This design comes from an exercise in tuning for small area on the open sky130 flow, not from production work.
At most, simulation tests tie the RTL to the original design; equivalence was not proved.
The series may have gaps, and a smaller design here may also do less where the tests do not look.
For runs 3 and 4, only the layout was checked, not whether the RTL still works.
No activity file was given, so power comes from the tool's default toggle rates.

==> design.v <==
`timescale 1ns/ 1ps
module lcd_sync
#(
    parameter IMG_W = 200,  
    parameter IMG_H = 164,
    parameter IMG_X = 0  ,
    parameter IMG_Y = 0
)
(
    input                       clk         ,
    input                       rest_n      ,
    output  wire                lcd_hsync   , 
    output  wire                lcd_vsync   , 
    output  wire                lcd_de      ,
    output  wire [10:0]         hsync_cnt   ,
    output  wire [10:0]         vsync_cnt   ,
    output  wire                img_ack     ,
    output  wire                img_ack0    ,
    output  wire [15:0]         addr
);
localparam TFT_H = 640;  
localparam TFT_V = 480; 
localparam THB   = 160;
localparam TH    = TFT_H + THB;
localparam TVB   = 45;
localparam TV    = TFT_V + TVB;
reg [10:0]           counter_hs       ;
reg [10:0]           counter_vs       ;
reg [15:0]           read_addr        ;   
reg [10:0]           img_hbegin       ;   
reg [10:0]           img_vbegin       ;   
assign lcd_hsync = ( counter_hs >= 5'd16 && counter_hs < 7'd112 ) ?1'b1 :1'b0;
assign lcd_vsync = ( counter_vs >= 4'd10 && counter_vs < 4'd12 ) ?1'b1:1'b0;
assign lcd_de    = ( counter_hs >= THB && counter_hs <= TH && counter_vs >= TVB  && counter_vs < TV) ?1'b1:1'b0;
assign hsync_cnt = counter_hs;
assign vsync_cnt = counter_vs;
assign img_ack   = lcd_de &&((counter_hs - THB) >= IMG_X && (counter_hs - THB) < (IMG_X + IMG_W)) && 
                 ((counter_vs - TVB) >= IMG_Y && (counter_vs - TVB) < (IMG_Y + IMG_H)) ? 1'b1 : 1'b0;
assign img_ack0  = lcd_de &&((counter_hs - THB) >= IMG_X && (counter_hs - THB) < (IMG_X + IMG_W)) && 
                 ((counter_vs - TVB) >= IMG_Y+8'd200 && (counter_vs - TVB) < (IMG_Y + IMG_H+8'd200 )) ? 1'b1 : 1'b0;               
assign addr      = read_addr;
always@(posedge clk or negedge rest_n)begin
    if(rest_n == 1'b0)begin 
        counter_hs <= 11'd0;
    end 
    else if(counter_hs == TH )begin 
        counter_hs <= 11'd0;
    end 
    else begin 
        counter_hs <= counter_hs + 1'b1;
    end 
end
always@(posedge clk or negedge rest_n)begin
    if(rest_n == 1'b0)begin 
        counter_vs <= 11'd0;
    end 
    else if(counter_hs == TH && counter_vs == TV)begin 
        counter_vs <= 11'd0;
    end 
    else if(counter_hs == TH && counter_vs != TV)begin 
        counter_vs <= counter_vs +1'b1;
    end 
end
always@(posedge clk or negedge rest_n)begin
    if(!rest_n)begin 
        read_addr <= 16'd0;
    end 
    else if(img_ack)begin 
        read_addr <= (counter_hs - IMG_X - THB) + (counter_vs - IMG_Y - TVB) * IMG_W;
    end 
    else if(img_ack0)begin 
        read_addr <= (counter_hs - IMG_X - THB) + (counter_vs - IMG_Y - TVB-8'd200) * IMG_W;
    end 
    else begin 
        read_addr <= 16'd0;  
    end 
end
endmodule
`timescale 1ns / 1ps
module	rgb2ycbcr(
    input                            pixelclk   ,
    input          [23:0]            i_rgb      ,
    input                            i_hsync    ,
    input                            i_vsync    ,
    input                            i_de       ,
    input                            i_de0      ,
    output            [23:0]         o_rgb      ,
    output            [23:0]         o_ycbcr    ,
    output                           o_hsync    ,
    output                           o_vsync    ,    
    output                           o_de0      ,                          
    output                           o_de                                                                                               
);
parameter    para_0183_10b = 10'd47     ;    
parameter    para_0614_10b = 10'd157    ;
parameter    para_0062_10b = 10'd16     ;
parameter    para_0101_10b = 10'd26     ;
parameter    para_0338_10b = 10'd86     ;
parameter    para_0439_10b = 10'd112    ;
parameter    para_0399_10b = 10'd102    ;
parameter    para_0040_10b = 10'd10     ;
parameter    para_16_18b   = 18'd4096   ;
parameter    para_128_18b  = 18'd32768  ;
wire [7 : 0]        i_r_8b                  ;
wire [7 : 0]        i_g_8b                  ;
wire [7 : 0]        i_b_8b                  ;
wire [7 : 0]        o_y_8b                  ;
wire [7 : 0]        o_cb_8b                 ;
wire [7 : 0]        o_cr_8b                 ;
reg  [17: 0]        mult_r_for_y_18b ;
reg  [17: 0]        mult_r_for_cb_18b ;
reg  [17: 0]        mult_r_for_cr_18b ;
reg  [17: 0]        mult_g_for_y_18b ;
reg  [17: 0]        mult_g_for_cb_18b ;
reg  [17: 0]        mult_g_for_cr_18b ;
reg  [17: 0]        mult_b_for_y_18b ;
reg  [17: 0]        mult_b_for_cb_18b ;
reg  [17: 0]        mult_b_for_cr_18b ;
reg  [17: 0]        add_y_0_18b ;
reg  [17: 0]        add_cb_0_18b ;
reg  [17: 0]        add_cr_0_18b ;
reg  [17: 0]        add_y_1_18b ;
reg  [17: 0]        add_cb_1_18b ;
reg  [17: 0]        add_cr_1_18b ;
reg  [17: 0]        result_y_18b ;
reg  [17: 0]        result_cb_18b ;
reg  [17: 0]        result_cr_18b ;
reg  [15:0]         y_tmp ;
reg  [15:0]         cb_tmp ;
reg  [15:0]         cr_tmp ;
reg  [23:0]         o_rgb_delay_1           ;
reg  [23:0]         o_rgb_delay_2           ;
reg  [23:0]         o_rgb_delay_3           ;
reg                 i_de0_delay_1           ;
reg                 i_de0_delay_2           ;
reg                 i_de0_delay_3           ;
reg                 i_h_sync_delay_1        ;
reg                 i_v_sync_delay_1        ;
reg                 i_data_en_delay_1       ;
reg                 i_h_sync_delay_2        ;
reg                 i_v_sync_delay_2        ;
reg                 i_data_en_delay_2       ;
reg                 i_h_sync_delay_3        ;
reg                 i_v_sync_delay_3        ;
reg                 i_data_en_delay_3       ;
assign i_r_8b  = i_rgb[23:16];
assign i_g_8b  = i_rgb[15:8];
assign i_b_8b  = i_rgb[7:0];
assign o_ycbcr = {o_y_8b,o_cb_8b,o_cr_8b};
assign o_rgb   = o_rgb_delay_3; 
assign o_y_8b  = y_tmp[15 : 8];
assign o_cb_8b =cb_tmp[15 : 8];
assign o_cr_8b =cr_tmp[15 : 8];
assign o_hsync = i_h_sync_delay_3;
assign o_vsync = i_v_sync_delay_3;
assign o_de    = i_data_en_delay_3;
assign o_de0   = i_de0_delay_3;
always @(posedge   pixelclk)begin
    mult_r_for_y_18b  <= i_r_8b * para_0183_10b;
    mult_r_for_cb_18b <= i_r_8b * para_0101_10b;
    mult_r_for_cr_18b <= i_r_8b * para_0439_10b;
end
always @(posedge   pixelclk)begin
    mult_g_for_y_18b  <= i_g_8b * para_0614_10b;
    mult_g_for_cb_18b <= i_g_8b * para_0338_10b;
    mult_g_for_cr_18b <= i_g_8b * para_0399_10b;
end
always @(posedge   pixelclk)begin
    mult_b_for_y_18b  <= i_b_8b * para_0062_10b;
    mult_b_for_cb_18b <= i_b_8b * para_0439_10b;
    mult_b_for_cr_18b <= i_b_8b * para_0040_10b;
end
always @(posedge   pixelclk)begin
    add_y_0_18b  <= mult_r_for_y_18b + mult_g_for_y_18b;
    add_y_1_18b  <= mult_b_for_y_18b + para_16_18b;
    add_cb_0_18b <= mult_b_for_cb_18b + para_128_18b;
    add_cb_1_18b <= mult_r_for_cb_18b + mult_g_for_cb_18b;
    add_cr_0_18b <= mult_r_for_cr_18b + para_128_18b;
    add_cr_1_18b <= mult_g_for_cr_18b + mult_b_for_cr_18b;
end
always @(posedge   pixelclk)begin
    y_tmp  <= add_y_0_18b + add_y_1_18b;
    cb_tmp <= add_cb_0_18b - add_cb_1_18b ;
    cr_tmp <= add_cr_0_18b - add_cr_1_18b ;
end
always @(posedge    pixelclk)begin
    i_h_sync_delay_1  <= i_hsync;
    i_v_sync_delay_1  <= i_vsync;
    i_data_en_delay_1 <= i_de;
    o_rgb_delay_1     <= i_rgb;
    i_de0_delay_1     <=i_de0;
    i_h_sync_delay_2  <= i_h_sync_delay_1;
    i_v_sync_delay_2  <= i_v_sync_delay_1;
    i_data_en_delay_2 <= i_data_en_delay_1;
    o_rgb_delay_2     <= o_rgb_delay_1;
    i_de0_delay_2     <=i_de0_delay_1;
    i_h_sync_delay_3  <= i_h_sync_delay_2;
    i_v_sync_delay_3  <= i_v_sync_delay_2;
    i_data_en_delay_3 <= i_data_en_delay_2;
    o_rgb_delay_3     <= o_rgb_delay_2;
    i_de0_delay_3     <=i_de0_delay_2;
end	
endmodule 
`timescale 1ns/1ps
module  threshold_binary#(
        parameter DW        = 24 ,
        parameter Y_TH      = 150,
        parameter Y_TL      = 40 ,
        parameter CB_TH     = 155,
        parameter CB_TL     = 100,
        parameter CR_TH     = 240,
        parameter CR_TL     = 160
)(
        input                            pixelclk   ,
        input                            reset_n    ,
        input [DW-1:0]                   i_ycbcr    ,
        input                            i_hsync    ,
        input                            i_vsync    ,
        input                            i_de       ,
        output[DW-1:0]                   o_binary   ,
        output                           o_hsync    ,
        output                           o_vsync    ,   
        output                           o_de                                                                                                
);
reg  [DW-1:0]           binary_r    ;
reg                     h_sync_r    ;
reg                     v_sync_r    ;
reg                     de_r        ;
wire                    en0         ;
wire                    en1         ;
wire                    en2         ;
assign o_binary = binary_r;  
assign o_hsync  = h_sync_r;
assign o_vsync  = v_sync_r;
assign o_de     = de_r;
assign en0      =i_ycbcr[23:16] >=Y_TL  && i_ycbcr[23:16] <= Y_TH;
assign en1      =i_ycbcr[15: 8] >=CB_TL && i_ycbcr[15: 8] <= CB_TH;
assign en2      =i_ycbcr[ 7: 0] >=CR_TL && i_ycbcr[ 7: 0] <= CR_TH;
always @(posedge pixelclk)begin
    h_sync_r<= i_hsync;
    v_sync_r<= i_vsync;
    de_r    <= i_de;
end 
always @(posedge pixelclk or negedge reset_n) begin
    if(!reset_n)begin 
        binary_r <= 24'd0;
    end 
    else begin 
        if(en0==1'b1 && en1 ==1'b1 && en2==1'b1) begin 
            binary_r <= 24'd0;
        end 
        else begin 
            binary_r <= 24'hffffff;
        end 
    end  
end 
endmodule 
`timescale 1ns/ 1ps
module  HVCOUNT#(
    parameter IMG_W   = 200,
    parameter IMG_H   = 164,
    parameter cnt_x0  = 16 ,  
    parameter cnt_x1  = 10 ,
    parameter cnt_y0  = 5  ,
    parameter cnt_y1  = 5  ,
    parameter pixel   = 500
)(
    input                            clk        ,
    input                            rst_n      ,
    input [23:0]                     i_binary   ,
    input                            i_hsync    ,
    input                            i_vsync    ,
    input                            i_de       ,
    output [23:0]                    o_binary   ,
    output signed       [31:0]       mid_y      ,
    output signed       [31:0]       mid_x      ,
    output reg signed   [31:0]       p_sum      ,
    output                           o_hsync    ,
    output                           o_vsync    , 
    output                           o_de                
);
reg [10:0]              hcnt         ;
reg [10:0]              vcnt         ;
reg [23:0]              cnt_delete   ;
reg [9:0]               hcount_begin ;
reg [9:0]               vcount_begin ;
reg [9:0]               hcount_end   ;
reg [9:0]               vcount_end   ;
reg                     delay_de_1   ;
reg                     delay_hsync_1;
reg                     delay_vsync_1;
wire                    flag0        ;
wire                    flag1        ;
reg [10:0]              x0           ;
reg [10:0]              y0           ;
reg [10:0]              x1           ;
reg [10:0]              y1           ;
reg [23:0]              i_binary_r   ;
reg                     flag_delete  ;
reg signed [31:0]       mid_yr       ;
reg signed [31:0]       mid_xr       ;
assign flag0    =(x0<hcnt && hcnt<x1)?1'b1:1'b0;
assign flag1    =(y0<vcnt && vcnt<y1)?1'b1:1'b0;
assign o_binary =i_binary_r;
assign o_de     =delay_de_1;
assign o_hsync  =delay_hsync_1;
assign o_vsync  =delay_vsync_1;
assign mid_y    =mid_yr;
assign mid_x    =mid_xr;
always@(posedge  clk)begin
    delay_de_1   <=i_de;
    delay_hsync_1<=i_hsync;
    delay_vsync_1<=i_vsync;
end
always@(posedge clk or negedge rst_n)begin
    if(!rst_n) begin 
        hcnt<=11'd0;
    end 
    else if (hcnt==IMG_W-1'b1)begin 
        hcnt<=11'd0;
    end 
    else if(i_de==1'b1)begin 
        hcnt<=hcnt+1'b1;
    end 
    else begin 
        hcnt<=11'd0;
    end 
end 
always@(posedge clk or negedge rst_n)begin
    if(!rst_n) begin 
        vcnt<=11'd0;
    end 
    else if ( hcnt==IMG_W-1'b1) begin
        if(vcnt==IMG_H-1'b1 )begin 
            vcnt<=11'd0;
        end 
        else begin 
            vcnt<=vcnt+1'b1;
        end 
     end
end 
always@(posedge clk or negedge rst_n)begin
    if(!rst_n)begin 
        hcount_begin<=10'd0;
    end 
    else if (i_de==1'b1)begin
        if(hcount_begin==cnt_x0)begin 
            hcount_begin<=cnt_x0;
        end 
        else if(i_binary==24'd0)begin 
            hcount_begin<=hcount_begin+1'b1;
        end 
        else begin 
            hcount_begin<=10'd0;
        end 
    end
    else begin 
        hcount_begin<=10'd0;
    end 
end
always@(posedge clk or negedge rst_n)begin
    if(!rst_n)begin 
        vcount_begin<=10'd0;
    end 
    else if(vcnt!=IMG_H-1'b1 )begin
        if (vcount_begin==cnt_y0)begin 
            vcount_begin<=cnt_y0;
        end 
        else if (hcnt==IMG_W-1'b1)begin
            if (hcount_begin==cnt_x0 )begin 
                vcount_begin<=vcount_begin+1'b1;
            end 
            else begin 
                vcount_begin<=10'd0;
            end 
        end
    end
    else begin 
         vcount_begin<=10'd0;
    end 
end
always@(posedge clk or negedge rst_n)begin
    if(!rst_n)begin 
        hcount_end<=10'd0;
    end 
    else if (hcount_begin==cnt_x0)begin
        if(hcount_end==cnt_x1)begin 
            hcount_end<=cnt_x1;
        end 
        else if(i_binary==24'hffffff)begin 
            hcount_end<=hcount_end+1'b1;
        end 
        else begin 
            hcount_end<=10'd0;
        end 
    end
    else begin 
        hcount_end<=10'd0;
    end 
end
always@(posedge clk or negedge rst_n)begin
    if(!rst_n)begin 
        vcount_end<=10'd0;
    end 
    else if (vcount_begin==cnt_y0  )begin
        if(vcount_end==cnt_y1)begin
            vcount_end<=cnt_y1;
        end 
        else if (hcnt==IMG_W-1'b1)begin
             if (hcount_begin==10'd0)begin 
                vcount_end<=vcount_end+1'b1;
             end 
            else begin 
                vcount_end<=10'd0;
            end 
        end
    end
    else begin 
        vcount_end<=10'd0;
    end 
end
always@(posedge clk or negedge rst_n)begin
    if(!rst_n)begin 
        cnt_delete<=24'd0;
    end 
    else if (vcnt==IMG_H-1'b1 && hcnt==IMG_W-1'b1 )begin
        cnt_delete<=24'd0;
    end 
    else if(i_binary==24'h000000)begin 
        cnt_delete<=cnt_delete+1'b1;
    end 
end
always@(posedge clk or negedge rst_n )begin
    if(!rst_n)begin 
        flag_delete<=1'b0;
    end 
    else if( vcnt==IMG_H-3'd5 && hcnt==IMG_W-4'd10)begin
        if(cnt_delete<pixel)begin 
            flag_delete<=1'b1;
        end             
        else begin 
            flag_delete<=1'b0; 
        end 
    end
end
always@(posedge clk or negedge rst_n)begin
    if(!rst_n)begin
        x0<=11'd0;
        y0<=11'd0;
        x1<=11'd0;
    end 
    else if (vcount_begin==cnt_y0-1'b1)begin
        if(hcount_begin==cnt_x0-1'b1)begin
            x0<=hcnt-cnt_x0+1'b1;
            y0<=vcnt-cnt_y0+1'b1;
        end
        else if(hcount_end==cnt_x1-1'b1)begin
            x1<=hcnt-cnt_x1+1'b1;
        end
    end
    else if (flag_delete==1'b1)begin
        x0<=11'd0;
        y0<=11'd0;
        x1<=11'd0;
    end
end
always@(posedge clk or negedge rst_n)begin
    if(!rst_n)begin
        y1<=11'd0;
    end 
    else if(vcount_end==cnt_y1-1'b1  )begin
        y1<=vcnt-cnt_y1+1'b1;
    end
    else if(flag_delete==1'b1)begin 
        y1<=11'd0;
    end 
end
always@(posedge clk or negedge rst_n)begin
    if(!rst_n)begin 
        i_binary_r<=24'd0;
    end 
    else if (flag0==1'b1 && (vcnt==y0 || vcnt==y1))begin 
            i_binary_r<=24'hff0000;
    end 
    else if (flag1==1'b1 &&(hcnt==x0 || hcnt==x1))begin 
            i_binary_r<=24'hff0000;
    end 
    else if ( vcnt==mid_y && hcnt==mid_x)begin 
            i_binary_r<=24'hff0000;
    end 
    else begin 
        i_binary_r<=i_binary;
    end 
end
always@(posedge clk or negedge rst_n)begin
   if(!rst_n)begin      
       mid_yr<=32'd0;
       mid_xr<=32'd0;
       p_sum <=32'd0;
   end 
   else begin
       mid_yr <= (y1+y0)>>1; 
       mid_xr <= (x0+x1)>>1; 
       p_sum  <= (x1-x0)*(y1-y0);
   end 
 end 
endmodule
`timescale 1ns/ 1ps
module color_tracker
(
    input   wire        clk         ,
    input   wire        rst_n       ,
    output  wire [15:0] pix_addr    ,
    output  wire        pix_rden    ,
    input   wire [15:0] pix_data    ,
    output  reg  [7:0]  vga_r       ,
    output  reg  [7:0]  vga_g       ,
    output  reg  [7:0]  vga_b       ,
    output  reg         th_hsync    ,
    output  reg         th_vsync    ,
    output  reg  [31:0] x_error     ,
    output  reg  [31:0] h_error
 ) ;
wire                  clk_lcd        ;
wire [10:0]           hsync_cnt      ;
wire [10:0]           vsync_cnt      ;
wire                  vga_rden       ;
wire                  vga_rden0      ;
wire [15:0]           vga_rddat      ;
wire [15:0]           vga_rdaddr     ;
wire                  vga_den        ;
wire                  vga_hsync      ;
wire                  vga_vsync      ;
wire [23:0]           o_rgb          ;
wire [23:0]           o_ycbcr        ;
wire                  o_hsync        ;
wire                  o_vsync        ;
wire                  o_de           ;
wire                  o_de0          ;
wire [23:0]           i_rgb          ;
wire [23:0]           th_binary      ;
wire                  th_hsyncr      ;
wire                  th_vsyncr      ;
wire                  th_de          ;
wire                  cnt_hsyncr     ;
wire                  cnt_vsyncr     ;
wire [23:0]           cnt_binary     ;
wire [31:0]           mid_x          ;
wire [31:0]           p_sum          ;
wire                  cnt_de         ;
assign clk_lcd     = clk;
assign vga_rddat   = pix_data;
assign pix_addr    = vga_rdaddr;
assign pix_rden    = vga_rden || vga_rden0;
assign i_rgb[23:16]= {vga_rddat[15:11],3'd0};
assign i_rgb[15:8] = {vga_rddat[10:5] ,2'd0};
assign i_rgb[7:0]  = {vga_rddat[4:0]  ,3'd0};
always @(posedge clk_lcd or negedge rst_n)begin
    if(!rst_n)begin
        vga_r   <=8'd0;
        vga_g   <=8'd0;
        vga_b   <=8'd0;
        th_hsync<=1'b0;
        th_vsync<=1'b0;
    end
    else begin
        th_hsync<=cnt_hsyncr;
        th_vsync<=cnt_vsyncr;
        if(th_de==1'b1)begin
            vga_r<=cnt_binary[23:16];
            vga_g<=cnt_binary[15:8];
            vga_b<=cnt_binary[7:0];
        end
        else if(o_de==1'b1)begin
            vga_r<=o_rgb[23:16];
            vga_g<=o_rgb[15:8];
            vga_b<=o_rgb[7:0];
        end
        else begin
            vga_r<=8'd0;
            vga_g<=8'd0;
            vga_b<=8'd0;
        end
    end
end
always@(posedge clk_lcd or negedge rst_n)begin
   if(!rst_n)begin
       x_error<=32'd0;
   end
   else begin
       x_error<=(mid_x-7'd100);
   end
end
always@(posedge clk_lcd or negedge rst_n)begin
   if(!rst_n)begin
       h_error<=32'd0;
   end
   else begin
      h_error<=(p_sum-2000);
   end
end
lcd_sync
#(
    .IMG_W      (200        ),
    .IMG_H      (164        ),
    .IMG_X      (0          ),
    .IMG_Y      (1          )
)
u_vga_sync
(
    .clk        (clk_lcd    ),
    .rest_n     (rst_n      ),
    .lcd_hsync  (vga_hsync  ),
    .lcd_vsync  (vga_vsync  ),
    .lcd_de     (vga_den    ),
    .hsync_cnt  (hsync_cnt  ),
    .vsync_cnt  (vsync_cnt  ),
    .img_ack    (vga_rden   ),
    .img_ack0   (vga_rden0  ),
    .addr       (vga_rdaddr )
);
rgb2ycbcr u_rgb2ycbcr(
    .pixelclk   (clk_lcd   ),
    .i_rgb      (i_rgb     ),
    .i_hsync    (vga_hsync ),
    .i_vsync    (vga_vsync ),
    .i_de       (vga_rden  ),
    .i_de0      (vga_rden0 ),
    .o_rgb      (o_rgb     ),
    .o_ycbcr    (o_ycbcr   ),
    .o_hsync    (o_hsync   ),
    .o_vsync    (o_vsync   ),
    .o_de0      (o_de      ),
    .o_de       (o_de0     )
);
threshold_binary#(
        .DW       (24        ),
        .Y_TH     (150       ),
        .Y_TL     (40        ),
        .CB_TH    (155       ),
        .CB_TL    (100       ),
        .CR_TH    (240       ),
        .CR_TL    (160       )
)u_threshold_binary(
    .pixelclk     (clk_lcd   ),
    .reset_n      (rst_n     ),
    .i_ycbcr      (o_ycbcr   ),
    .i_hsync      (o_hsync   ),
    .i_vsync      (o_vsync   ),
    .i_de         (o_de0     ),
    .o_binary     (th_binary ),
    .o_hsync      (th_hsyncr ),
    .o_vsync      (th_vsyncr ),
    .o_de         (th_de     )
);
HVCOUNT #(
    .IMG_W      (200        ),
    .IMG_H      (164        ),
    .cnt_x0     (16         ),
    .cnt_x1     (16         ),
    .cnt_y0     (5          ),
    .cnt_y1     (5          ),
    .pixel      (500        )
)u_HVCOUNT(
   .clk      (clk_lcd    ),
   .rst_n    (rst_n      ),
   .i_binary (th_binary  ),
   .i_hsync  (th_hsyncr  ),
   .i_vsync  (th_vsyncr  ),
   .i_de     (th_de      ),
   .o_binary (cnt_binary ),
   .o_hsync  (cnt_hsyncr ),
   .o_vsync  (cnt_vsyncr ),
   .mid_y    (           ),
   .mid_x    (mid_x      ),
   .p_sum    (p_sum      ),
   .o_de     (cnt_de     )
);
endmodule
==> run.sh <==
#!/bin/bash
# synth_recipe.tcl (not shown) runs the flow's synth.tcl, then flattens the netlist and writes it again
# the make line also repeats each setting of config.mk as NAME=value (left out here)
make -C /OpenROAD-flow-scripts/flow DESIGN_CONFIG=/design/flow/config.mk WORK_HOME=/design/flow/orfs CLKGATE_MAP_FILE= SYNTH_SCRIPT=/design/flow/synth_recipe.tcl finish
==> config.mk <==
export PLATFORM = sky130hd
export DESIGN_NAME = color_tracker
export DESIGN_NICKNAME = color_tracker
export VERILOG_FILES = /design/flow/design.v
export SDC_FILE = /design/flow/constraint.sdc
export NUM_CORES = 4
export LEC_CHECK = 0
export CAP_MARGIN = 20
export CORE_MARGIN = 2
export CORE_UTILIZATION = 40
export SLEW_MARGIN = 20
==> constraint.sdc <==
create_clock -name core_clock -period 12.0 [get_ports {clk}]
set_input_delay 2.4000 -clock core_clock [delete_from_list [all_inputs] [get_ports {clk}]]
set_output_delay 2.4000 -clock core_clock [all_outputs]
set_load 0.01 [all_outputs]
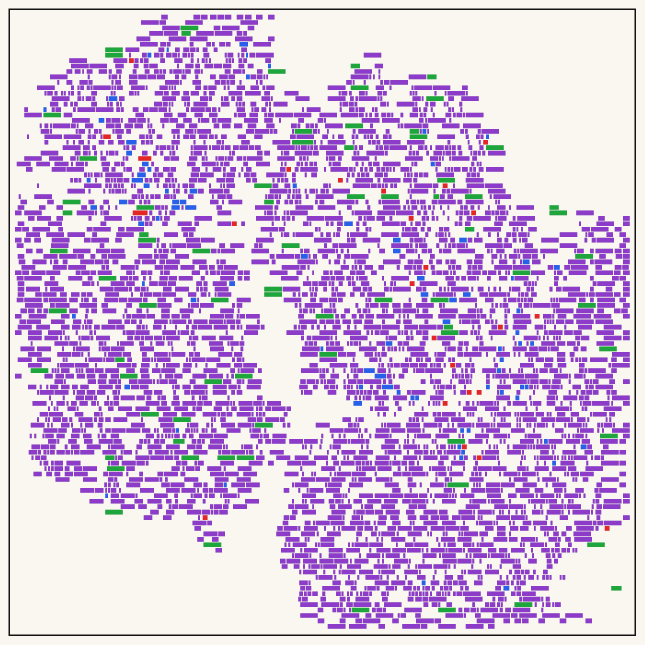
Figure 1: run 1, drive-strength map.
(2 px per µm)
- green: x6 and larger (cells 76; share 1.9%)
- blue: x2 (cells 84; share 2.1%)
- red: x3 and x4 (cells 25; share 0.62%)
- purple: x1 and smaller (cells 3820; share 95%)

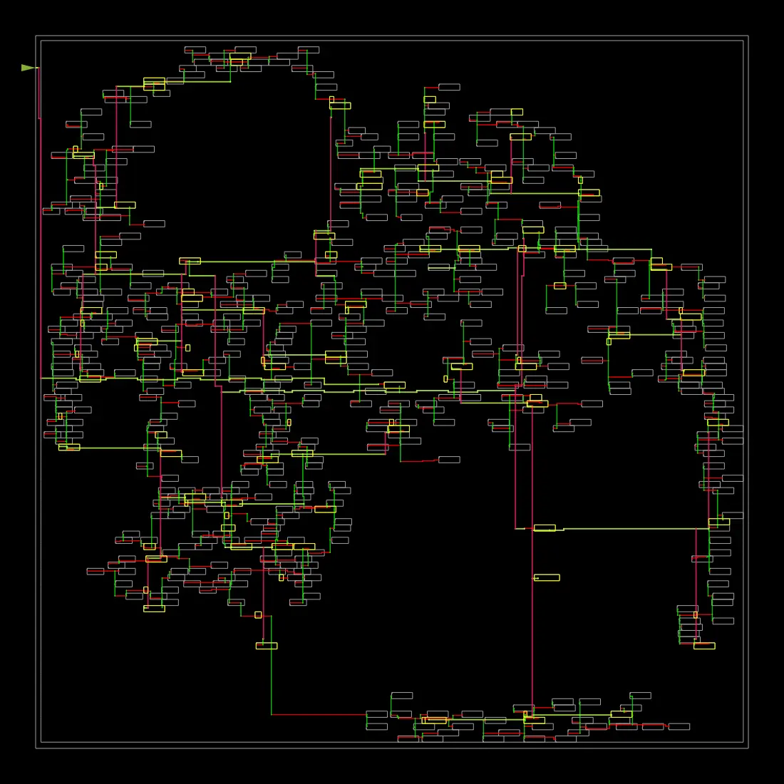
Figure 2: run 1, the clock network.
number of buffers created by CTS: 56
Clock net power: 1690 µW
count of clock buffers in the final design: 86

==> results.rst, run 1 <==
.. list-table::
   :header-rows: 1

   * - Metric
     - Value
   * - Clock-cell share
     - 0.0431
   * - Register bit count reported by yosys
     - 499
   * - Number of buffers inserted by port buffering
     - 124
   * - Clock root cell
     - clkbuf_16
   * - Area of the mapped netlist
     - about 38000 µm²
   * - Netlist cell types
     - between 90 and 100
   * - Number of maximum-capacitance constraint violations
     - 0
   * - Post-Synthesis Mean Instance Area
     - 9.85 µm²
   * - Most used cell along the critical path
     - fa_1
   * - Final wirelength
     - 81.3 mm
   * - Crit path setup slack, layout
     - between 1 and 1.5 ns
   * - H-Tree Depth
     - 2
   * - Die height
     - around 310 µm
   * - Worst IR Drop VDD
     - 0.000112 V
   * - Slew at the pin with the worst max-slew slack
     - approximately 1.2 ns
   * - Most numerous cell types in the synthesized netlist
     - inv_1 (662), ha_1 (481), fa_1 (313)
   * - Number of signal-net buffers in the layout
     - 145
   * - Maximum number of pins on one net before global-route repair
     - between 70 and 80
   * - CTS max path bufs
     - 3
   * - Main combinational cell family by area after synthesis
     - adder cells
   * - Worst setup slack after placement
     - ~1.5 ns
   * - Family of cells with the greatest summed delay on the critical path
     - adder cells
   * - Mux cell area share after synthesis
     - 0.00316
   * - Met3 global-route usage
     - 0.0259
   * - Critical path endpoint category
     - flip-flop
   * - Gr busiest metal
     - met2
   * - Share of cell area taken by multi-input logic gates
     - 0.556
   * - Clock latency on the worst-skew pair
     - approximately 0.66 ns
   * - Finished Layout Cells
     - approximately 5.3k
   * - Post-DRT Antenna Nets
     - 0
   * - Data required, critical path
     - 12.55 ns
   * - Overall power after layout
     - ~4500 µW
   * - Async SR Flop Fraction
     - 0.595
   * - Proportion of cell area occupied by registers
     - 0.271
   * - Post-layout instance area
     - ~42000 µm²
   * - Number of flip-flops and latches
     - about 500
   * - Routability congestion estimate from global placement
     - 0.893
   * - Worst stage delay on the critical path
     - 0.74 ns
   * - Outcome
     - finished clean
   * - Global-route wire length before repair
     - 136 mm
   * - Number of setup buffers added after CTS
     - 0
   * - Regs by FF count
     - h_error x32, u_HVCOUNT.p_sum x32, u_HVCOUNT.cnt_delete x24
   * - Net count after synthesis
     - roughly 4.7k
   * - CTS-repair resized insts
     - 0
   * - Post-route fraction of the period consumed by the critical path
     - 0.880
   * - Layout area overhead
     - 11.5%
   * - Most common cell after layout, fill and taps aside
     - inv_1
   * - Met2 track demand over resource in global routing
     - 0.285
   * - TritonCTS clock tree
     - yes
   * - Antenna cells
     - 0
   * - Layout cells sized above 1
     - 0.0462
   * - Sum of met2 wire segment lengths after detailed routing
     - about 38 mm
   * - GR Overflow Total
     - 0
   * - Slowest cell on the critical path
     - fa_1
   * - Power density normalized to cell area
     - around 110 nW/µm²
   * - Part of the Yosys area used for sequential elements
     - 0.302
   * - Largest fanout of any net on the critical path
     - 20
   * - Accumulated negative setup slack
     - 0 ns
   * - Fraction of the mapped netlist area in simple logic gates
     - 0.110
   * - HPWL after DPL
     - about 65 mm
   * - Core area
     - about 95000 µm²
   * - Non-clock inverter count in the final layout
     - ~670
   * - Final setup viols
     - 0
   * - Fill count
     - around 9.0k
   * - Width of the die
     - approximately 310 µm
   * - Layout buffering overhead excluding clock cells
     - 0.0331
   * - Iteration-0 DRC Markers
     - ~1.1k
   * - Top cells by area, synth
     - dfrtp_1 (20%), fa_1 (16%), ha_1 (16%)
   * - Tapcells
     - between 1k and 1.5k
   * - Area of placed instances
     - a little over 40000 µm²
   * - Min-Delay Path Class
     - reg2reg
   * - Synth Area in Compound Gates
     - 0.0965
   * - Number of global-route vias before repair
     - 26.4k
   * - Category of the worst setup path launch point
     - flip-flop
   * - Leak
     - 0.0207 µW
   * - F_max
     - ~0.095 GHz
   * - Final hold slack
     - between 0.2 and 0.3 ns
   * - Avg WL per Cell
     - approximately 15 µm
   * - Die footprint
     - between 90000 and 100000 µm²
   * - Count of vias placed by the detailed router
     - 25.7k
   * - Std cell rows
     - 113
   * - Top layer used by detailed routing
     - met5
   * - Share of Yosys cell area claimed by the top area cell type
     - 0.196
   * - End-of-flow core utilization
     - 0.448
   * - Sink count of the clock tree
     - between 400 and 500
   * - Starting utilization of the core area
     - 0.402
   * - Detailed-route vias per instance
     - between 4 and 5
   * - Area of combinational cells with multiple inputs
     - between 20000 and 25000 µm²
   * - Worst rel slew slack
     - 0.223
   * - Worst Clk Skew
     - about 0.047 ns
   * - Commonest cells after routing, fill and taps aside
     - inv_1 (662), ha_1 (481), fa_1 (313)
   * - XOR/XNOR share of the synthesized area
     - 0.0864
   * - Hold violation total from the final report
     - 0
   * - RSZ-0062 raised after global routing
     - no
   * - Number of warnings reported in the yosys synthesis log
     - 5
   * - Detail Route met3 WL
     - roughly 3.1 mm
   * - Critical Setup Path Class
     - reg2reg
   * - #MultiIn Comb
     - 2594
   * - Cell type with the highest aggregate area in the netlist
     - dfrtp_1
   * - Commonest register cell after synthesis
     - dfrtp_1
   * - Post-layout net count
     - 4775
   * - Global routing met1 resource utilization
     - 0.231
   * - Post-CTS Hold Buffers
     - 0
   * - Number of top-level pins
     - around 130
   * - Most area-hungry cell class in the final design
     - multi-input combinational cells
   * - DRC violations left
     - 0
   * - Critical path arrival
     - 11.11 ns
   * - Count of buffer and inverter cells on the critical path
     - 7
   * - First drt pass iteration count
     - 8
   * - Arithmetic-cell share of the synthesized area counting full adders, half adders and majority gates
     - 0.323
   * - Overall routing resource usage
     - 0.171
   * - Post-CTS clock slew at the launch and capture registers of the worst setup and hold paths
     - approximately 0.06 ns
   * - Count of flip-flops with a built-in enable after synthesis
     - 0
   * - Final Slew Violations
     - 0
   * - Syn Inst Count
     - 3860
   * - Instance count after placement with tap cells included
     - 5170
   * - Seq. cell area
     - about 11000 µm²
   * - Metal-1 WL
     - 38.1 mm
   * - Initial antenna violation count
     - 1
   * - Final period demand of the worst path
     - 10.56 ns
   * - Most instantiated library cell after synthesis
     - inv_1
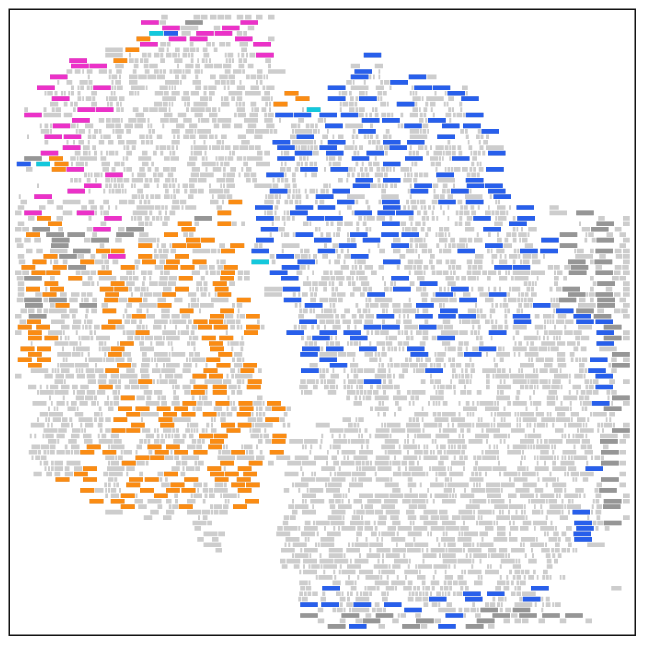
Figure 3: run 1, hierarchy map of the flops.
(2 px per µm) Other sequential cells in the stronger grey, the rest of the logic in the fainter grey.
- cyan: `u_threshold_binary` (placed flops 4)
- blue: `u_HVCOUNT` (placed flops 189)
- orange: `u_rgb2ycbcr` (placed flops 197)
- magenta: `u_vga_sync` (placed flops 38; where upper left)
- not coloured: 71

## run 1: where the power goes
group | leakage (µW) | internal [µW] | switching, µW
combinational | 0.0142 | 398 | 457
clock | 0.000898 | 985 | 706
sequential | 0.00561 | 1880 | 83.9
total | 0.0207 | 3270 | 1250
## run 1: path summary, 6_finish.rpt
path / start / endpoint / slack, ns / cells past startpoint
min: u_rgb2ycbcr.o_rgb_delay_1[12]$_DFF_P_ / u_rgb2ycbcr.o_rgb_delay_2[12]$_DFF_P_ / 0.29 / 0
max in group asynchronous: rst_n / u_HVCOUNT.cnt_delete[7]$_DFFE_PN0P_ / 8.21 / 3
max: u_HVCOUNT.x0[1]$_DFFE_PN0P_ / u_HVCOUNT.p_sum[31]$_DFF_PN0_ / 1.44 / 36
max reg2reg: u_HVCOUNT.x0[1]$_DFFE_PN0P_ / u_HVCOUNT.p_sum[31]$_DFF_PN0_ / 1.44 / 36
min reg2reg: u_rgb2ycbcr.o_rgb_delay_1[12]$_DFF_P_ / u_rgb2ycbcr.o_rgb_delay_2[12]$_DFF_P_ / 0.29 / 0
min in group asynchronous: rst_n / u_HVCOUNT.p_sum[17]$_DFF_PN0_ / 1.76 / 1
Figure 4. Placement by cell class (run 1).
(1.5 px per µm) Fill, decap, tap and diode cells in grey.
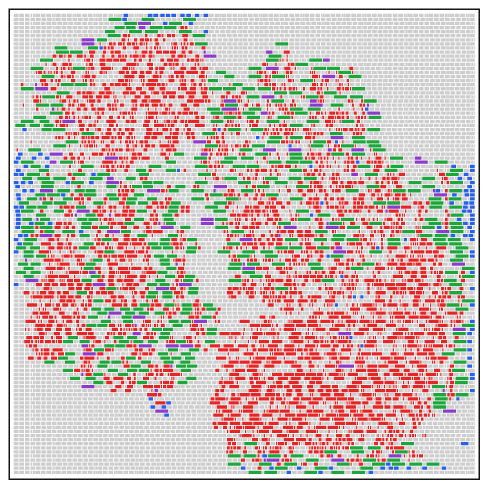

## Run 2: files that changed since run 1, shown whole
==> design.v <==
`timescale 1ns/ 1ps
module color_tracker
(
    input   wire        clk         ,
    input   wire        rst_n       ,
    output  wire [15:0] pix_addr    ,
    output  wire        pix_rden    ,
    input   wire [15:0] pix_data    ,
    output  wire [7:0]  vga_r       ,
    output  wire [7:0]  vga_g       ,
    output  wire [7:0]  vga_b       ,
    output  reg         th_hsync    ,
    output  reg         th_vsync    ,
    output  wire [31:0] x_error     ,
    output  wire [31:0] h_error
 ) ;
function [21:0] radd;
    input [20:0] a;
    input [20:0] b;
    input        ci;
    integer i;
    reg c;
    begin
        c = ci;
        for (i = 0; i < 21; i = i + 1) begin
            radd[i] = a[i] ^ b[i] ^ c;
            c = (a[i] & b[i]) | (c & (a[i] ^ b[i]));
        end
        radd[21] = c;
    end
endfunction
function rge;
    input [15:0] a;
    input [15:0] b;
    integer i;
    reg c;
    begin
        c = 1'b1;
        for (i = 0; i < 16; i = i + 1)
            c = (a[i] & ~b[i]) | (~(a[i] ^ b[i]) & c);
        rge = c;
    end
endfunction
function [15:0] rinc;
    input [15:0] a;
    integer i;
    reg c;
    begin
        c = 1'b1;
        for (i = 0; i < 16; i = i + 1) begin
            rinc[i] = a[i] ^ c;
            c = c & a[i];
        end
    end
endfunction
reg [9:0] h;
reg [9:0] v;
wire [9:0] h_inc = rinc({6'd0, h});
wire [9:0] v_inc = rinc({6'd0, v});
wire h_end  = (h == 10'd800);
wire h_199  = (h == 10'd199);
always @(posedge clk or negedge rst_n) begin
    if (!rst_n)     h <= 10'd636;
    else if (h_end) h <= 10'd0;
    else            h <= h_inc;
end
always @(posedge clk or negedge rst_n) begin
    if (!rst_n) v <= 10'd480;
    else if (h_199) v <= (v == 10'd525) ? 10'd0 : v_inc;
end
wire h_lt195 = !rge(h, 195);
wire h_lt196 = !rge(h, 196);
wire h_lt198 = !rge(h, 198);
wire h_lt199 = !rge(h, 199);
wire h_lt200 = !rge(h, 200);
wire h_ge796 = rge(h, 796);
wire h_ge797 = rge(h, 797);
wire h_ge799 = rge(h, 799);
wire r1 = !rge(v, 164);                         
wire r2 = rge(v, 200) && !rge(v, 364);          
assign pix_rden = (h_ge796 || h_lt195) && (r1 || r2);
wire de_a = (h_end || h_lt199) && r1;
wire de_b = (h_ge799 || h_lt198) && r2;
wire de_m = h_lt200 && r1;
reg [15:0] addr;
wire addr_inc = h_ge797 || h_lt196;
wire [15:0] addr_nx = rinc(addr);
always @(posedge clk) begin
    if (!(r1 || r2))   addr <= 16'd0;
    else if (addr_inc) addr <= addr_nx;
end
assign pix_addr = (h == 10'd796) ? 16'd0 : addr;
wire h_ge5 = rge(h, 641) || h_lt200;             
always @(posedge clk or negedge rst_n) begin
    if (!rst_n) begin
        th_hsync <= 1'b0;
        th_vsync <= 1'b0;
    end else begin
        th_hsync <= rge(h, 657) && !rge(h, 753);
        th_vsync <= (v == 10'd491) || (h_ge5 ? (v == 10'd490) : (v == 10'd492));
    end
end
reg [15:0] d1, d2, d3;
always @(posedge clk) begin
    d1 <= pix_data;
    d2 <= d1;
    d3 <= d2;
end
wire [4:0] pr = d3[15:11];
wire [5:0] pg = d3[10:5];
wire [4:0] pb = d3[4:0];
wire [6:0]  r3   = radd({16'd0, pr}, {15'd0, pr, 1'b0}, 1'b0);         
wire [8:0]  g5   = radd({15'd0, pg}, {13'd0, pg, 2'b0}, 1'b0);         
wire [8:0]  s35  = radd({14'd0, r3}, {12'd0, g5}, 1'b0);               
wire [9:0]  sb   = radd({12'd0, s35}, {16'd0, pb}, 1'b0);              
wire [7:0]  b5   = radd({16'd0, pb}, {14'd0, pb, 2'b0}, 1'b0);         
wire [8:0]  b13  = radd({13'd0, b5}, {13'd0, pb, 3'b0}, 1'b0);         
wire [10:0] e3   = radd({12'd0, s35}, {10'd0, ~{2'b0, b13}}, 1'b1);    
wire [10:0] e3o  = radd({10'd0, e3}, 21'd104, 1'b0);                   
wire [7:0]  u2   = radd({16'd0, pr}, {14'd0, pg, 1'b0}, 1'b0);         
wire [8:0]  t7   = radd({14'd0, r3}, {13'd0, pb, 3'b0}, 1'b0);         
wire [8:0]  t7b  = radd({12'd0, t7}, {12'd0, ~{4'b0, pb}}, 1'b1);      
wire [11:0] c19  = radd({9'd0, u2, 4'b0}, {12'd0, t7b}, 1'b0);        
wire [9:0]  l5   = radd({12'd0, g5}, {16'd0, pb}, 1'b0);               
wire [8:0]  m11  = radd({13'd0, pr, 3'b0}, {14'd0, r3}, 1'b0);         
wire [10:0] c11  = radd({11'd0, 1'b0, m11}, {10'd0, ~{1'b0, l5}}, 1'b1);  
wire target = rge({6'd0, sb}, 16'd49) &&
              rge(16'd1764, {4'd0, c19}) &&
              rge(16'd207, {5'd0, e3o}) &&
              !c11[10] && rge({5'd0, c11}, 16'd101);
reg nb_a;        
reg nb;          
always @(posedge clk or negedge rst_n) begin
    if (!rst_n) begin
        nb_a <= 1'b0;
        nb   <= 1'b1;
    end else begin
        nb_a <= !target;
        nb   <= nb_a;
    end
end
wire [7:0] hcnt = de_m ? h[7:0] : 8'd0;
wire [7:0] vcnt = v[7:0];
wire       eol  = de_m && h_199;             
wire       v163 = (v == 10'd163);
reg [4:0] hb;    
reg [2:0] vb;    
reg [4:0] he;    
reg [2:0] ve;    
reg [8:0] cnt;   
reg       fd;
reg [7:0] x0, y0, x1, y1;
wire hb16 = (hb == 5'd16);
wire cnt_sat = (cnt == 9'd500);
wire [4:0] hb_inc  = rinc({11'd0, hb});
wire [4:0] he_inc  = rinc({11'd0, he});
wire [2:0] vb_inc  = rinc({13'd0, vb});
wire [2:0] ve_inc  = rinc({13'd0, ve});
wire [8:0] cnt_inc = rinc({7'd0, cnt});
wire [7:0] hcnt_15 = radd({13'd0, hcnt}, {13'd0, 8'd241}, 1'b0);    
wire [7:0] vcnt_4  = radd({13'd0, vcnt}, {13'd0, 8'd252}, 1'b0);    
always @(posedge clk or negedge rst_n) begin
    if (!rst_n) begin
        hb  <= 5'd0;
        vb  <= 3'd0;
        he  <= 5'd0;
        ve  <= 3'd0;
        cnt <= 9'd0;
        fd  <= 1'b0;
        x0  <= 8'd0;
        y0  <= 8'd0;
        x1  <= 8'd0;
        y1  <= 8'd0;
    end else begin
        if (!de_m)     hb <= 5'd0;
        else if (hb16) hb <= hb;
        else if (!nb)  hb <= hb_inc;
        else           hb <= 5'd0;
        if (v163)            vb <= 3'd0;
        else if (vb == 3'd5) vb <= vb;
        else if (eol)        vb <= hb16 ? vb_inc : 3'd0;
        if (!hb16)            he <= 5'd0;
        else if (he == 5'd16) he <= he;
        else if (nb)          he <= he_inc;
        else                  he <= 5'd0;
        if (vb != 3'd5)      ve <= 3'd0;
        else if (ve == 3'd5) ve <= ve;
        else if (eol)        ve <= (hb == 5'd0) ? ve_inc : 3'd0;
        if (v163 && eol)          cnt <= 9'd0;
        else if (!nb && !cnt_sat) cnt <= cnt_inc;
        if (vcnt == 8'd159 && hcnt == 8'd190) fd <= !cnt_sat;
        if (vb == 3'd4) begin
            if (hb == 5'd15) begin
                x0 <= hcnt_15;
                y0 <= vcnt_4;
            end else if (he == 5'd15) begin
                x1 <= hcnt_15;
            end
        end else if (fd) begin
            x0 <= 8'd0;
            y0 <= 8'd0;
            x1 <= 8'd0;
        end
        if (ve == 3'd4) y1 <= vcnt_4;
        else if (fd)    y1 <= 8'd0;
    end
end
reg [7:0] x0d, x1d, y0d, y1d;
always @(posedge clk or negedge rst_n) begin
    if (!rst_n) begin
        x0d <= 8'd80;
        x1d <= 8'd120;
        y0d <= 8'd0;
        y1d <= 8'd50;
    end else begin
        x0d <= x0;
        x1d <= x1;
        y0d <= y0;
        y1d <= y1;
    end
end
wire        wrap  = &x1d[7:4];                  
wire [8:0]  sx    = radd({13'd0, x0d}, {13'd0, x1d}, 1'b0);
wire [7:0]  midx  = sx[8:1];                    
wire [8:0]  sy2   = radd({13'd0, y0d}, {13'd0, y1d}, 1'b0);
wire [7:0]  midy  = sy2[8:1];
wire [9:0]  xe    = radd({13'd0, midx}, {11'd0, wrap ? 10'd796 : 10'd924}, 1'b0);
assign x_error = {{22{xe[9] & !wrap}}, xe};
wire [8:0]  dxs = radd({13'd0, x1d}, {12'd0, ~{1'b0, x0d}}, 1'b1);
wire [8:0]  dys = radd({13'd0, y1d}, {12'd0, ~{1'b0, y0d}}, 1'b1);
wire [8:0]  ma  = {dxs[8] ^ wrap, dxs[7:0]};
wire [8:0]  mb  = dys;
wire [20:0] mrow [0:8];
genvar gi, gj;
generate
    for (gi = 0; gi < 9; gi = gi + 1) begin : g_row
        wire [8:0] pp;
        for (gj = 0; gj < 9; gj = gj + 1) begin : g_bit
            if ((gi == 8) != (gj == 8)) begin : g_n
                assign pp[gj] = ~(ma[gj] & mb[gi]);
            end else begin : g_p
                assign pp[gj] = ma[gj] & mb[gi];
            end
        end
        assign mrow[gi] = {12'd0, pp} << gi;
    end
endgenerate
wire [20:0] kconst = 21'd512 - 21'd131072 - 21'd2000;
wire [20:0] wrow   = wrap ? {{1{mb[8]}}, mb, 11'd0} : 21'd0;
wire [20:0] k2     = radd(kconst, wrow, 1'b0);
wire [20:0] acc0 = radd(mrow[0], mrow[1], 1'b0);
wire [20:0] acc1 = radd(acc0, mrow[2], 1'b0);
wire [20:0] acc2 = radd(acc1, mrow[3], 1'b0);
wire [20:0] acc3 = radd(acc2, mrow[4], 1'b0);
wire [20:0] acc4 = radd(acc3, mrow[5], 1'b0);
wire [20:0] acc5 = radd(acc4, mrow[6], 1'b0);
wire [20:0] acc6 = radd(acc5, mrow[7], 1'b0);
wire [20:0] acc7 = radd(acc6, mrow[8], 1'b0);
wire [20:0] hv   = radd(acc7, k2, 1'b0);
assign h_error = {{11{hv[20]}}, hv};
wire flag0 = !rge({8'd0, x0}, {8'd0, hcnt}) && !rge({8'd0, hcnt}, {8'd0, x1});
wire flag1 = !rge({8'd0, y0}, {8'd0, vcnt}) && !rge({8'd0, vcnt}, {8'd0, y1});
wire red   = (flag0 && (vcnt == y0 || vcnt == y1)) ||
             (flag1 && (hcnt == x0 || hcnt == x1)) ||
             (!wrap && vcnt == midy && hcnt == midx);
wire white = !red && nb;
wire rw    = red || white;
reg [4:0] or_r;
reg [5:0] or_g;
reg [4:0] or_b;
reg       or_rl, or_gl;
always @(posedge clk or negedge rst_n) begin
    if (!rst_n) begin
        or_r  <= 5'd0;
        or_g  <= 6'd0;
        or_b  <= 5'd0;
        or_rl <= 1'b0;
        or_gl <= 1'b0;
    end else if (de_a) begin
        or_r  <= {5{rw}};
        or_g  <= {6{white}};
        or_b  <= {5{white}};
        or_rl <= rw;
        or_gl <= white;
    end else if (de_b) begin
        or_r  <= d3[15:11];
        or_g  <= d3[10:5];
        or_b  <= d3[4:0];
        or_rl <= 1'b0;
        or_gl <= 1'b0;
    end else begin
        or_r  <= 5'd0;
        or_g  <= 6'd0;
        or_b  <= 5'd0;
        or_rl <= 1'b0;
        or_gl <= 1'b0;
    end
end
assign vga_r = {or_r, {3{or_rl}}};
assign vga_g = {or_g, {2{or_gl}}};
assign vga_b = {or_b, {3{or_gl}}};
endmodule
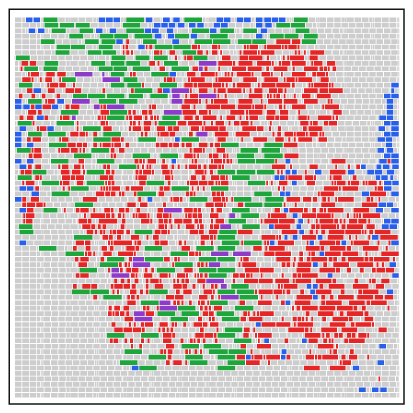
Figure 5: run 2, placement by cell class.
(2 px per µm) Fill, decap, tap and diode cells in grey.
- green: registers (cells 196)
- blue: remaining buffers and delay cells (cells 165)
- red: remaining logic cells (cells 1133)
- purple: clock drivers and dummy loads (cells 32)

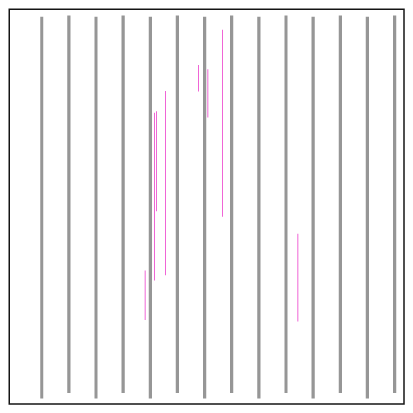
Figure 6: run 2, M4 wires.
(2 px per µm) Supply wires on this layer in grey.
- share of all routed wire: 1.4%
- wire length on this layer: 423 µm
- main direction: vertical

==> run 2 against run 1 <==
Net effect:
- now fails the layout checks on negative setup slack
- routed wire length down 61%
- clock power shrank 66%
- total power down 63%
- fmax is 33% lower
- combinational power is 55% lower
- register-to-register slack improved by 4.1 ns
- sequential cell count decreased by 303
==> results.rst, run 2 <==
.. list-table::
   :header-rows: 1

   * - Metric
     - Value
   * - Sink count of the clock tree
     - 196 (-61%)
   * - Share of power burned in registers
     - 0.419 (-0.017)
   * - Power density normalized to cell area
     - 95.2 nW/µm² (-11%)
   * - Number of buffers inserted by port buffering
     - 124 (unchanged)
   * - Core area
     - 36600 µm² (-61%)
   * - Register-to-Register Path Depth
     - 22 (-39%)
   * - Width of the die
     - 197 µm (-37%)
   * - Arithmetic-cell share of the synthesized area counting full adders, half adders and majority gates
     - 0.366 (+0.0429)
   * - Final setup viols
     - 22 (+22)
   * - Main combinational cell family by area after synthesis
     - adder cells
   * - Fill count
     - 3357 (-63%)
   * - Share of power burned in combinational logic
     - 0.235 (+0.046)
   * - Layout area overhead
     - 16.8%
   * - Syn Inst Count
     - 1401 (-64%)
   * - Outcome
     - failed layout checks
   * - Clock root cell
     - clkbuf_16
   * - H-Tree Depth
     - 4 (+2)
   * - Worst IR Drop VDD
     - 0.0000665 V (-41%)
   * - Routability congestion estimate from global placement
     - 0.820 (-8.2%)
   * - Min-Delay Startpoint
     - d2[10]$_DFF_P_
   * - Most common cell after layout, fill and taps aside
     - inv_1
   * - Post-Synthesis Mean Instance Area
     - 10.6 µm² (+7.6%)
   * - Layout cells sized above 1
     - 0.156 (+0.110)
   * - HPWL after DPL
     - 25.1 mm (-61%)
   * - Final period demand of the worst path
     - 15.67 ns (+5.12 ns)
   * - Most numerous cell types in the synthesized netlist
     - inv_1 (240), ha_1 (182), fa_1 (158)
   * - FF-to-FF setup slack
     - 5.51 ns (+4.07 ns)
   * - Area of the mapped netlist
     - 14900 µm² (-61%)
   * - Cell internal power dissipation
     - 1140 µW (-65%)
   * - Net count after synthesis
     - 1759 (-62%)
   * - Slowest cell on the critical path
     - fa_2
   * - Post-layout instance area
     - 17300 µm² (-59%)
   * - Cell type with the highest aggregate area in the netlist
     - fa_1
   * - Final Slew Violations
     - 0 (unchanged)
   * - Post-layout net count
     - 1871 (-61%)
   * - First drt pass iteration count
     - 5 (-3)
   * - TritonCTS clock tree
     - yes
   * - Number of buffers created by CTS
     - 17 (-70%)
   * - Worst setup path endpoint
     - h_error[29]
   * - Die height
     - 197 µm (-37%)
   * - Netlist cell types
     - 69 (-25%)
   * - Count of buffer and inverter cells on the critical path
     - 7 (unchanged)
   * - Part of the Yosys area used for sequential elements
     - 0.310 (+0.00847)
   * - Number of warnings reported in the yosys synthesis log
     - 1 (-4)
   * - Register bit count reported by yosys
     - 196 (-61%)
   * - Worst stage delay on the critical path
     - 0.58 ns (-0.16 ns)
   * - Antenna cells
     - 0 (unchanged)
   * - Worst setup slack after placement
     - -3.95 ns (-5.44 ns)
   * - Critical path arrival
     - 13.27 ns (+2.16 ns)
   * - F_max
     - 0.0638 GHz (-33%)
   * - Initial antenna violation count
     - 0 (-1)
   * - Instance count after placement with tap cells included
     - 1952 (-62%)
   * - Iteration-0 DRC Markers
     - 475 (-58%)
   * - Count of cells along the worst hold path
     - 0 (unchanged)
   * - Post-DRT Antenna Nets
     - 0 (unchanged)
   * - Finished Layout Cells
     - 1994 (-62%)
   * - Data required, critical path
     - 9.60 ns (-2.95 ns)
   * - Post-route fraction of the period consumed by the critical path
     - 1.31 (+0.426)
   * - Synth Area in Compound Gates
     - 0.0591 (-0.0375)
   * - Crit path setup slack, layout
     - -3.67 ns (-5.12 ns)
   * - Final hold slack
     - 0.328 ns (+0.0422 ns)
   * - Mux cell area share after synthesis
     - 0.0156 (+0.0124)
   * - Family of cells with the greatest summed delay on the critical path
     - adder cells
   * - Launch point of the worst reg-to-reg path
     - d3[11]$_DFF_P_
   * - Async SR Flop Fraction
     - 0.673 (+0.0783)
   * - Std cell rows
     - 70 (-38%)
   * - Critical path endpoint category
     - output pin
   * - Starting utilization of the core area
     - 0.406 (+0.00378)
   * - Number of global-route vias before repair
     - 10.0k (-62%)
   * - Count of flip-flops with a built-in enable after synthesis
     - 0 (unchanged)
   * - Final wirelength
     - 31.3 mm (-61%)
   * - DRC violations left
     - 0 (unchanged)
   * - GR Overflow Total
     - 0 (unchanged)
   * - Leak
     - 0.00787 µW (-62%)
   * - Area of placed instances
     - 16600 µm² (-59%)
   * - Sw Pwr
     - 509 µW (-59%)
   * - Detailed-route vias per instance
     - 4.89 (+0.21%)
   * - Commonest cells after routing, fill and taps aside
     - inv_1 (220), ha_1 (178), dfrtp_1 (112)
   * - Worst setup path startpoint
     - x1d[0]$_DFF_PN0_
   * - Commonest register cell after synthesis
     - dfrtp_1
   * - Category of the worst setup path launch point
     - flip-flop
   * - Most used cell along the critical path
     - fa_2
   * - Clock latency on the worst-skew pair
     - 0.44 ns (-0.22 ns)
   * - XOR/XNOR share of the synthesized area
     - 0.0147 (-0.0717)
   * - Post-CTS clock slew at the launch and capture registers of the worst setup and hold paths
     - 0.08 ns (+0.02 ns)
   * - Top cells by area, synth
     - fa_1 (21%), dfrtp_1 (19%), ha_1 (15%)
   * - Count of vias placed by the detailed router
     - 9748 (-62%)
   * - Die footprint
     - 38700 µm² (-60%)
   * - Most instantiated library cell after synthesis
     - inv_1
   * - Largest fanout of any net on the critical path
     - 6 (-70%)
   * - RSZ-0062 raised after global routing
     - yes
   * - Avg WL per Cell
     - 15.7 µm (+1.8%)
   * - Maximum number of pins on one net before global-route repair
     - 73 (-3.9%)
   * - Number of top-level pins
     - 125 (unchanged)
   * - Overall routing resource usage
     - 0.169 (-0.00165)
   * - Endpoint, Worst Hold
     - d3[10]$_DFF_P_
   * - End-of-flow core utilization
     - 0.474 (+0.0259)
   * - Total number of cells along the worst setup path
     - 37 (+2.8%)
   * - Slew at the pin with the worst max-slew slack
     - 1.10 ns (-0.0619 ns)
   * - Worst r2r dst
     - nb_a$_DFF_PN0_
   * - Global-route wire length before repair
     - 52.0 mm (-62%)
   * - Hold violation total from the final report
     - 0 (unchanged)
   * - Fraction of the mapped netlist area in simple logic gates
     - 0.140 (+0.0301)
   * - CTS max path bufs
     - 2 (-1)
   * - Switching fraction of total power
     - 0.308 (+0.0320)
   * - Overall power after layout
     - 1650 µW (-63%)
   * - Number of maximum-capacitance constraint violations
     - 0 (unchanged)
   * - Clock power share
     - 0.346 (-0.029)
   * - Critical Setup Path Class
     - reg2out
   * - Worst rel slew slack
     - 0.263 (+0.0401)
   * - Min-Delay Path Class
     - reg2reg
   * - Accumulated negative setup slack
     - -64.02 ns (-64.02 ns)
   * - Share of Yosys cell area claimed by the top area cell type
     - 0.213 (+0.0175)
   * - Failed Checks
     - negative setup slack
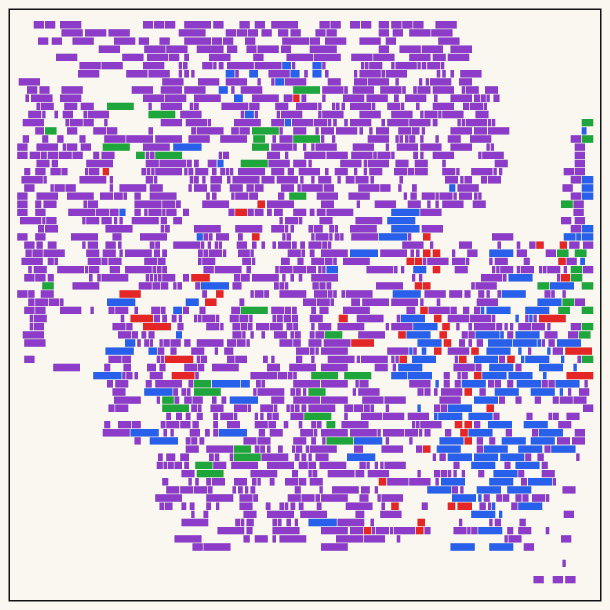
Figure 7: run 2, drive-strength map.
(3 px per µm)
- purple: x1 and smaller (cells 1288; share 84%)
- red: x3 and x4 (cells 56; share 3.7%)
- blue: x2 (cells 137; share 9.0%)
- green: x6 and larger (cells 45; share 2.9%)

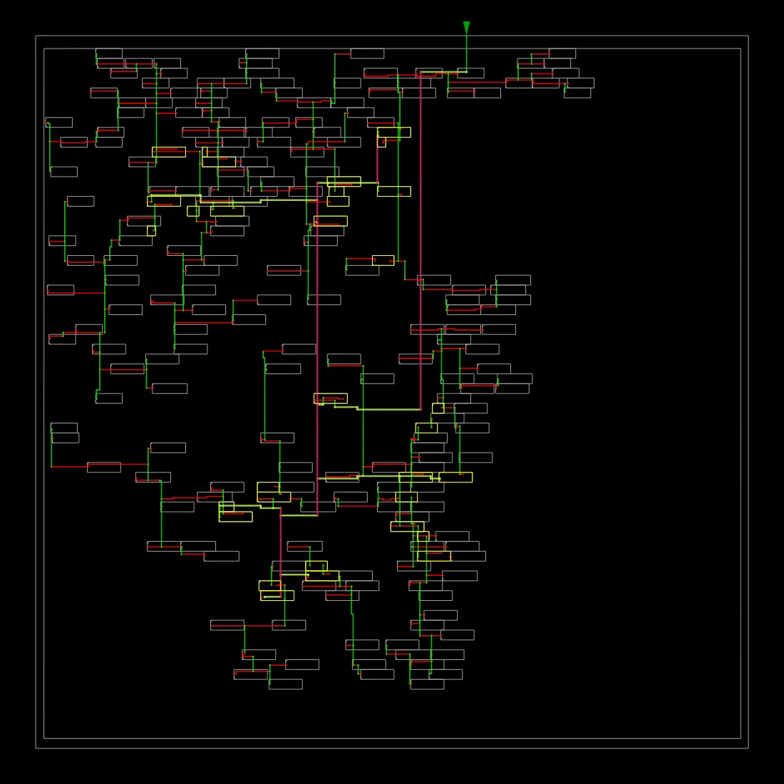
Figure 8: run 2, the clock network.
Worst Clk Skew: 0.0169 ns
number of flip-flops and latches: 196

run 2: power by group through the flow:
stage / clock (µW) / combinational [µW] / sequential, µW
floorplan: 0 / 285 / 701
global placement: 0 / 385 / 705
detailed placement: 0 / 396 / 705
CTS: 588 / 402 / 692
global route: 612 / 468 / 694
finish: 572 / 389 / 691
run 2: repair_timing:
item | in CTS | in global routing
gates resized for setup | 83 | 49
gates cloned | 0 | 1
pin swaps | 26 | 17
buffers inserted | 5 | 3
setup endpoints to repair | 23 | 23
hold buffers | 0 | 0
run 2: metal layers:
layer / track usage / up-vias / share of wire
li1: - / 4714 / -
met1: 0.236 / 4858 / 0.49
met2: 0.284 / 154 / 0.47
met3: 0.0207 / 22 / 0.029
met4: 0.0398 / 0 / 0.013
met5: 0 / - / 0
run 2: cell type report:
type / count / area [µm²] / area share
inverter: 241 / 910 / 0.0524
sequential: 196 / 4610 / 0.266
multi-input combinational: 891 / 9060 / 0.523
timing repair buffer: 165 / 1570 / 0.0904
clock buffer: 18 / 429 / 0.0247
clock inverter: 14 / 175 / 0.0101
timing repair inverter: 1 / 5.00 / 0.000289
tap: 468 / 586 / 0.0338
Figure 9. Layout detail (run 2).
Window x 37 to 62, y 135 to 160 µm. Cells in grey, sequential cells in the stronger grey; small squares are vias.
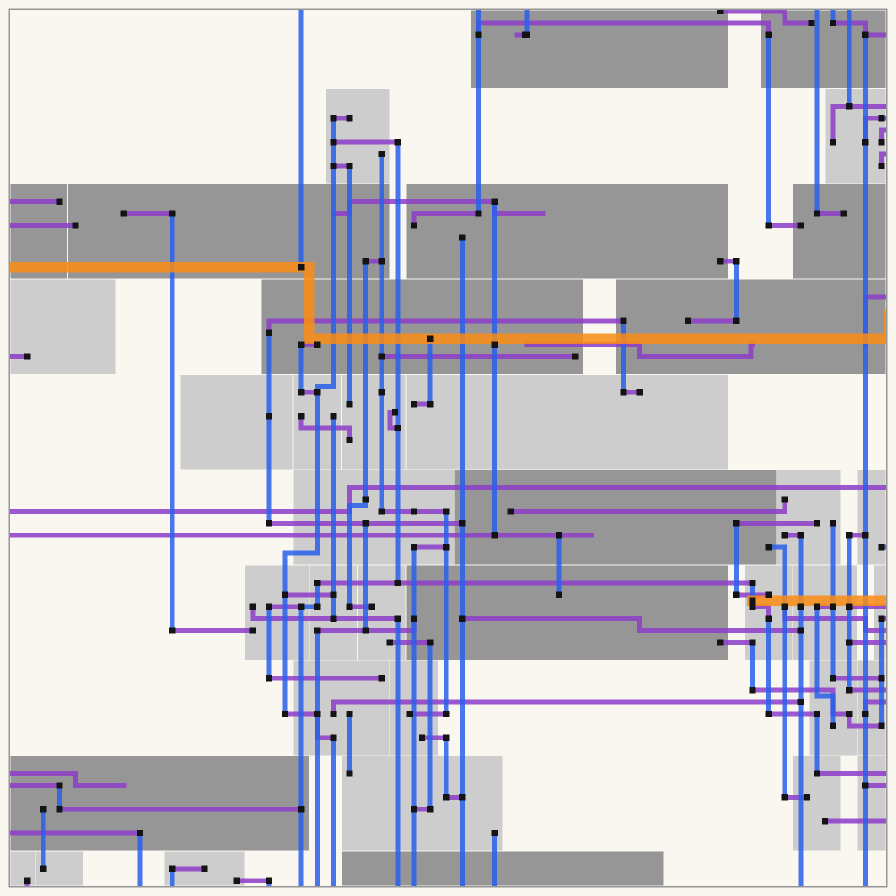

==> run 3: too many edits to list; what changed since run 2 <==
design.v: 302 -> 1372 lines; modules unchanged: 0
  color_tracker: edited, 301 -> 1363 lines
  fa: new, 4 lines
  ha: new, 4 lines
==> module fa as of run 3 <==
module fa (input a, input b, input c, output s, output co);
    assign s  = a ^ b ^ c;
    assign co = (a & b) | (c & (a ^ b));
endmodule
==> module ha as of run 3 <==
module ha (input a, input b, output s, output co);
    assign s  = a ^ b;
    assign co = a & b;
endmodule
--- a/config.mk
+++ b/config.mk
@@ -10,2 +10,3 @@
 export CORE_UTILIZATION = 40
 export SLEW_MARGIN = 20
+export SYNTH_HIERARCHICAL = 1
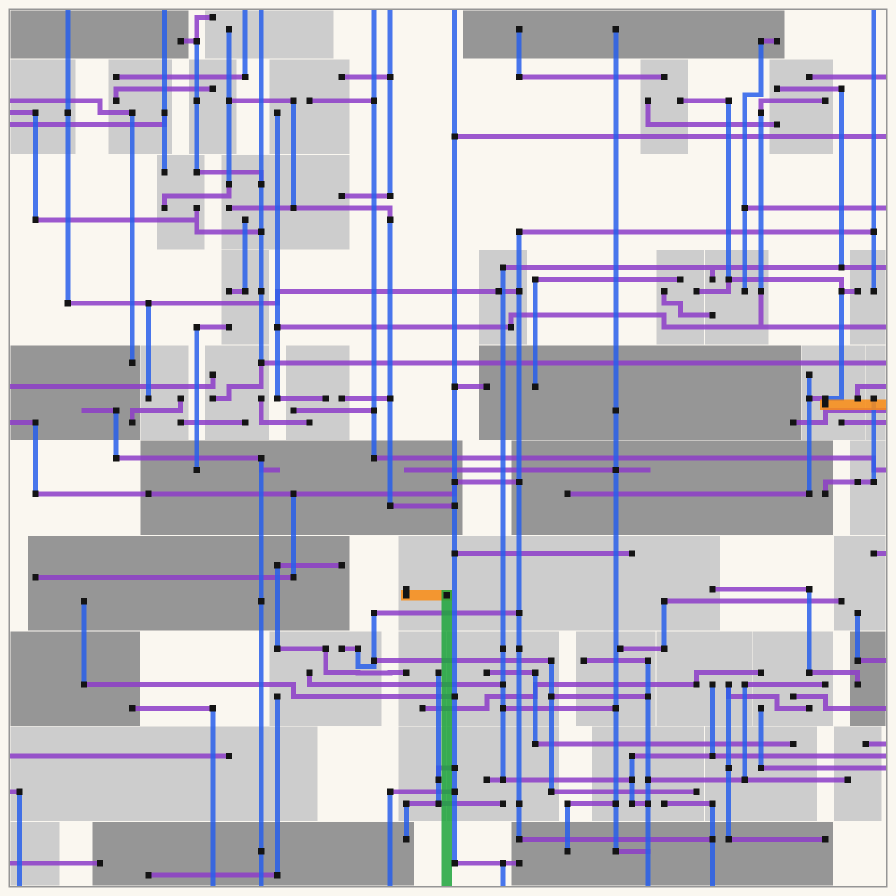
Figure 10: run 3, layout detail.
Window x 34 to 59, y 126 to 151 µm. Cells in grey, sequential cells in the stronger grey; small squares are vias.
- orange: M3
- green: M4
- purple: M1
- blue: M2
- cells with their middle in the window: 41
- most frequent: dfrtp_1 (8)
- netlist names of flops here include: `hb` (3), `he` (3), `cnt` (2)
- sequential cells in the window: 9

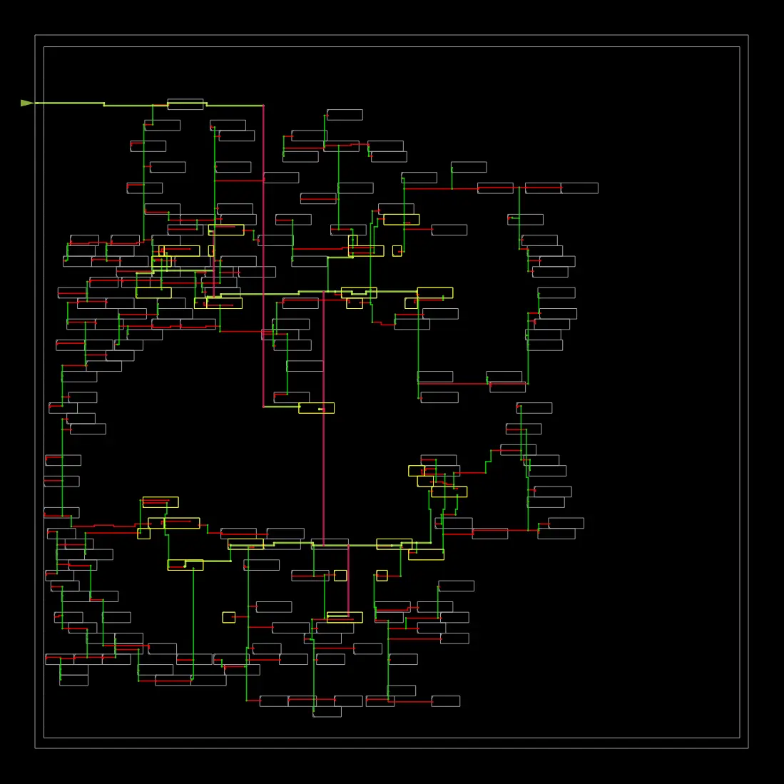
Figure 11: run 3, the clock network.
number of buffers created by CTS: 17
Clock net power: 525 µW

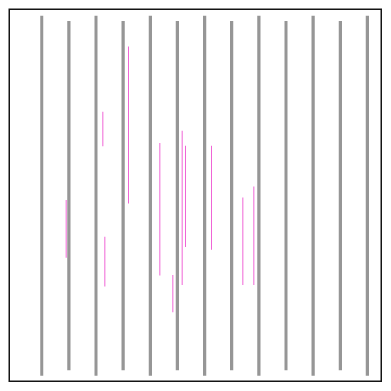
Figure 12: run 3, M4 wires.
(2 px per µm) Supply wires on this layer in grey.
final wirelength: 28.7 mm
count of vias placed by the detailed router: 8685

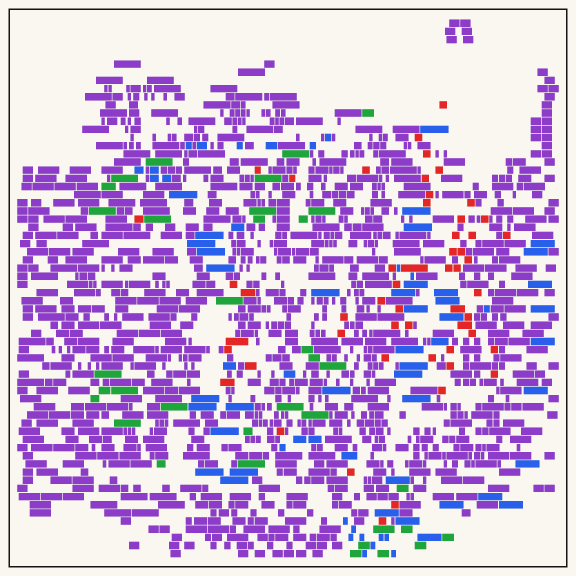
Figure 13: run 3, drive-strength map.
(3 px per µm)
- blue: x2 (cells 71; share 5.4%)
- purple: x1 and smaller (cells 1157; share 88%)
- green: x6 and larger (cells 35; share 2.7%)
- red: x3 and x4 (cells 53; share 4.0%)

==> run 3 against run 2 <==
Net effect:
- still fails the layout checks on negative setup slack
- routed wire length shrank 8.2%
- global-route usage grew 0.96 points
- clock skew shrank 0.0093 ns
- first-iteration DRC count shrank 17%
- critical path depth shrank 6
- setup slack gained 2.5 ns
- critical endpoint is now h_error[28]
==> results.rst, run 3 <==
.. list-table::
   :header-rows: 1

   * - Metric
     - Value
   * - Synth Area in Compound Gates
     - 0.0736 (+0.0145)
   * - Global routing met1 resource utilization
     - 0.235 (-0.000975)
   * - Proportion of cell area occupied by registers
     - 0.255 (-0.0112)
   * - Post-route fraction of the period consumed by the critical path
     - 1.10 (-0.210)
   * - Sink count of the clock tree
     - 167 (-15%)
   * - Commonest register cell after synthesis
     - dfrtp_1
   * - Critical Setup Path Class
     - reg2out
   * - Most used cell along the critical path
     - fa_2
   * - Data required, critical path
     - 9.60 ns (about the same)
   * - Non-clock inverter count in the final layout
     - 118 (-51%)
   * - Count of buffer and inverter cells on the critical path
     - 5 (-2)
   * - Number of warnings reported in the yosys synthesis log
     - 7 (+6)
   * - Maximum number of pins on one net before global-route repair
     - 77 (+5.5%)
   * - Number of top-level pins
     - 125 (unchanged)
   * - Total number of cells along the worst setup path
     - 31 (-16%)
   * - Worst stage delay on the critical path
     - 0.55 ns (-0.03 ns)
   * - Post-layout net count
     - 1623 (-13%)
   * - HPWL after DPL
     - 22.9 mm (-8.8%)
   * - First drt pass iteration count
     - 5 (unchanged)
   * - Netlist cell types
     - 70 (+1.4%)
   * - Switching fraction of total power
     - 0.302 (-0.00595)
   * - Worst IR Drop VDD
     - 0.0000975 V (+47%)
   * - Worst rel slew slack
     - 0.432 (+0.169)
   * - Critical path arrival
     - 10.75 ns (-2.52 ns)
   * - Net count after synthesis
     - 1534 (-13%)
   * - Met3 global-route usage
     - 0.0224 (+0.00171)
   * - Share of power burned in registers
     - 0.420 (about the same)
   * - Std cell rows
     - 66 (-5.7%)
   * - Arithmetic-cell share of the synthesized area counting full adders, half adders and majority gates
     - 0.378 (+0.0118)
   * - Leak
     - 0.00707 µW (-10%)
   * - Clock latency on the worst-skew pair
     - 0.43 ns (about the same)
   * - Number of maximum-capacitance constraint violations
     - 0 (unchanged)
   * - Min-Delay Path Class
     - reg2reg
   * - Metal-1 WL
     - 12.9 mm (-15%)
   * - Family of cells with the greatest summed delay on the critical path
     - adder cells
   * - Sequential group power
     - 617 µW (-11%)
   * - Cell internal power dissipation
     - 1030 µW (-10%)
   * - Cell type with the highest aggregate area in the netlist
     - fa_1
   * - CTS max path bufs
     - 2 (unchanged)
   * - Worst setup path endpoint
     - h_error[28]
   * - Syn Inst Count
     - 1214 (-13%)
   * - Failed Checks
     - negative setup slack
   * - Clock root cell
     - clkbuf_16
   * - Most area-hungry cell class in the final design
     - multi-input combinational cells
   * - Area of the mapped netlist
     - 13100 µm² (-11%)
   * - Number of global-route vias before repair
     - 9237 (-7.7%)
   * - Post-DRT Antenna Nets
     - 0 (unchanged)
   * - FF-to-FF setup slack
     - 5.81 ns (+0.30 ns)
   * - Clock power share
     - 0.357 (+0.011)
   * - Iteration-0 DRC Markers
     - 392 (-17%)
   * - Most instantiated library cell after synthesis
     - fa_1
   * - Crit path setup slack, layout
     - -1.15 ns (+2.52 ns)
   * - Top layer used by detailed routing
     - met4
   * - Most numerous cell types in the synthesized netlist
     - fa_1 (159), ha_1 (143), inv_1 (117)
   * - H-Tree Depth
     - 4 (unchanged)
   * - Power of the combinational group
     - 329 µW (-15%)
   * - Seq. cell area
     - 3880 µm² (-16%)
   * - TritonCTS clock tree
     - yes
   * - Layout area overhead
     - 16.1%
   * - Slew at the pin with the worst max-slew slack
     - 0.849 ns (-0.247 ns)
   * - Hold violation total from the final report
     - 0 (unchanged)
   * - Width of the die
     - 185 µm (-5.8%)
   * - Area of placed instances
     - 14700 µm² (-11%)
   * - Async SR Flop Fraction
     - 0.617 (-0.0567)
   * - Power density normalized to cell area
     - 96.4 nW/µm² (+1.2%)
   * - Number of buffers inserted by port buffering
     - 124 (unchanged)
   * - Post-layout instance area
     - 15300 µm² (-12%)
   * - Share of Yosys cell area claimed by the top area cell type
     - 0.242 (+0.0291)
   * - Routability congestion estimate from global placement
     - 0.858 (+4.7%)
   * - Register bit count reported by yosys
     - 167 (-15%)
   * - Detailed-route vias per instance
     - 4.94 (+1.1%)
   * - Category of the worst setup path launch point
     - flip-flop
   * - Count of clock buffers in the final design
     - 20 (+2)
   * - Fill count
     - 2985 (-11%)
   * - Sw Pwr
     - 445 µW (-13%)
   * - #MultiIn Comb
     - 832 (-6.6%)
   * - Outcome
     - failed layout checks
   * - Worst r2r dst
     - nb0$_DFF_PN0_
   * - Core area
     - 32500 µm² (-11%)
   * - Post-Synthesis Mean Instance Area
     - 10.8 µm² (+2.2%)
   * - GR Overflow Total
     - 0 (unchanged)
   * - Critical path endpoint category
     - output pin
   * - Detail Route met3 WL
     - 1.07 mm (+20%)
   * - Instance count after placement with tap cells included
     - 1723 (-12%)
   * - Part of the Yosys area used for sequential elements
     - 0.295 (-0.0149)
   * - Most common cell after layout, fill and taps aside
     - ha_1
   * - Avg WL per Cell
     - 16.4 µm (+4.2%)
   * - Antenna cells
     - 0 (unchanged)
   * - Global-route wire length before repair
     - 48.1 mm (-7.4%)
   * - Launch point of the worst reg-to-reg path
     - d3[11]$_DFF_P_
   * - Slowest cell on the critical path
     - fa_1
   * - Post-CTS Hold Buffers
     - 0 (unchanged)
   * - Final hold slack
     - 0.327 ns (-0.000822 ns)
   * - Final Slew Violations
     - 0 (unchanged)
   * - Post-CTS clock slew at the launch and capture registers of the worst setup and hold paths
     - 0.07 ns (about the same)
   * - Largest fanout of any net on the critical path
     - 5 (-1)
   * - Worst setup path startpoint
     - x1[0]$_DFF_PN0_
   * - Worst Clk Skew
     - 0.00758 ns (-0.00928 ns)
   * - Overall routing resource usage
     - 0.179 (+0.00959)
   * - Layout buffering overhead excluding clock cells
     - 0.101 (+0.0105)
   * - Accumulated negative setup slack
     - -15.23 ns (+48.80 ns)
   * - Area of combinational cells with multiple inputs
     - 8290 µm² (-8.6%)
   * - Clock-cell share
     - 0.0364 (+0.00156)
   * - Final period demand of the worst path
     - 13.15 ns (-2.52 ns)
   * - Register-to-Register Path Depth
     - 18 (-18%)
   * - Share of power burned in combinational logic
     - 0.224 (-0.011)
   * - Mux cell area share after synthesis
     - 0.00695 (-0.00864)
   * - Top cells by area, synth
     - fa_1 (24%), dfrtp_1 (16%), ha_1 (14%)
   * - Die footprint
     - 34300 µm² (-11%)
   * - Starting utilization of the core area
     - 0.405 (-0.000481)
   * - DRC violations left
     - 0 (unchanged)
   * - Overall power after layout
     - 1470 µW (-11%)
   * - Initial antenna violation count
     - 0 (unchanged)
   * - Commonest cells after routing, fill and taps aside
     - ha_1 (142), fa_1 (139), inv_1 (115)
   * - Share of cell area taken by multi-input logic gates
     - 0.543 (+0.0204)
   * - Gr busiest metal
     - met2
   * - Number of flip-flops and latches
     - 167 (-15%)
   * - Count of flip-flops with a built-in enable after synthesis
     - 0 (unchanged)
   * - RSZ-0062 raised after global routing
     - yes
   * - F_max
     - 0.0760 GHz (+19%)
   * - Number of signal-net buffers in the layout
     - 167 (+1.2%)
   * - Top power group
     - sequential cells
   * - Layout cells sized above 1
     - 0.121 (-0.0351)
   * - Die height
     - 185 µm (-5.8%)
   * - Sum of met2 wire segment lengths after detailed routing
     - 14.2 mm (-3.8%)
   * - End-of-flow core utilization
     - 0.470 (-0.00347)
   * - Main combinational cell family by area after synthesis
     - adder cells
   * - Met2 track demand over resource in global routing
     - 0.307 (+0.0235)
   * - Fraction of the mapped netlist area in simple logic gates
     - 0.153 (+0.0126)
   * - Worst setup slack after placement
     - -1.19 ns (+2.75 ns)
   * - Finished Layout Cells
     - 1758 (-12%)
   * - Final setup viols
     - 15 (-32%)
   * - XOR/XNOR share of the synthesized area
     - 0.0113 (-0.00342)
   * - Tapcells
     - 442 (-5.6%)
## run 3: timing repair
item                                    CTS  global route
setup buffers                             2             1
endpoints found under the setup margin   17            16
pin swaps                                 1             0
resized for setup                        66            12
## run 3: cells by family (layout without fill, tap and decap cells)
logic type / Yosys count / in the layout
adders and majority gates: 302 / 302
AOI/OAI and AO/OA: 144 / 144
buffers and inverters: 215 / 317
xor gates and xnor gates: 17 / 17
other: 1 / 1
muxes: 9 / 9
and+or+nand+nor: 359 / 359
DFF: 167 / 167
## run 3: per-module statistics from Yosys, one instance, submodules excluded
module / copies in the design / flops+latches
color_tracker: 1 / 167
fa: 158 / 0
ha: 76 / 0
## run 3: worst min path at each step
stage,start,endpoint,cells past startpoint
floorplan,d1[0]$_DFF_P_,d2[0]$_DFF_P_,0
global placement,d2[9]$_DFF_P_,d3[9]$_DFF_P_,0
detailed placement,d1[14]$_DFF_P_,d2[14]$_DFF_P_,0
CTS,d1[4]$_DFF_P_,d2[4]$_DFF_P_,0
global route,d1[1]$_DFF_P_,d2[1]$_DFF_P_,0
finish,d2[4]$_DFF_P_,d3[4]$_DFF_P_,0
Figure 14. Placement by cell class (run 3).
(2 px per µm) Fill, decap, tap and diode cells in grey.
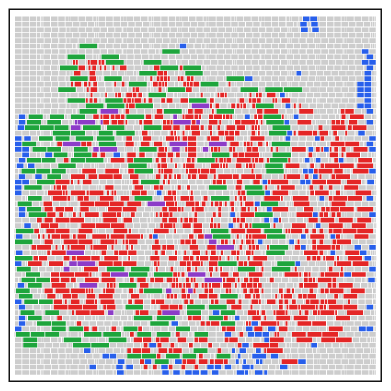

==> run 4: changes to the inputs <==
--- a/design.v
+++ b/design.v
@@ -120,6 +120,8 @@
 wire hc_56;
 wire hs_57;
 wire hc_58;
+wire [8:0] t_p;
+wire [9:0] t_sb;
 wire hs_59;
 wire hc_60;
 wire fs_61;
@@ -158,6 +160,7 @@
 wire fc_94;
 wire fs_95;
 wire fc_96;
+wire [10:0] t_e3;
 wire hs_97;
 wire hc_98;
 wire fs_99;
@@ -214,6 +217,7 @@
 wire hc_150;
 wire hs_151;
 wire hc_152;
+wire [11:0] t_c19;
 wire hs_153;
 wire hc_154;
 wire fs_155;
@@ -262,10 +266,82 @@
 wire fc_198;
 wire hs_199;
 wire hc_200;
-wire [9:0] t_sb;
-wire [10:0] t_e3;
-wire [11:0] t_c19;
 wire [10:0] t_c11;
+function [8:0] t_h14;   
+    input [4:0] r;
+    case (r)
+        5'd0: t_h14 = 9'd0;
+        5'd1: t_h14 = 9'd0;
+        5'd2: t_h14 = 9'd0;
+        5'd3: t_h14 = 9'd0;
+        5'd4: t_h14 = 9'd0;
+        5'd5: t_h14 = 9'd0;
+        5'd6: t_h14 = 9'd0;
+        5'd7: t_h14 = 9'd0;
+        5'd8: t_h14 = 9'd11;
+        5'd9: t_h14 = 9'd25;
+        5'd10: t_h14 = 9'd39;
+        5'd11: t_h14 = 9'd53;
+        5'd12: t_h14 = 9'd67;
+        5'd13: t_h14 = 9'd81;
+        5'd14: t_h14 = 9'd95;
+        5'd15: t_h14 = 9'd109;
+        5'd16: t_h14 = 9'd123;
+        5'd17: t_h14 = 9'd137;
+        5'd18: t_h14 = 9'd151;
+        5'd19: t_h14 = 9'd165;
+        5'd20: t_h14 = 9'd179;
+        5'd21: t_h14 = 9'd193;
+        5'd22: t_h14 = 9'd207;
+        5'd23: t_h14 = 9'd221;
+        5'd24: t_h14 = 9'd235;
+        5'd25: t_h14 = 9'd249;
+        5'd26: t_h14 = 9'd263;
+        5'd27: t_h14 = 9'd277;
+        5'd28: t_h14 = 9'd291;
+        5'd29: t_h14 = 9'd305;
+        5'd30: t_h14 = 9'd319;
+        5'd31: t_h14 = 9'd333;
+        default: t_h14 = 9'd0;
+    endcase
+endfunction
+function [4:0] t_b1;    
+    input [2:0] r;
+    input [2:0] g;
+    case ({r, g})
+        6'd31: t_b1 = 5'd31;
+        6'd24: t_b1 = 5'd31;
+        6'd25: t_b1 = 5'd27;
+        6'd26: t_b1 = 5'd23;
+        6'd27: t_b1 = 5'd18;
+        6'd28: t_b1 = 5'd14;
+        6'd39: t_b1 = 5'd31;
+        6'd32: t_b1 = 5'd29;
+        6'd33: t_b1 = 5'd25;
+        6'd34: t_b1 = 5'd20;
+        6'd35: t_b1 = 5'd16;
+        6'd36: t_b1 = 5'd11;
+        6'd47: t_b1 = 5'd31;
+        6'd40: t_b1 = 5'd27;
+        6'd41: t_b1 = 5'd22;
+        6'd42: t_b1 = 5'd17;
+        6'd43: t_b1 = 5'd13;
+        6'd44: t_b1 = 5'd8;
+        6'd55: t_b1 = 5'd28;
+        6'd48: t_b1 = 5'd24;
+        6'd49: t_b1 = 5'd19;
+        6'd50: t_b1 = 5'd15;
+        6'd51: t_b1 = 5'd10;
+        6'd52: t_b1 = 5'd6;
+        6'd63: t_b1 = 5'd26;
+        6'd56: t_b1 = 5'd21;
+        6'd57: t_b1 = 5'd17;
+        6'd58: t_b1 = 5'd12;
+        6'd59: t_b1 = 5'd7;
+        6'd60: t_b1 = 5'd3;
+        default: t_b1 = 5'd0;
+    endcase
+endfunction
 wire hs_201;
 wire hc_202;
 wire hs_203;
@@ -647,8 +723,8 @@
 wire fc_572;
 wire fs_573;
 wire fc_574;
-wire fs_575;
-wire fc_576;
+wire hs_575;
+wire hc_576;
 wire fs_577;
 wire fc_578;
 wire fs_579;
@@ -667,6 +743,36 @@
 wire fc_592;
 wire fs_593;
 wire fc_594;
+wire xs_595;
+wire xc_596;
+wire fs_597;
+wire fc_598;
+wire fs_599;
+wire fc_600;
+wire fs_601;
+wire fc_602;
+wire fs_603;
+wire fc_604;
+wire fs_605;
+wire fc_606;
+wire fs_607;
+wire fc_608;
+wire fs_609;
+wire fc_610;
+wire fs_611;
+wire fc_612;
+wire fs_613;
+wire fc_614;
+wire cs_615;
+wire cs_616;
+wire cs_617;
+wire cs_618;
+wire cs_619;
+wire cs_620;
+wire cs_621;
+wire cs_622;
+wire cs_623;
+wire cs_624;
 wire [19:0] hv;
 ha u_ha1 (.a(d3[12]), .b(d3[11]), .s(hs_1), .co(hc_2));
 fa u_fa1 (.a(d3[13]), .b(d3[12]), .c(hc_2), .s(fs_3), .co(fc_4));
@@ -697,6 +803,25 @@
 ha u_ha11 (.a(fs_35), .b(hc_52), .s(hs_53), .co(hc_54));
 ha u_ha12 (.a(hs_37), .b(hc_54), .s(hs_55), .co(hc_56));
 ha u_ha13 (.a(hs_39), .b(hc_56), .s(hs_57), .co(hc_58));
+assign t_p[0] = hs_23;
+assign t_p[1] = fs_25;
+assign t_p[2] = fs_27;
+assign t_p[3] = fs_29;
+assign t_p[4] = fs_31;
+assign t_p[5] = fs_33;
+assign t_p[6] = fs_35;
+assign t_p[7] = hs_37;
+assign t_p[8] = hs_39;
+assign t_sb[0] = hs_41;
+assign t_sb[1] = fs_43;
+assign t_sb[2] = fs_45;
+assign t_sb[3] = fs_47;
+assign t_sb[4] = fs_49;
+assign t_sb[5] = hs_51;
+assign t_sb[6] = hs_53;
+assign t_sb[7] = hs_55;
+assign t_sb[8] = hs_57;
+assign t_sb[9] = hc_58;
 ha u_ha14 (.a(d3[2]), .b(d3[0]), .s(hs_59), .co(hc_60));
 fa u_fa17 (.a(d3[3]), .b(d3[1]), .c(hc_60), .s(fs_61), .co(fc_62));
 fa u_fa18 (.a(d3[4]), .b(d3[2]), .c(fc_62), .s(fs_63), .co(fc_64));
@@ -717,6 +842,17 @@
 fa u_fa28 (.a(fs_35), .b(~fs_75), .c(fc_90), .s(fs_91), .co(fc_92));
 fa u_fa29 (.a(hs_37), .b(~fs_77), .c(fc_92), .s(fs_93), .co(fc_94));
 fa u_fa30 (.a(hs_39), .b(~fc_78), .c(fc_94), .s(fs_95), .co(fc_96));
+assign t_e3[0] = xs_79;
+assign t_e3[1] = fs_81;
+assign t_e3[2] = fs_83;
+assign t_e3[3] = fs_85;
+assign t_e3[4] = fs_87;
+assign t_e3[5] = fs_89;
+assign t_e3[6] = fs_91;
+assign t_e3[7] = fs_93;
+assign t_e3[8] = fs_95;
+assign t_e3[9] = ~fc_96;
+assign t_e3[10] = ~fc_96;
 ha u_ha18 (.a(d3[12]), .b(d3[5]), .s(hs_97), .co(hc_98));
 fa u_fa31 (.a(d3[13]), .b(d3[6]), .c(hc_98), .s(fs_99), .co(fc_100));
 fa u_fa32 (.a(d3[14]), .b(d3[7]), .c(fc_100), .s(fs_101), .co(fc_102));
@@ -750,6 +886,18 @@
 ha u_ha24 (.a(hs_105), .b(fc_146), .s(hs_147), .co(hc_148));
 ha u_ha25 (.a(hs_107), .b(hc_148), .s(hs_149), .co(hc_150));
 ha u_ha26 (.a(hc_108), .b(hc_150), .s(hs_151), .co(hc_152));
+assign t_c19[0] = xs_119;
+assign t_c19[1] = fs_121;
+assign t_c19[2] = fs_123;
+assign t_c19[3] = fs_125;
+assign t_c19[4] = hs_137;
+assign t_c19[5] = fs_139;
+assign t_c19[6] = fs_141;
+assign t_c19[7] = fs_143;
+assign t_c19[8] = fs_145;
+assign t_c19[9] = hs_147;
+assign t_c19[10] = hs_149;
+assign t_c19[11] = hs_151;
 ha u_ha27 (.a(d3[5]), .b(d3[0]), .s(hs_153), .co(hc_154));
 fa u_fa45 (.a(d3[6]), .b(d3[1]), .c(hc_154), .s(fs_155), .co(fc_156));
 fa u_fa46 (.a(hs_11), .b(d3[2]), .c(fc_156), .s(fs_157), .co(fc_158));
@@ -775,39 +923,6 @@
 fa u_fa58 (.a(hs_179), .b(~hs_167), .c(fc_194), .s(fs_195), .co(fc_196));
 fa u_fa59 (.a(hc_180), .b(~hs_169), .c(fc_196), .s(fs_197), .co(fc_198));
 ha u_ha34 (.a(~hc_170), .b(fc_198), .s(hs_199), .co(hc_200));
-assign t_sb[0] = hs_41;
-assign t_sb[1] = fs_43;
-assign t_sb[2] = fs_45;
-assign t_sb[3] = fs_47;
-assign t_sb[4] = fs_49;
-assign t_sb[5] = hs_51;
-assign t_sb[6] = hs_53;
-assign t_sb[7] = hs_55;
-assign t_sb[8] = hs_57;
-assign t_sb[9] = hc_58;
-assign t_e3[0] = xs_79;
-assign t_e3[1] = fs_81;
-assign t_e3[2] = fs_83;
-assign t_e3[3] = fs_85;
-assign t_e3[4] = fs_87;
-assign t_e3[5] = fs_89;
-assign t_e3[6] = fs_91;
-assign t_e3[7] = fs_93;
-assign t_e3[8] = fs_95;
-assign t_e3[9] = ~fc_96;
-assign t_e3[10] = ~fc_96;
-assign t_c19[0] = xs_119;
-assign t_c19[1] = fs_121;
-assign t_c19[2] = fs_123;
-assign t_c19[3] = fs_125;
-assign t_c19[4] = hs_137;
-assign t_c19[5] = fs_139;
-assign t_c19[6] = fs_141;
-assign t_c19[7] = fs_143;
-assign t_c19[8] = fs_145;
-assign t_c19[9] = hs_147;
-assign t_c19[10] = hs_149;
-assign t_c19[11] = hs_151;
 assign t_c11[0] = xs_181;
 assign t_c11[1] = fs_183;
 assign t_c11[2] = fs_185;
@@ -1132,16 +1247,37 @@
 fa u_fa146 (.a(fs_535), .b(fc_534), .c(fc_568), .s(fs_569), .co(fc_570));
 fa u_fa147 (.a(fs_537), .b(fc_536), .c(fc_570), .s(fs_571), .co(fc_572));
 fa u_fa148 (.a(fs_539), .b(fc_538), .c(fc_572), .s(fs_573), .co(fc_574));
-fa u_fa149 (.a(fs_541), .b(fc_540), .c(fc_574), .s(fs_575), .co(fc_576));
-fa u_fa150 (.a(fs_543), .b(fc_542), .c(fc_576), .s(fs_577), .co(fc_578));
-fa u_fa151 (.a(fs_545), .b(fc_544), .c(fc_578), .s(fs_579), .co(fc_580));
-fa u_fa152 (.a(fs_547), .b(fc_546), .c(fc_580), .s(fs_581), .co(fc_582));
-fa u_fa153 (.a(fs_549), .b(fc_548), .c(fc_582), .s(fs_583), .co(fc_584));
-fa u_fa154 (.a(fs_551), .b(fc_550), .c(fc_584), .s(fs_585), .co(fc_586));
-fa u_fa155 (.a(fs_553), .b(fc_552), .c(fc_586), .s(fs_587), .co(fc_588));
-fa u_fa156 (.a(hs_555), .b(fc_554), .c(fc_588), .s(fs_589), .co(fc_590));
-fa u_fa157 (.a(~wr_419), .b(hc_556), .c(fc_590), .s(fs_591), .co(fc_592));
-fa u_fa158 (.a(wr_420), .b(wr_419), .c(fc_592), .s(fs_593), .co(fc_594));
+ha u_ha77 (.a(fs_541), .b(fc_540), .s(hs_575), .co(hc_576));
+fa u_fa149 (.a(fs_543), .b(fc_542), .c(hc_576), .s(fs_577), .co(fc_578));
+fa u_fa150 (.a(fs_545), .b(fc_544), .c(fc_578), .s(fs_579), .co(fc_580));
+fa u_fa151 (.a(fs_547), .b(fc_546), .c(fc_580), .s(fs_581), .co(fc_582));
+fa u_fa152 (.a(fs_549), .b(fc_548), .c(fc_582), .s(fs_583), .co(fc_584));
+fa u_fa153 (.a(fs_551), .b(fc_550), .c(fc_584), .s(fs_585), .co(fc_586));
+fa u_fa154 (.a(fs_553), .b(fc_552), .c(fc_586), .s(fs_587), .co(fc_588));
+fa u_fa155 (.a(hs_555), .b(fc_554), .c(fc_588), .s(fs_589), .co(fc_590));
+fa u_fa156 (.a(~wr_419), .b(hc_556), .c(fc_590), .s(fs_591), .co(fc_592));
+fa u_fa157 (.a(wr_420), .b(wr_419), .c(fc_592), .s(fs_593), .co(fc_594));
+assign xs_595 = ~(fs_541 ^ fc_540);
+assign xc_596 = (fs_541 | fc_540);
+fa u_fa158 (.a(fs_543), .b(fc_542), .c(xc_596), .s(fs_597), .co(fc_598));
+fa u_fa159 (.a(fs_545), .b(fc_544), .c(fc_598), .s(fs_599), .co(fc_600));
+fa u_fa160 (.a(fs_547), .b(fc_546), .c(fc_600), .s(fs_601), .co(fc_602));
+fa u_fa161 (.a(fs_549), .b(fc_548), .c(fc_602), .s(fs_603), .co(fc_604));
+fa u_fa162 (.a(fs_551), .b(fc_550), .c(fc_604), .s(fs_605), .co(fc_606));
+fa u_fa163 (.a(fs_553), .b(fc_552), .c(fc_606), .s(fs_607), .co(fc_608));
+fa u_fa164 (.a(hs_555), .b(fc_554), .c(fc_608), .s(fs_609), .co(fc_610));
+fa u_fa165 (.a(~wr_419), .b(hc_556), .c(fc_610), .s(fs_611), .co(fc_612));
+fa u_fa166 (.a(wr_420), .b(wr_419), .c(fc_612), .s(fs_613), .co(fc_614));
+assign cs_615 = fc_574 ? xs_595 : hs_575;
+assign cs_616 = fc_574 ? fs_597 : fs_577;
+assign cs_617 = fc_574 ? fs_599 : fs_579;
+assign cs_618 = fc_574 ? fs_601 : fs_581;
+assign cs_619 = fc_574 ? fs_603 : fs_583;
+assign cs_620 = fc_574 ? fs_605 : fs_585;
+assign cs_621 = fc_574 ? fs_607 : fs_587;
+assign cs_622 = fc_574 ? fs_609 : fs_589;
+assign cs_623 = fc_574 ? fs_611 : fs_591;
+assign cs_624 = fc_574 ? fs_613 : fs_593;
 assign hv[0] = pp_331;
 assign hv[1] = hs_557;
 assign hv[2] = fs_559;
@@ -1152,16 +1288,16 @@
 assign hv[7] = fs_569;
 assign hv[8] = fs_571;
 assign hv[9] = fs_573;
-assign hv[10] = fs_575;
-assign hv[11] = fs_577;
-assign hv[12] = fs_579;
-assign hv[13] = fs_581;
-assign hv[14] = fs_583;
-assign hv[15] = fs_585;
-assign hv[16] = fs_587;
-assign hv[17] = fs_589;
-assign hv[18] = fs_591;
-assign hv[19] = fs_593;
+assign hv[10] = cs_615;
+assign hv[11] = cs_616;
+assign hv[12] = cs_617;
+assign hv[13] = cs_618;
+assign hv[14] = cs_619;
+assign hv[15] = cs_620;
+assign hv[16] = cs_621;
+assign hv[17] = cs_622;
+assign hv[18] = cs_623;
+assign hv[19] = cs_624;
 wire h_end = (h == 10'd800);
 wire h_200 = (h == 10'd200);
 always @(posedge clk or negedge rst_n) begin
@@ -1208,11 +1344,15 @@
     d2 <= d1;
     d3 <= d2;
 end
-wire target = rge({6'd0, t_sb}, 16'd49) &&
-              rge(16'd1764, {4'd0, t_c19}) &&
-              rge({5'd0, t_e3 ^ 11'h400}, 16'd920) &&       
-              rge(16'd1127, {5'd0, t_e3 ^ 11'h400}) &&      
-              !t_c11[10] && rge({5'd0, t_c11}, 16'd101);
+wire [4:0] tR = d3[15:11];
+wire [5:0] tG = d3[10:5];
+wire [4:0] tB = d3[4:0];
+wire t_c0 = rge({6'd0, t_sb}, 16'd49);
+wire t_c4 = !t_c11[10] && rge({5'd0, t_c11}, 16'd101);
+wire t_c1 = rge(16'd1764, {4'd0, t_c19});
+wire t_c23 = rge({5'd0, t_e3 ^ 11'h400}, 16'd920) &&       
+             rge(16'd1127, {5'd0, t_e3 ^ 11'h400});        
+wire target = t_c0 && t_c1 && t_c23 && t_c4;
 reg nb0;         
 reg nb1;         
 reg nb2;         
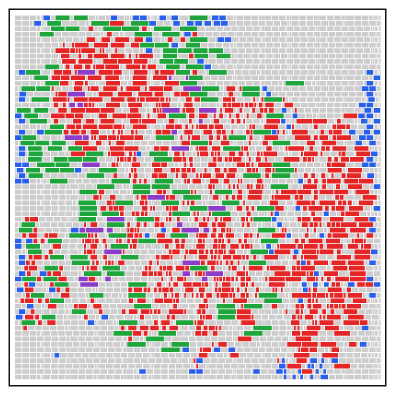
Figure 15: run 4, placement by cell class.
(2 px per µm) Fill, decap, tap and diode cells in grey.
post-layout instance area: 15500 µm²
proportion of cell area occupied by registers: 0.251
std cell rows: 67
core area: 33400 µm²

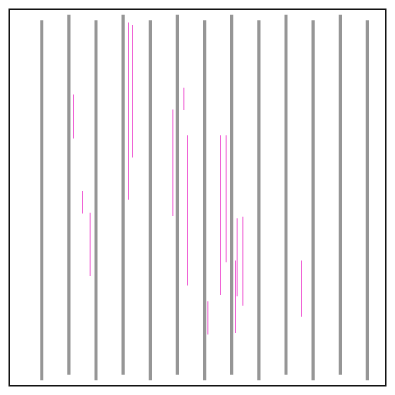
Figure 16: run 4, M4 wires.
(2 px per µm) Supply wires on this layer in grey.
- wire length on this layer: 663 µm
- longest straight run: 88.4 µm
- main direction: vertical
- share of all routed wire: 2.3%

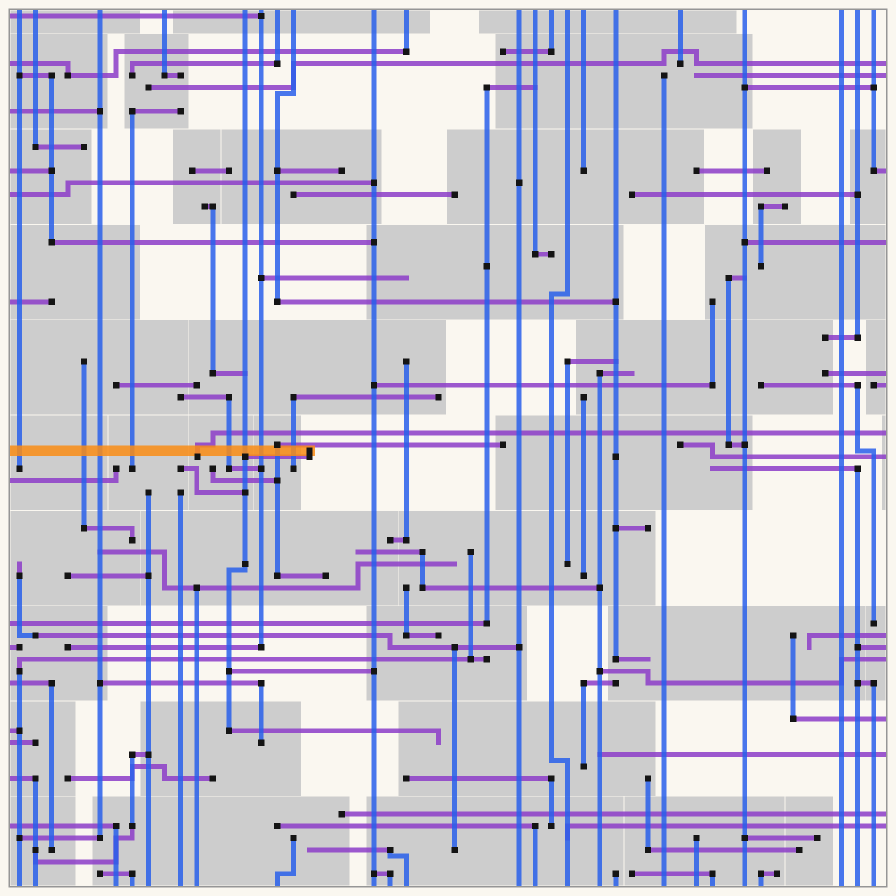
Figure 17: run 4, layout detail.
Window x 34 to 59, y 128 to 153 µm. Cells in grey, sequential cells in the stronger grey; small squares are vias.
- orange: M3
- blue: M2
- purple: M1
- most frequent: fa_1 (15), ha_1 (7), inv_1 (3)
- sequential cells in the window: 0
- cells with their middle in the window: 31

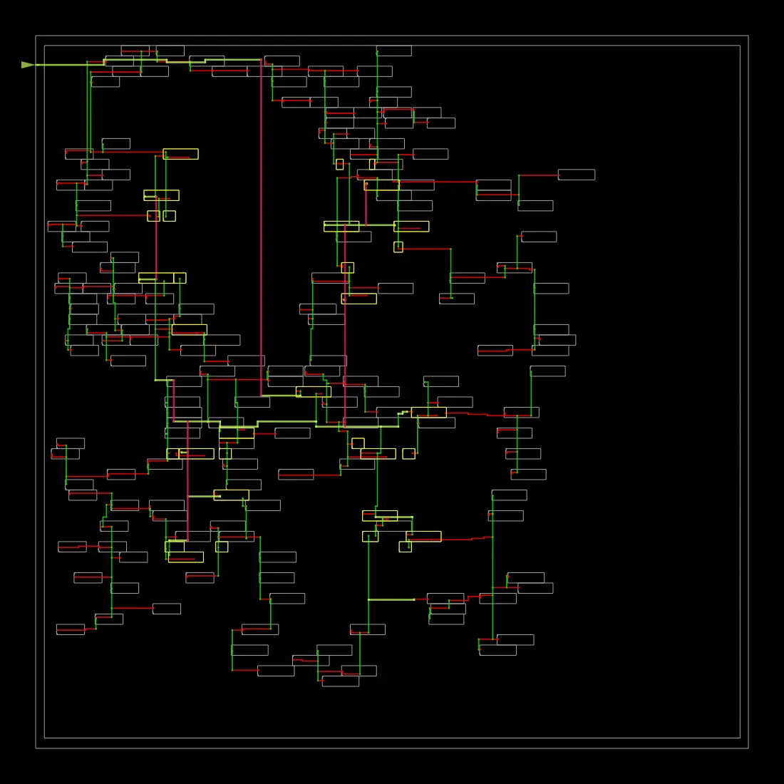
Figure 18: run 4, the clock network.
sink count of the clock tree: 167
number of flip-flops and latches: 167

==> run 4 against run 3 <==
Net effect:
- still fails the layout checks on negative setup slack
- largest cell class unchanged
- largest power group unchanged
- total power down 0.52%
- highest routed layer unchanged
- synthesized area grew 2.5%
- global-route usage shrank 0.60 points
- critical path type unchanged
- first-iteration DRC count rose by 6.4%
- sequential share of layout area fell by 0.38 points
==> results.rst, run 4 <==
.. list-table::
   :header-rows: 1

   * - Metric
     - Value
   * - Outcome
     - failed layout checks
   * - Failed Checks
     - negative setup slack
   * - Final hold slack
     - 0.324 ns (-0.00325 ns)
   * - Register bit count reported by yosys
     - 167 (unchanged)
   * - Number of buffers inserted by port buffering
     - 124 (unchanged)
   * - Slowest cell on the critical path
     - fa_1
   * - HPWL after DPL
     - 22.9 mm (about the same)
   * - H-Tree Depth
     - 4 (unchanged)
   * - Number of maximum-capacitance constraint violations
     - 0 (unchanged)
   * - FF-to-FF setup slack
     - 5.87 ns (+0.06 ns)
   * - Final period demand of the worst path
     - 12.08 ns (-1.07 ns)
   * - Post-CTS Hold Buffers
     - 0 (unchanged)
   * - Worst stage delay on the critical path
     - 0.56 ns (about the same)
   * - Most numerous cell types in the synthesized netlist
     - fa_1 (167), ha_1 (145), inv_1 (120)
   * - End-of-flow core utilization
     - 0.464 (-0.00587)
   * - Share of power burned in registers
     - 0.422 (+0.002)
   * - Launch point of the worst reg-to-reg path
     - d3[12]$_DFF_P_
   * - Switching fraction of total power
     - 0.300 (-0.00195)
   * - Count of buffer and inverter cells on the critical path
     - 5 (unchanged)
   * - Detailed-route vias per instance
     - 4.98 (+0.80%)
   * - Initial antenna violation count
     - 0 (unchanged)
   * - Width of the die
     - 188 µm (+1.2%)
   * - Hold violation total from the final report
     - 0 (unchanged)
   * - Top power group
     - sequential cells
   * - First drt pass iteration count
     - 5 (unchanged)
   * - Worst setup path startpoint
     - x1[0]$_DFF_PN0_
   * - Antenna cells
     - 0 (unchanged)
   * - Netlist cell types
     - 65 (-7.1%)
   * - Most common cell after layout, fill and taps aside
     - ha_1
   * - Layout cells sized above 1
     - 0.123 (+0.00221)
   * - Sw Pwr
     - 440 µW (-1.2%)
   * - Number of buffers created by CTS
     - 17 (unchanged)
   * - Largest fanout of any net on the critical path
     - 7 (+2)
   * - Overall power after layout
     - 1460 µW (-0.52%)
   * - Sequential group power
     - 617 µW (about the same)
   * - Critical path endpoint category
     - output pin
   * - Commonest register cell after synthesis
     - dfrtp_1
   * - Net count after synthesis
     - 1576 (+2.7%)
   * - Worst Clk Skew
     - 0.00919 ns (+0.00161 ns)
   * - Die height
     - 188 µm (+1.2%)
   * - Count of cells along the worst hold path
     - 0 (unchanged)
   * - Clock root cell
     - clkbuf_16
   * - Area of placed instances
     - 14900 µm² (+1.2%)
   * - Most instantiated library cell after synthesis
     - fa_1
   * - Worst rel slew slack
     - 0.306 (-0.125)
   * - Most used cell along the critical path
     - fa_2
   * - Family of cells with the greatest summed delay on the critical path
     - adder cells
   * - Number of top-level pins
     - 125 (unchanged)
   * - Accumulated negative setup slack
     - -0.951 ns (+14.27 ns)
   * - Part of the Yosys area used for sequential elements
     - 0.288 (-0.00721)
   * - Async SR Flop Fraction
     - 0.617 (unchanged)
   * - Maximum number of pins on one net before global-route repair
     - 78 (+1.3%)
   * - Overall routing resource usage
     - 0.173 (-0.00605)
   * - RSZ-0062 raised after global routing
     - yes
   * - Final setup viols
     - 13 (-2)
   * - Instance count after placement with tap cells included
     - 1744 (+1.2%)
   * - Register-to-Register Path Depth
     - 18 (unchanged)
   * - Cell type with the highest aggregate area in the netlist
     - fa_1
   * - Count of flip-flops with a built-in enable after synthesis
     - 0 (unchanged)
   * - Power density normalized to cell area
     - 94.4 nW/µm² (-2.0%)
   * - Routability congestion estimate from global placement
     - 0.884 (+3.0%)
   * - Number of global-route vias before repair
     - 9433 (+2.1%)
   * - TritonCTS clock tree
     - yes
   * - Number of setup buffers added after CTS
     - 3 (+1)
   * - Area of the mapped netlist
     - 13500 µm² (+2.5%)
   * - Worst setup path endpoint
     - h_error[21]
   * - Critical path arrival
     - 9.68 ns (-1.07 ns)
   * - Data required, critical path
     - 9.60 ns (about the same)
   * - Clock latency on the worst-skew pair
     - 0.43 ns (about the same)
   * - Crit path setup slack, layout
     - -0.0775 ns (+1.07 ns)
   * - Worst r2r dst
     - nb0$_DFF_PN0_
   * - Share of power burned in combinational logic
     - 0.225 (about the same)
   * - Cell internal power dissipation
     - 1020 µW (-0.24%)
   * - F_max
     - 0.0828 GHz (+8.9%)
   * - Count of vias placed by the detailed router
     - 8869 (+2.1%)
   * - Top cells by area, synth
     - fa_1 (25%), dfrtp_1 (15%), ha_1 (13%)
   * - Total number of cells along the worst setup path
     - 30 (-3.2%)
   * - Global-route wire length before repair
     - 49.0 mm (+1.8%)
   * - Leak
     - 0.00708 µW (about the same)
   * - Fill count
     - 3201 (+7.2%)
   * - GR Overflow Total
     - 0 (unchanged)
   * - Die footprint
     - 35200 µm² (+2.4%)
   * - Post-CTS clock slew at the launch and capture registers of the worst setup and hold paths
     - 0.07 ns (about the same)
   * - Endpoint, Worst Hold
     - d2[6]$_DFF_P_
   * - DRC violations left
     - 0 (unchanged)
   * - Starting utilization of the core area
     - 0.404 (-0.00120)
   * - Post-layout net count
     - 1650 (+1.7%)
   * - Final Slew Violations
     - 0 (unchanged)
   * - Worst IR Drop VDD
     - 0.0000988 V (+1.3%)
   * - Power of the combinational group
     - 329 µW (about the same)
   * - Post-route fraction of the period consumed by the critical path
     - 1.01 (-0.0895)
   * - Avg WL per Cell
     - 16.3 µm (-0.13%)
   * - Iteration-0 DRC Markers
     - 417 (+6.4%)
   * - Worst setup slack after placement
     - -0.774 ns (+0.421 ns)
   * - Critical Setup Path Class
     - reg2out
   * - Post-DRT Antenna Nets
     - 0 (unchanged)
   * - Clock power share
     - 0.353 (-0.004)
   * - Layout area overhead
     - 15.0%
   * - Min-Delay Startpoint
     - d1[6]$_DFF_P_
   * - Syn Inst Count
     - 1246 (+2.6%)
   * - Post-Synthesis Mean Instance Area
     - 10.8 µm² (-0.13%)
   * - Number of warnings reported in the yosys synthesis log
     - 7 (unchanged)
   * - CTS max path bufs
     - 2 (unchanged)
   * - Share of Yosys cell area claimed by the top area cell type
     - 0.248 (+0.00597)
   * - Clock net power
     - 517 µW (-2%)
   * - CTS-repair resized insts
     - 86 (+30%)
   * - Min-Delay Path Class
     - reg2reg
   * - Final wirelength
     - 29.1 mm (+1.2%)
   * - Category of the worst setup path launch point
     - flip-flop
   * - Slew at the pin with the worst max-slew slack
     - 1.03 ns (+0.182 ns)
   * - Commonest cells after routing, fill and taps aside
     - ha_1 (144), fa_1 (131), inv_1 (118)
   * - Finished Layout Cells
     - 1781 (+1.3%)
-- run 4: modules after synthesis, one instance, submodules excluded --
module / cells inside / flip-flops and latches / area, µm² / copies in the design
fa: 1 / 0 / 20.0 / 166
color_tracker: 1003 / 167 / 9190 / 1
ha: 1 / 0 / 12.5 / 77
-- run 4: cell type report --
class                   count  area (µm²)  share of cell area
inverters                 121         454              0.0293
multi-input cells         860        8650               0.558
well taps                 448         561              0.0362
clock buffers              19         443              0.0286
clock inverters            13         110             0.00711
repair buffers            153        1400              0.0901
flip-flops and latches    167        3880               0.251
-- run 4: cell families after synthesis --
family                   share of synthesized area
XOR/XNOR                                    0.0123
other                                     0.000278
flip-flops                                   0.288
adder cells (fa/ha/maj)                      0.383
AO/OA/AOI/OAI                               0.0673
multiplexers                                0.0150
AND/OR/NAND/NOR                              0.154
buffers and inverters                       0.0806
-- run 4: metal layers --
layer  up-vias  track usage  share of wire
met4         0       0.0612          0.023
met3        33       0.0226          0.037
met2       192        0.288           0.49
met5         -            0              0
li1       4219            -              -
met1      4425        0.233           0.45
Figure 19. Drive-strength map (run 4).
(3 px per µm)
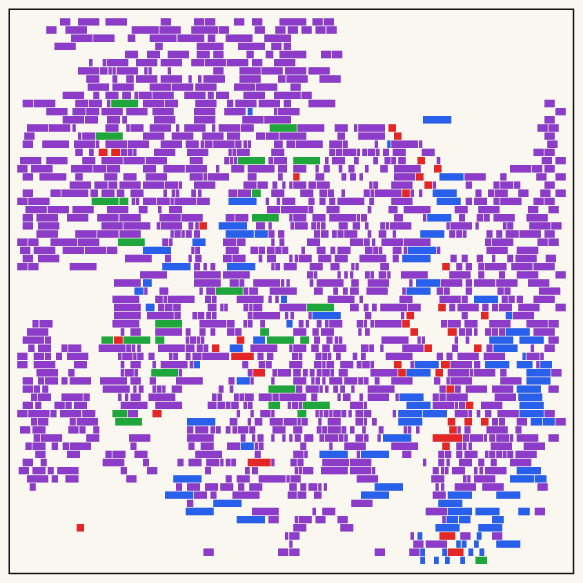

==> run 5: changes to the inputs <==
--- a/design.v
+++ b/design.v
@@ -719,20 +719,20 @@
 wire fc_568;
 wire fs_569;
 wire fc_570;
-wire fs_571;
-wire fc_572;
+wire hs_571;
+wire hc_572;
 wire fs_573;
 wire fc_574;
-wire hs_575;
-wire hc_576;
+wire fs_575;
+wire fc_576;
 wire fs_577;
 wire fc_578;
 wire fs_579;
 wire fc_580;
 wire fs_581;
 wire fc_582;
-wire fs_583;
-wire fc_584;
+wire xs_583;
+wire xc_584;
 wire fs_585;
 wire fc_586;
 wire fs_587;
@@ -743,36 +743,43 @@
 wire fc_592;
 wire fs_593;
 wire fc_594;
-wire xs_595;
-wire xc_596;
-wire fs_597;
-wire fc_598;
-wire fs_599;
-wire fc_600;
-wire fs_601;
-wire fc_602;
-wire fs_603;
-wire fc_604;
-wire fs_605;
-wire fc_606;
-wire fs_607;
-wire fc_608;
-wire fs_609;
-wire fc_610;
-wire fs_611;
-wire fc_612;
-wire fs_613;
-wire fc_614;
-wire cs_615;
-wire cs_616;
-wire cs_617;
-wire cs_618;
-wire cs_619;
-wire cs_620;
-wire cs_621;
-wire cs_622;
-wire cs_623;
-wire cs_624;
+wire cs_595;
+wire cs_596;
+wire cs_597;
+wire cs_598;
+wire cs_599;
+wire cs_600;
+wire cc_601;
+wire hs_602;
+wire hc_603;
+wire fs_604;
+wire fc_605;
+wire fs_606;
+wire fc_607;
+wire fs_608;
+wire fc_609;
+wire fs_610;
+wire fc_611;
+wire fs_612;
+wire fc_613;
+wire xs_614;
+wire xc_615;
+wire fs_616;
+wire fc_617;
+wire fs_618;
+wire fc_619;
+wire fs_620;
+wire fc_621;
+wire fs_622;
+wire fc_623;
+wire fs_624;
+wire fc_625;
+wire cs_626;
+wire cs_627;
+wire cs_628;
+wire cs_629;
+wire cs_630;
+wire cs_631;
 wire [19:0] hv;
 ha u_ha1 (.a(d3[12]), .b(d3[11]), .s(hs_1), .co(hc_2));
 fa u_fa1 (.a(d3[13]), .b(d3[12]), .c(hc_2), .s(fs_3), .co(fc_4));
@@ -1245,39 +1252,45 @@
 fa u_fa144 (.a(fs_531), .b(fc_530), .c(fc_564), .s(fs_565), .co(fc_566));
 fa u_fa145 (.a(fs_533), .b(fc_532), .c(fc_566), .s(fs_567), .co(fc_568));
 fa u_fa146 (.a(fs_535), .b(fc_534), .c(fc_568), .s(fs_569), .co(fc_570));
-fa u_fa147 (.a(fs_537), .b(fc_536), .c(fc_570), .s(fs_571), .co(fc_572));
-fa u_fa148 (.a(fs_539), .b(fc_538), .c(fc_572), .s(fs_573), .co(fc_574));
-ha u_ha77 (.a(fs_541), .b(fc_540), .s(hs_575), .co(hc_576));
-fa u_fa149 (.a(fs_543), .b(fc_542), .c(hc_576), .s(fs_577), .co(fc_578));
+ha u_ha77 (.a(fs_537), .b(fc_536), .s(hs_571), .co(hc_572));
+fa u_fa147 (.a(fs_539), .b(fc_538), .c(hc_572), .s(fs_573), .co(fc_574));
+fa u_fa148 (.a(fs_541), .b(fc_540), .c(fc_574), .s(fs_575), .co(fc_576));
+fa u_fa149 (.a(fs_543), .b(fc_542), .c(fc_576), .s(fs_577), .co(fc_578));
 fa u_fa150 (.a(fs_545), .b(fc_544), .c(fc_578), .s(fs_579), .co(fc_580));
 fa u_fa151 (.a(fs_547), .b(fc_546), .c(fc_580), .s(fs_581), .co(fc_582));
-fa u_fa152 (.a(fs_549), .b(fc_548), .c(fc_582), .s(fs_583), .co(fc_584));
-fa u_fa153 (.a(fs_551), .b(fc_550), .c(fc_584), .s(fs_585), .co(fc_586));
-fa u_fa154 (.a(fs_553), .b(fc_552), .c(fc_586), .s(fs_587), .co(fc_588));
-fa u_fa155 (.a(hs_555), .b(fc_554), .c(fc_588), .s(fs_589), .co(fc_590));
-fa u_fa156 (.a(~wr_419), .b(hc_556), .c(fc_590), .s(fs_591), .co(fc_592));
-fa u_fa157 (.a(wr_420), .b(wr_419), .c(fc_592), .s(fs_593), .co(fc_594));
-assign xs_595 = ~(fs_541 ^ fc_540);
-assign xc_596 = (fs_541 | fc_540);
-fa u_fa158 (.a(fs_543), .b(fc_542), .c(xc_596), .s(fs_597), .co(fc_598));
-fa u_fa159 (.a(fs_545), .b(fc_544), .c(fc_598), .s(fs_599), .co(fc_600));
-fa u_fa160 (.a(fs_547), .b(fc_546), .c(fc_600), .s(fs_601), .co(fc_602));
-fa u_fa161 (.a(fs_549), .b(fc_548), .c(fc_602), .s(fs_603), .co(fc_604));
-fa u_fa162 (.a(fs_551), .b(fc_550), .c(fc_604), .s(fs_605), .co(fc_606));
-fa u_fa163 (.a(fs_553), .b(fc_552), .c(fc_606), .s(fs_607), .co(fc_608));
-fa u_fa164 (.a(hs_555), .b(fc_554), .c(fc_608), .s(fs_609), .co(fc_610));
-fa u_fa165 (.a(~wr_419), .b(hc_556), .c(fc_610), .s(fs_611), .co(fc_612));
-fa u_fa166 (.a(wr_420), .b(wr_419), .c(fc_612), .s(fs_613), .co(fc_614));
-assign cs_615 = fc_574 ? xs_595 : hs_575;
-assign cs_616 = fc_574 ? fs_597 : fs_577;
-assign cs_617 = fc_574 ? fs_599 : fs_579;
-assign cs_618 = fc_574 ? fs_601 : fs_581;
-assign cs_619 = fc_574 ? fs_603 : fs_583;
-assign cs_620 = fc_574 ? fs_605 : fs_585;
-assign cs_621 = fc_574 ? fs_607 : fs_587;
-assign cs_622 = fc_574 ? fs_609 : fs_589;
-assign cs_623 = fc_574 ? fs_611 : fs_591;
-assign cs_624 = fc_574 ? fs_613 : fs_593;
+assign xs_583 = ~(fs_537 ^ fc_536);
+assign xc_584 = (fs_537 | fc_536);
+fa u_fa152 (.a(fs_539), .b(fc_538), .c(xc_584), .s(fs_585), .co(fc_586));
+fa u_fa153 (.a(fs_541), .b(fc_540), .c(fc_586), .s(fs_587), .co(fc_588));
+fa u_fa154 (.a(fs_543), .b(fc_542), .c(fc_588), .s(fs_589), .co(fc_590));
+fa u_fa155 (.a(fs_545), .b(fc_544), .c(fc_590), .s(fs_591), .co(fc_592));
+fa u_fa156 (.a(fs_547), .b(fc_546), .c(fc_592), .s(fs_593), .co(fc_594));
+assign cs_595 = fc_570 ? xs_583 : hs_571;
+assign cs_596 = fc_570 ? fs_585 : fs_573;
+assign cs_597 = fc_570 ? fs_587 : fs_575;
+assign cs_598 = fc_570 ? fs_589 : fs_577;
+assign cs_599 = fc_570 ? fs_591 : fs_579;
+assign cs_600 = fc_570 ? fs_593 : fs_581;
+assign cc_601 = fc_570 ? fc_594 : fc_582;
+ha u_ha78 (.a(fs_549), .b(fc_548), .s(hs_602), .co(hc_603));
+fa u_fa157 (.a(fs_551), .b(fc_550), .c(hc_603), .s(fs_604), .co(fc_605));
+fa u_fa158 (.a(fs_553), .b(fc_552), .c(fc_605), .s(fs_606), .co(fc_607));
+fa u_fa159 (.a(hs_555), .b(fc_554), .c(fc_607), .s(fs_608), .co(fc_609));
+fa u_fa160 (.a(~wr_419), .b(hc_556), .c(fc_609), .s(fs_610), .co(fc_611));
+fa u_fa161 (.a(wr_420), .b(wr_419), .c(fc_611), .s(fs_612), .co(fc_613));
+assign xs_614 = ~(fs_549 ^ fc_548);
+assign xc_615 = (fs_549 | fc_548);
+fa u_fa162 (.a(fs_551), .b(fc_550), .c(xc_615), .s(fs_616), .co(fc_617));
+fa u_fa163 (.a(fs_553), .b(fc_552), .c(fc_617), .s(fs_618), .co(fc_619));
+fa u_fa164 (.a(hs_555), .b(fc_554), .c(fc_619), .s(fs_620), .co(fc_621));
+fa u_fa165 (.a(~wr_419), .b(hc_556), .c(fc_621), .s(fs_622), .co(fc_623));
+fa u_fa166 (.a(wr_420), .b(wr_419), .c(fc_623), .s(fs_624), .co(fc_625));
+assign cs_626 = cc_601 ? xs_614 : hs_602;
+assign cs_627 = cc_601 ? fs_616 : fs_604;
+assign cs_628 = cc_601 ? fs_618 : fs_606;
+assign cs_629 = cc_601 ? fs_620 : fs_608;
+assign cs_630 = cc_601 ? fs_622 : fs_610;
+assign cs_631 = cc_601 ? fs_624 : fs_612;
 assign hv[0] = pp_331;
 assign hv[1] = hs_557;
 assign hv[2] = fs_559;
@@ -1286,18 +1299,18 @@
 assign hv[5] = fs_565;
 assign hv[6] = fs_567;
 assign hv[7] = fs_569;
-assign hv[8] = fs_571;
-assign hv[9] = fs_573;
-assign hv[10] = cs_615;
-assign hv[11] = cs_616;
-assign hv[12] = cs_617;
-assign hv[13] = cs_618;
-assign hv[14] = cs_619;
-assign hv[15] = cs_620;
-assign hv[16] = cs_621;
-assign hv[17] = cs_622;
-assign hv[18] = cs_623;
-assign hv[19] = cs_624;
+assign hv[8] = cs_595;
+assign hv[9] = cs_596;
+assign hv[10] = cs_597;
+assign hv[11] = cs_598;
+assign hv[12] = cs_599;
+assign hv[13] = cs_600;
+assign hv[14] = cs_626;
+assign hv[15] = cs_627;
+assign hv[16] = cs_628;
+assign hv[17] = cs_629;
+assign hv[18] = cs_630;
+assign hv[19] = cs_631;
 wire h_end = (h == 10'd800);
 wire h_200 = (h == 10'd200);
 always @(posedge clk or negedge rst_n) begin
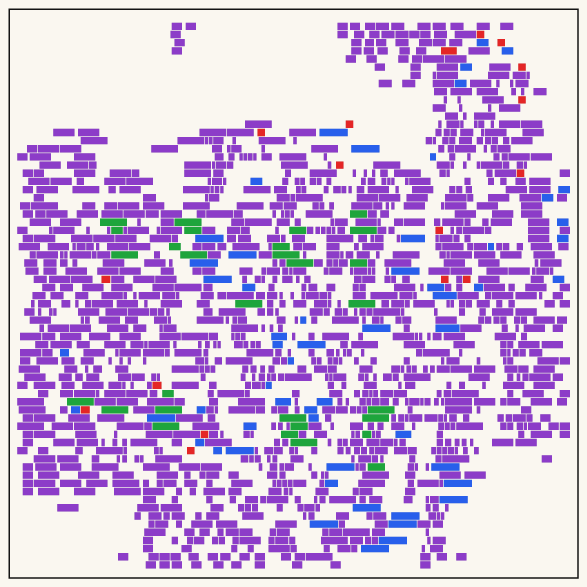
Figure 20: run 5, drive-strength map.
(3 px per µm)
crit path setup slack, layout: 0.307 ns
number of signal-net buffers in the layout: 136

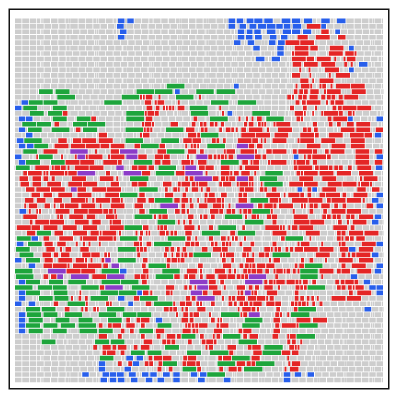
Figure 21: run 5, placement by cell class.
(2 px per µm) Fill, decap, tap and diode cells in grey.
post-layout instance area: 15600 µm²
end-of-flow core utilization: 0.465
core area: 33600 µm²
proportion of cell area occupied by registers: 0.249

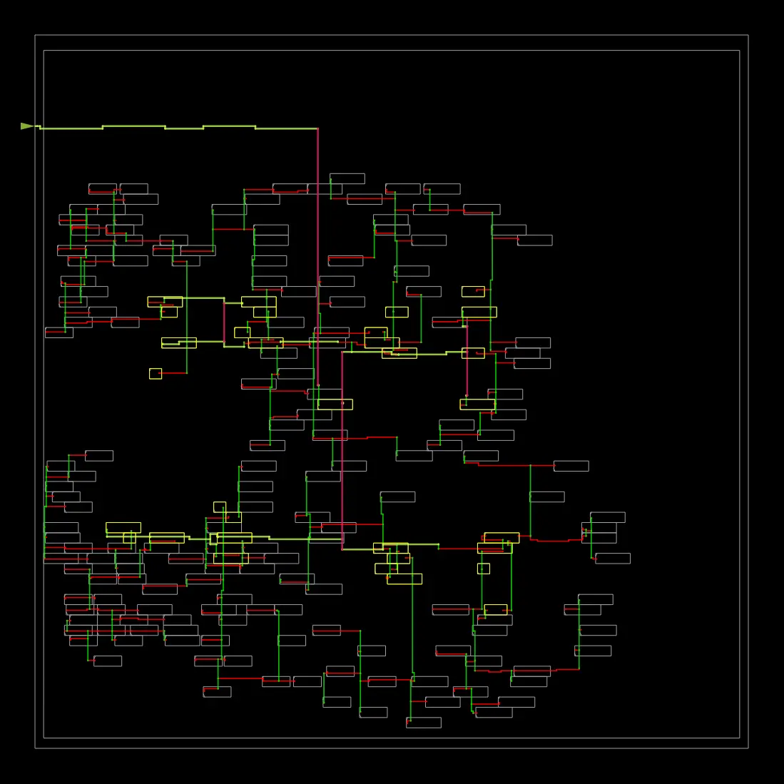
Figure 22: run 5, the clock network.
Clock net power: 570 µW
clock latency on the worst-skew pair: 0.44 ns
count of clock buffers in the final design: 17
Worst Clk Skew: 0.0132 ns

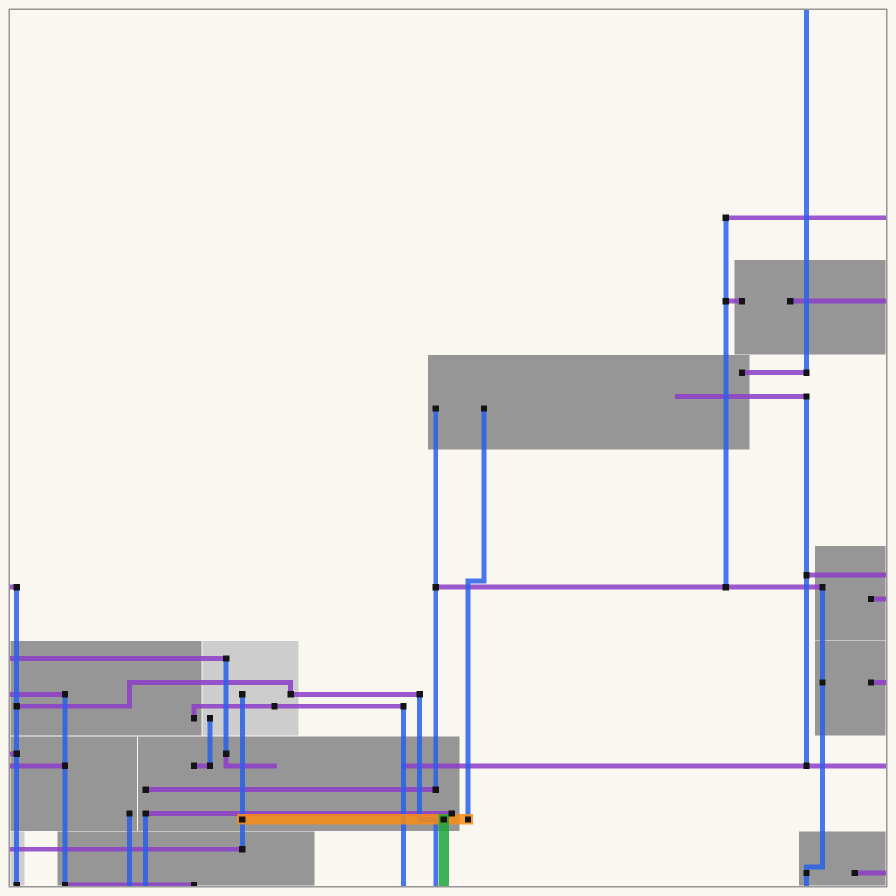
Figure 23: run 5, layout detail.
Window x 35 to 60, y 129 to 154 µm. Cells in grey, sequential cells in the stronger grey; small squares are vias.
- blue: M2
- orange: M3
- purple: M1
- green: M4
- most frequent: dfxtp_1 (2), dfrtp_1 (2), a21o_1 (1)
- cells with their middle in the window: 5
- netlist names of flops here include: `d3` (2)
- sequential cells in the window: 4

==> run 5 against run 4 <==
Net effect:
- register-to-register slack worse by 0.06 ns
- now clean on timing, DRC and antenna
- largest cell class unchanged
- global-route usage hardly changed
- count of clock-buffer cells in the layout is 2 lower
==> results.rst, run 5 <==
.. list-table::
   :header-rows: 1

   * - Metric
     - Value
   * - Most common cell after layout, fill and taps aside
     - fa_1
   * - XOR/XNOR share of the synthesized area
     - 0.0128 (+0.000441)
   * - Non-clock inverter count in the final layout
     - 119 (-1.7%)
   * - F_max
     - 0.0855 GHz (+3.3%)
   * - Power density normalized to cell area
     - 96.9 nW/µm² (+2.6%)
   * - Fraction of the mapped netlist area in simple logic gates
     - 0.155 (+0.00109)
   * - Register bit count reported by yosys
     - 167 (unchanged)
   * - Commonest cells after routing, fill and taps aside
     - fa_1 (164), ha_1 (147), inv_1 (119)
   * - Min-Delay Path Class
     - reg2reg
   * - Worst setup path startpoint
     - y1[0]$_DFF_PN0_
   * - Routability congestion estimate from global placement
     - 0.840 (-5.0%)
   * - Worst rel slew slack
     - 0.314 (+0.00739)
   * - TritonCTS clock tree
     - yes
   * - Worst IR Drop VDD
     - 0.000135 V (+36%)
   * - Post-route fraction of the period consumed by the critical path
     - 0.974 (-0.0321)
   * - Netlist cell types
     - 72 (+11%)
   * - Leak
     - 0.00708 µW (about the same)
   * - Register-to-Register Path Depth
     - 18 (unchanged)
   * - Final period demand of the worst path
     - 11.69 ns (-0.385 ns)
   * - Area of the mapped netlist
     - 13700 µm² (+1.6%)
   * - Number of warnings reported in the yosys synthesis log
     - 7 (unchanged)
   * - Mux cell area share after synthesis
     - 0.0164 (+0.00131)
   * - Sequential group power
     - 616 µW (about the same)
   * - Final setup viols
     - 0 (-13)
   * - Number of global-route vias before repair
     - 9492 (+0.63%)
   * - Post-CTS clock slew at the launch and capture registers of the worst setup and hold paths
     - 0.07 ns (about the same)
   * - Worst setup slack after placement
     - 0.282 ns (+1.06 ns)
   * - Worst stage delay on the critical path
     - 0.59 ns (+0.03 ns)
   * - Tapcells
     - 448 (unchanged)
   * - GR Overflow Total
     - 0 (unchanged)
   * - Outcome
     - finished clean
   * - Commonest register cell after synthesis
     - dfrtp_1
   * - Global-route wire length before repair
     - 49.2 mm (+0.38%)
   * - Avg WL per Cell
     - 16.7 µm (+2.0%)
   * - Antenna cells
     - 0 (unchanged)
   * - Iteration-0 DRC Markers
     - 520 (+25%)
   * - Launch point of the worst reg-to-reg path
     - d3[12]$_DFF_P_
   * - Total number of cells along the worst setup path
     - 25 (-17%)
   * - Count of flip-flops with a built-in enable after synthesis
     - 0 (unchanged)
   * - Sink count of the clock tree
     - 167 (unchanged)
   * - Share of power burned in registers
     - 0.407 (-0.015)
   * - Initial antenna violation count
     - 0 (unchanged)
   * - Async SR Flop Fraction
     - 0.617 (unchanged)
   * - Arithmetic-cell share of the synthesized area counting full adders, half adders and majority gates
     - 0.378 (-0.00432)
   * - Top power group
     - sequential cells
   * - Share of cell area taken by multi-input logic gates
     - 0.559 (+0.00107)
   * - Finished Layout Cells
     - 1779 (-0.11%)
   * - Slowest cell on the critical path
     - fa_2
   * - Final wirelength
     - 29.6 mm (+1.9%)
   * - Critical Setup Path Class
     - reg2out
   * - Critical path endpoint category
     - output pin
   * - Final Slew Violations
     - 0 (unchanged)
   * - HPWL after DPL
     - 23.4 mm (+2.0%)
   * - Cell type with the highest aggregate area in the netlist
     - fa_1
   * - Most numerous cell types in the synthesized netlist
     - fa_1 (167), ha_1 (147), inv_1 (119)
   * - Post-CTS Hold Buffers
     - 0 (unchanged)
   * - Sw Pwr
     - 478 µW (+8.6%)
   * - CTS-repair resized insts
     - 4 (-95%)
   * - Number of flip-flops and latches
     - 167 (unchanged)
   * - Top cells by area, synth
     - fa_1 (24%), dfrtp_1 (15%), ha_1 (13%)
   * - First drt pass iteration count
     - 6 (+1)
   * - Fill count
     - 3137 (-2.0%)
   * - Seq. cell area
     - 3880 µm² (unchanged)
   * - Number of maximum-capacitance constraint violations
     - 0 (unchanged)
   * - Worst r2r dst
     - nb0$_DFF_PN0_
   * - Post-DRT Antenna Nets
     - 0 (unchanged)
   * - Cell internal power dissipation
     - 1040 µW (+1.2%)
   * - Slew at the pin with the worst max-slew slack
     - 1.02 ns (-0.00944 ns)
   * - Most instantiated library cell after synthesis
     - fa_1
   * - #MultiIn Comb
     - 877 (+2.0%)
   * - Hold violation total from the final report
     - 0 (unchanged)
   * - CTS max path bufs
     - 2 (unchanged)
   * - Clock-cell share
     - 0.0400 (+0.00429)
   * - DRC violations left
     - 0 (unchanged)
   * - Category of the worst setup path launch point
     - flip-flop
   * - Layout buffering overhead excluding clock cells
     - 0.0877 (-0.00239)
   * - Part of the Yosys area used for sequential elements
     - 0.284 (-0.00463)
   * - Post-Synthesis Mean Instance Area
     - 10.8 µm² (about the same)
   * - Worst setup path endpoint
     - h_error[23]
   * - Data required, critical path
     - 9.60 ns (about the same)
   * - Main combinational cell family by area after synthesis
     - adder cells
run 5: worst min-delay path by stage:
| stage | start | end | slack [ns] | cells after the start |
|---|---|---|---|---|
| 2_1_floorplan | d1[0]$_DFF_P_ | d2[0]$_DFF_P_ | 0.31 | 0 |
| 6_report | d1[10]$_DFF_P_ | d2[10]$_DFF_P_ | 0.33 | 0 |
| 3_3_place_gp | d2[10]$_DFF_P_ | d3[10]$_DFF_P_ | 0.31 | 0 |
| 4_1_cts | d1[0]$_DFF_P_ | d2[0]$_DFF_P_ | 0.33 | 0 |
| 3_5_place_dp | d1[3]$_DFF_P_ | d2[3]$_DFF_P_ | 0.31 | 0 |
| 5_1_grt | d1[10]$_DFF_P_ | d2[10]$_DFF_P_ | 0.33 | 0 |
run 5: metal layers:
layer | GRT usage | share of wire | vias up | wire length, µm
li1 | - | - | 4264 | -
met1 | 0.212 | 0.43 | 4513 | 12700
met2 | 0.317 | 0.52 | 157 | 15500
met3 | 0.0259 | 0.031 | 28 | 908
met4 | 0.0418 | 0.016 | 0 | 462
met5 | 0 | 0 | - | 0

static timing again, ports no longer ideal:
The flow's constraints put no driver on any port. The routed layouts listed below were extracted and timed again, unchanged, in two steps. Step 1 sets driving cells, clkbuf_16 on the clock port and buf_2 on the other inputs (assumed; they add their load-dependent delay and slew). Step 2, shift: input delay + t, output delay - t, t = (earliest + latest rising clock arrival at the registers) / 2. This alone moves slack from input paths to output paths. a / b / c = no drivers / after step 1 / after step 2; a / b = the first two.
| run | t, ns | setup slack, ns | worst register clock-pin slew, ns | worst data-port slew with drivers (ns) |
|---|---|---|---|---|
| run 1 | 0.705 | 1.444 / 1.444 / 1.444 | 0.06 / 0.06 | 0.05 |
| run 2 | 0.481 | -3.672 / -3.720 / -3.238 | 0.08 / 0.08 | 0.07 |
| run 3 | 0.472 | -1.151 / -1.197 / -0.726 | 0.07 / 0.07 | 0.04 |
| run 4 | 0.474 | -0.078 / -0.127 / 0.347 | 0.07 / 0.07 | 0.04 |
| run 5 | 0.477 | 0.307 / 0.262 / 0.739 | 0.08 / 0.08 | 0.04 |
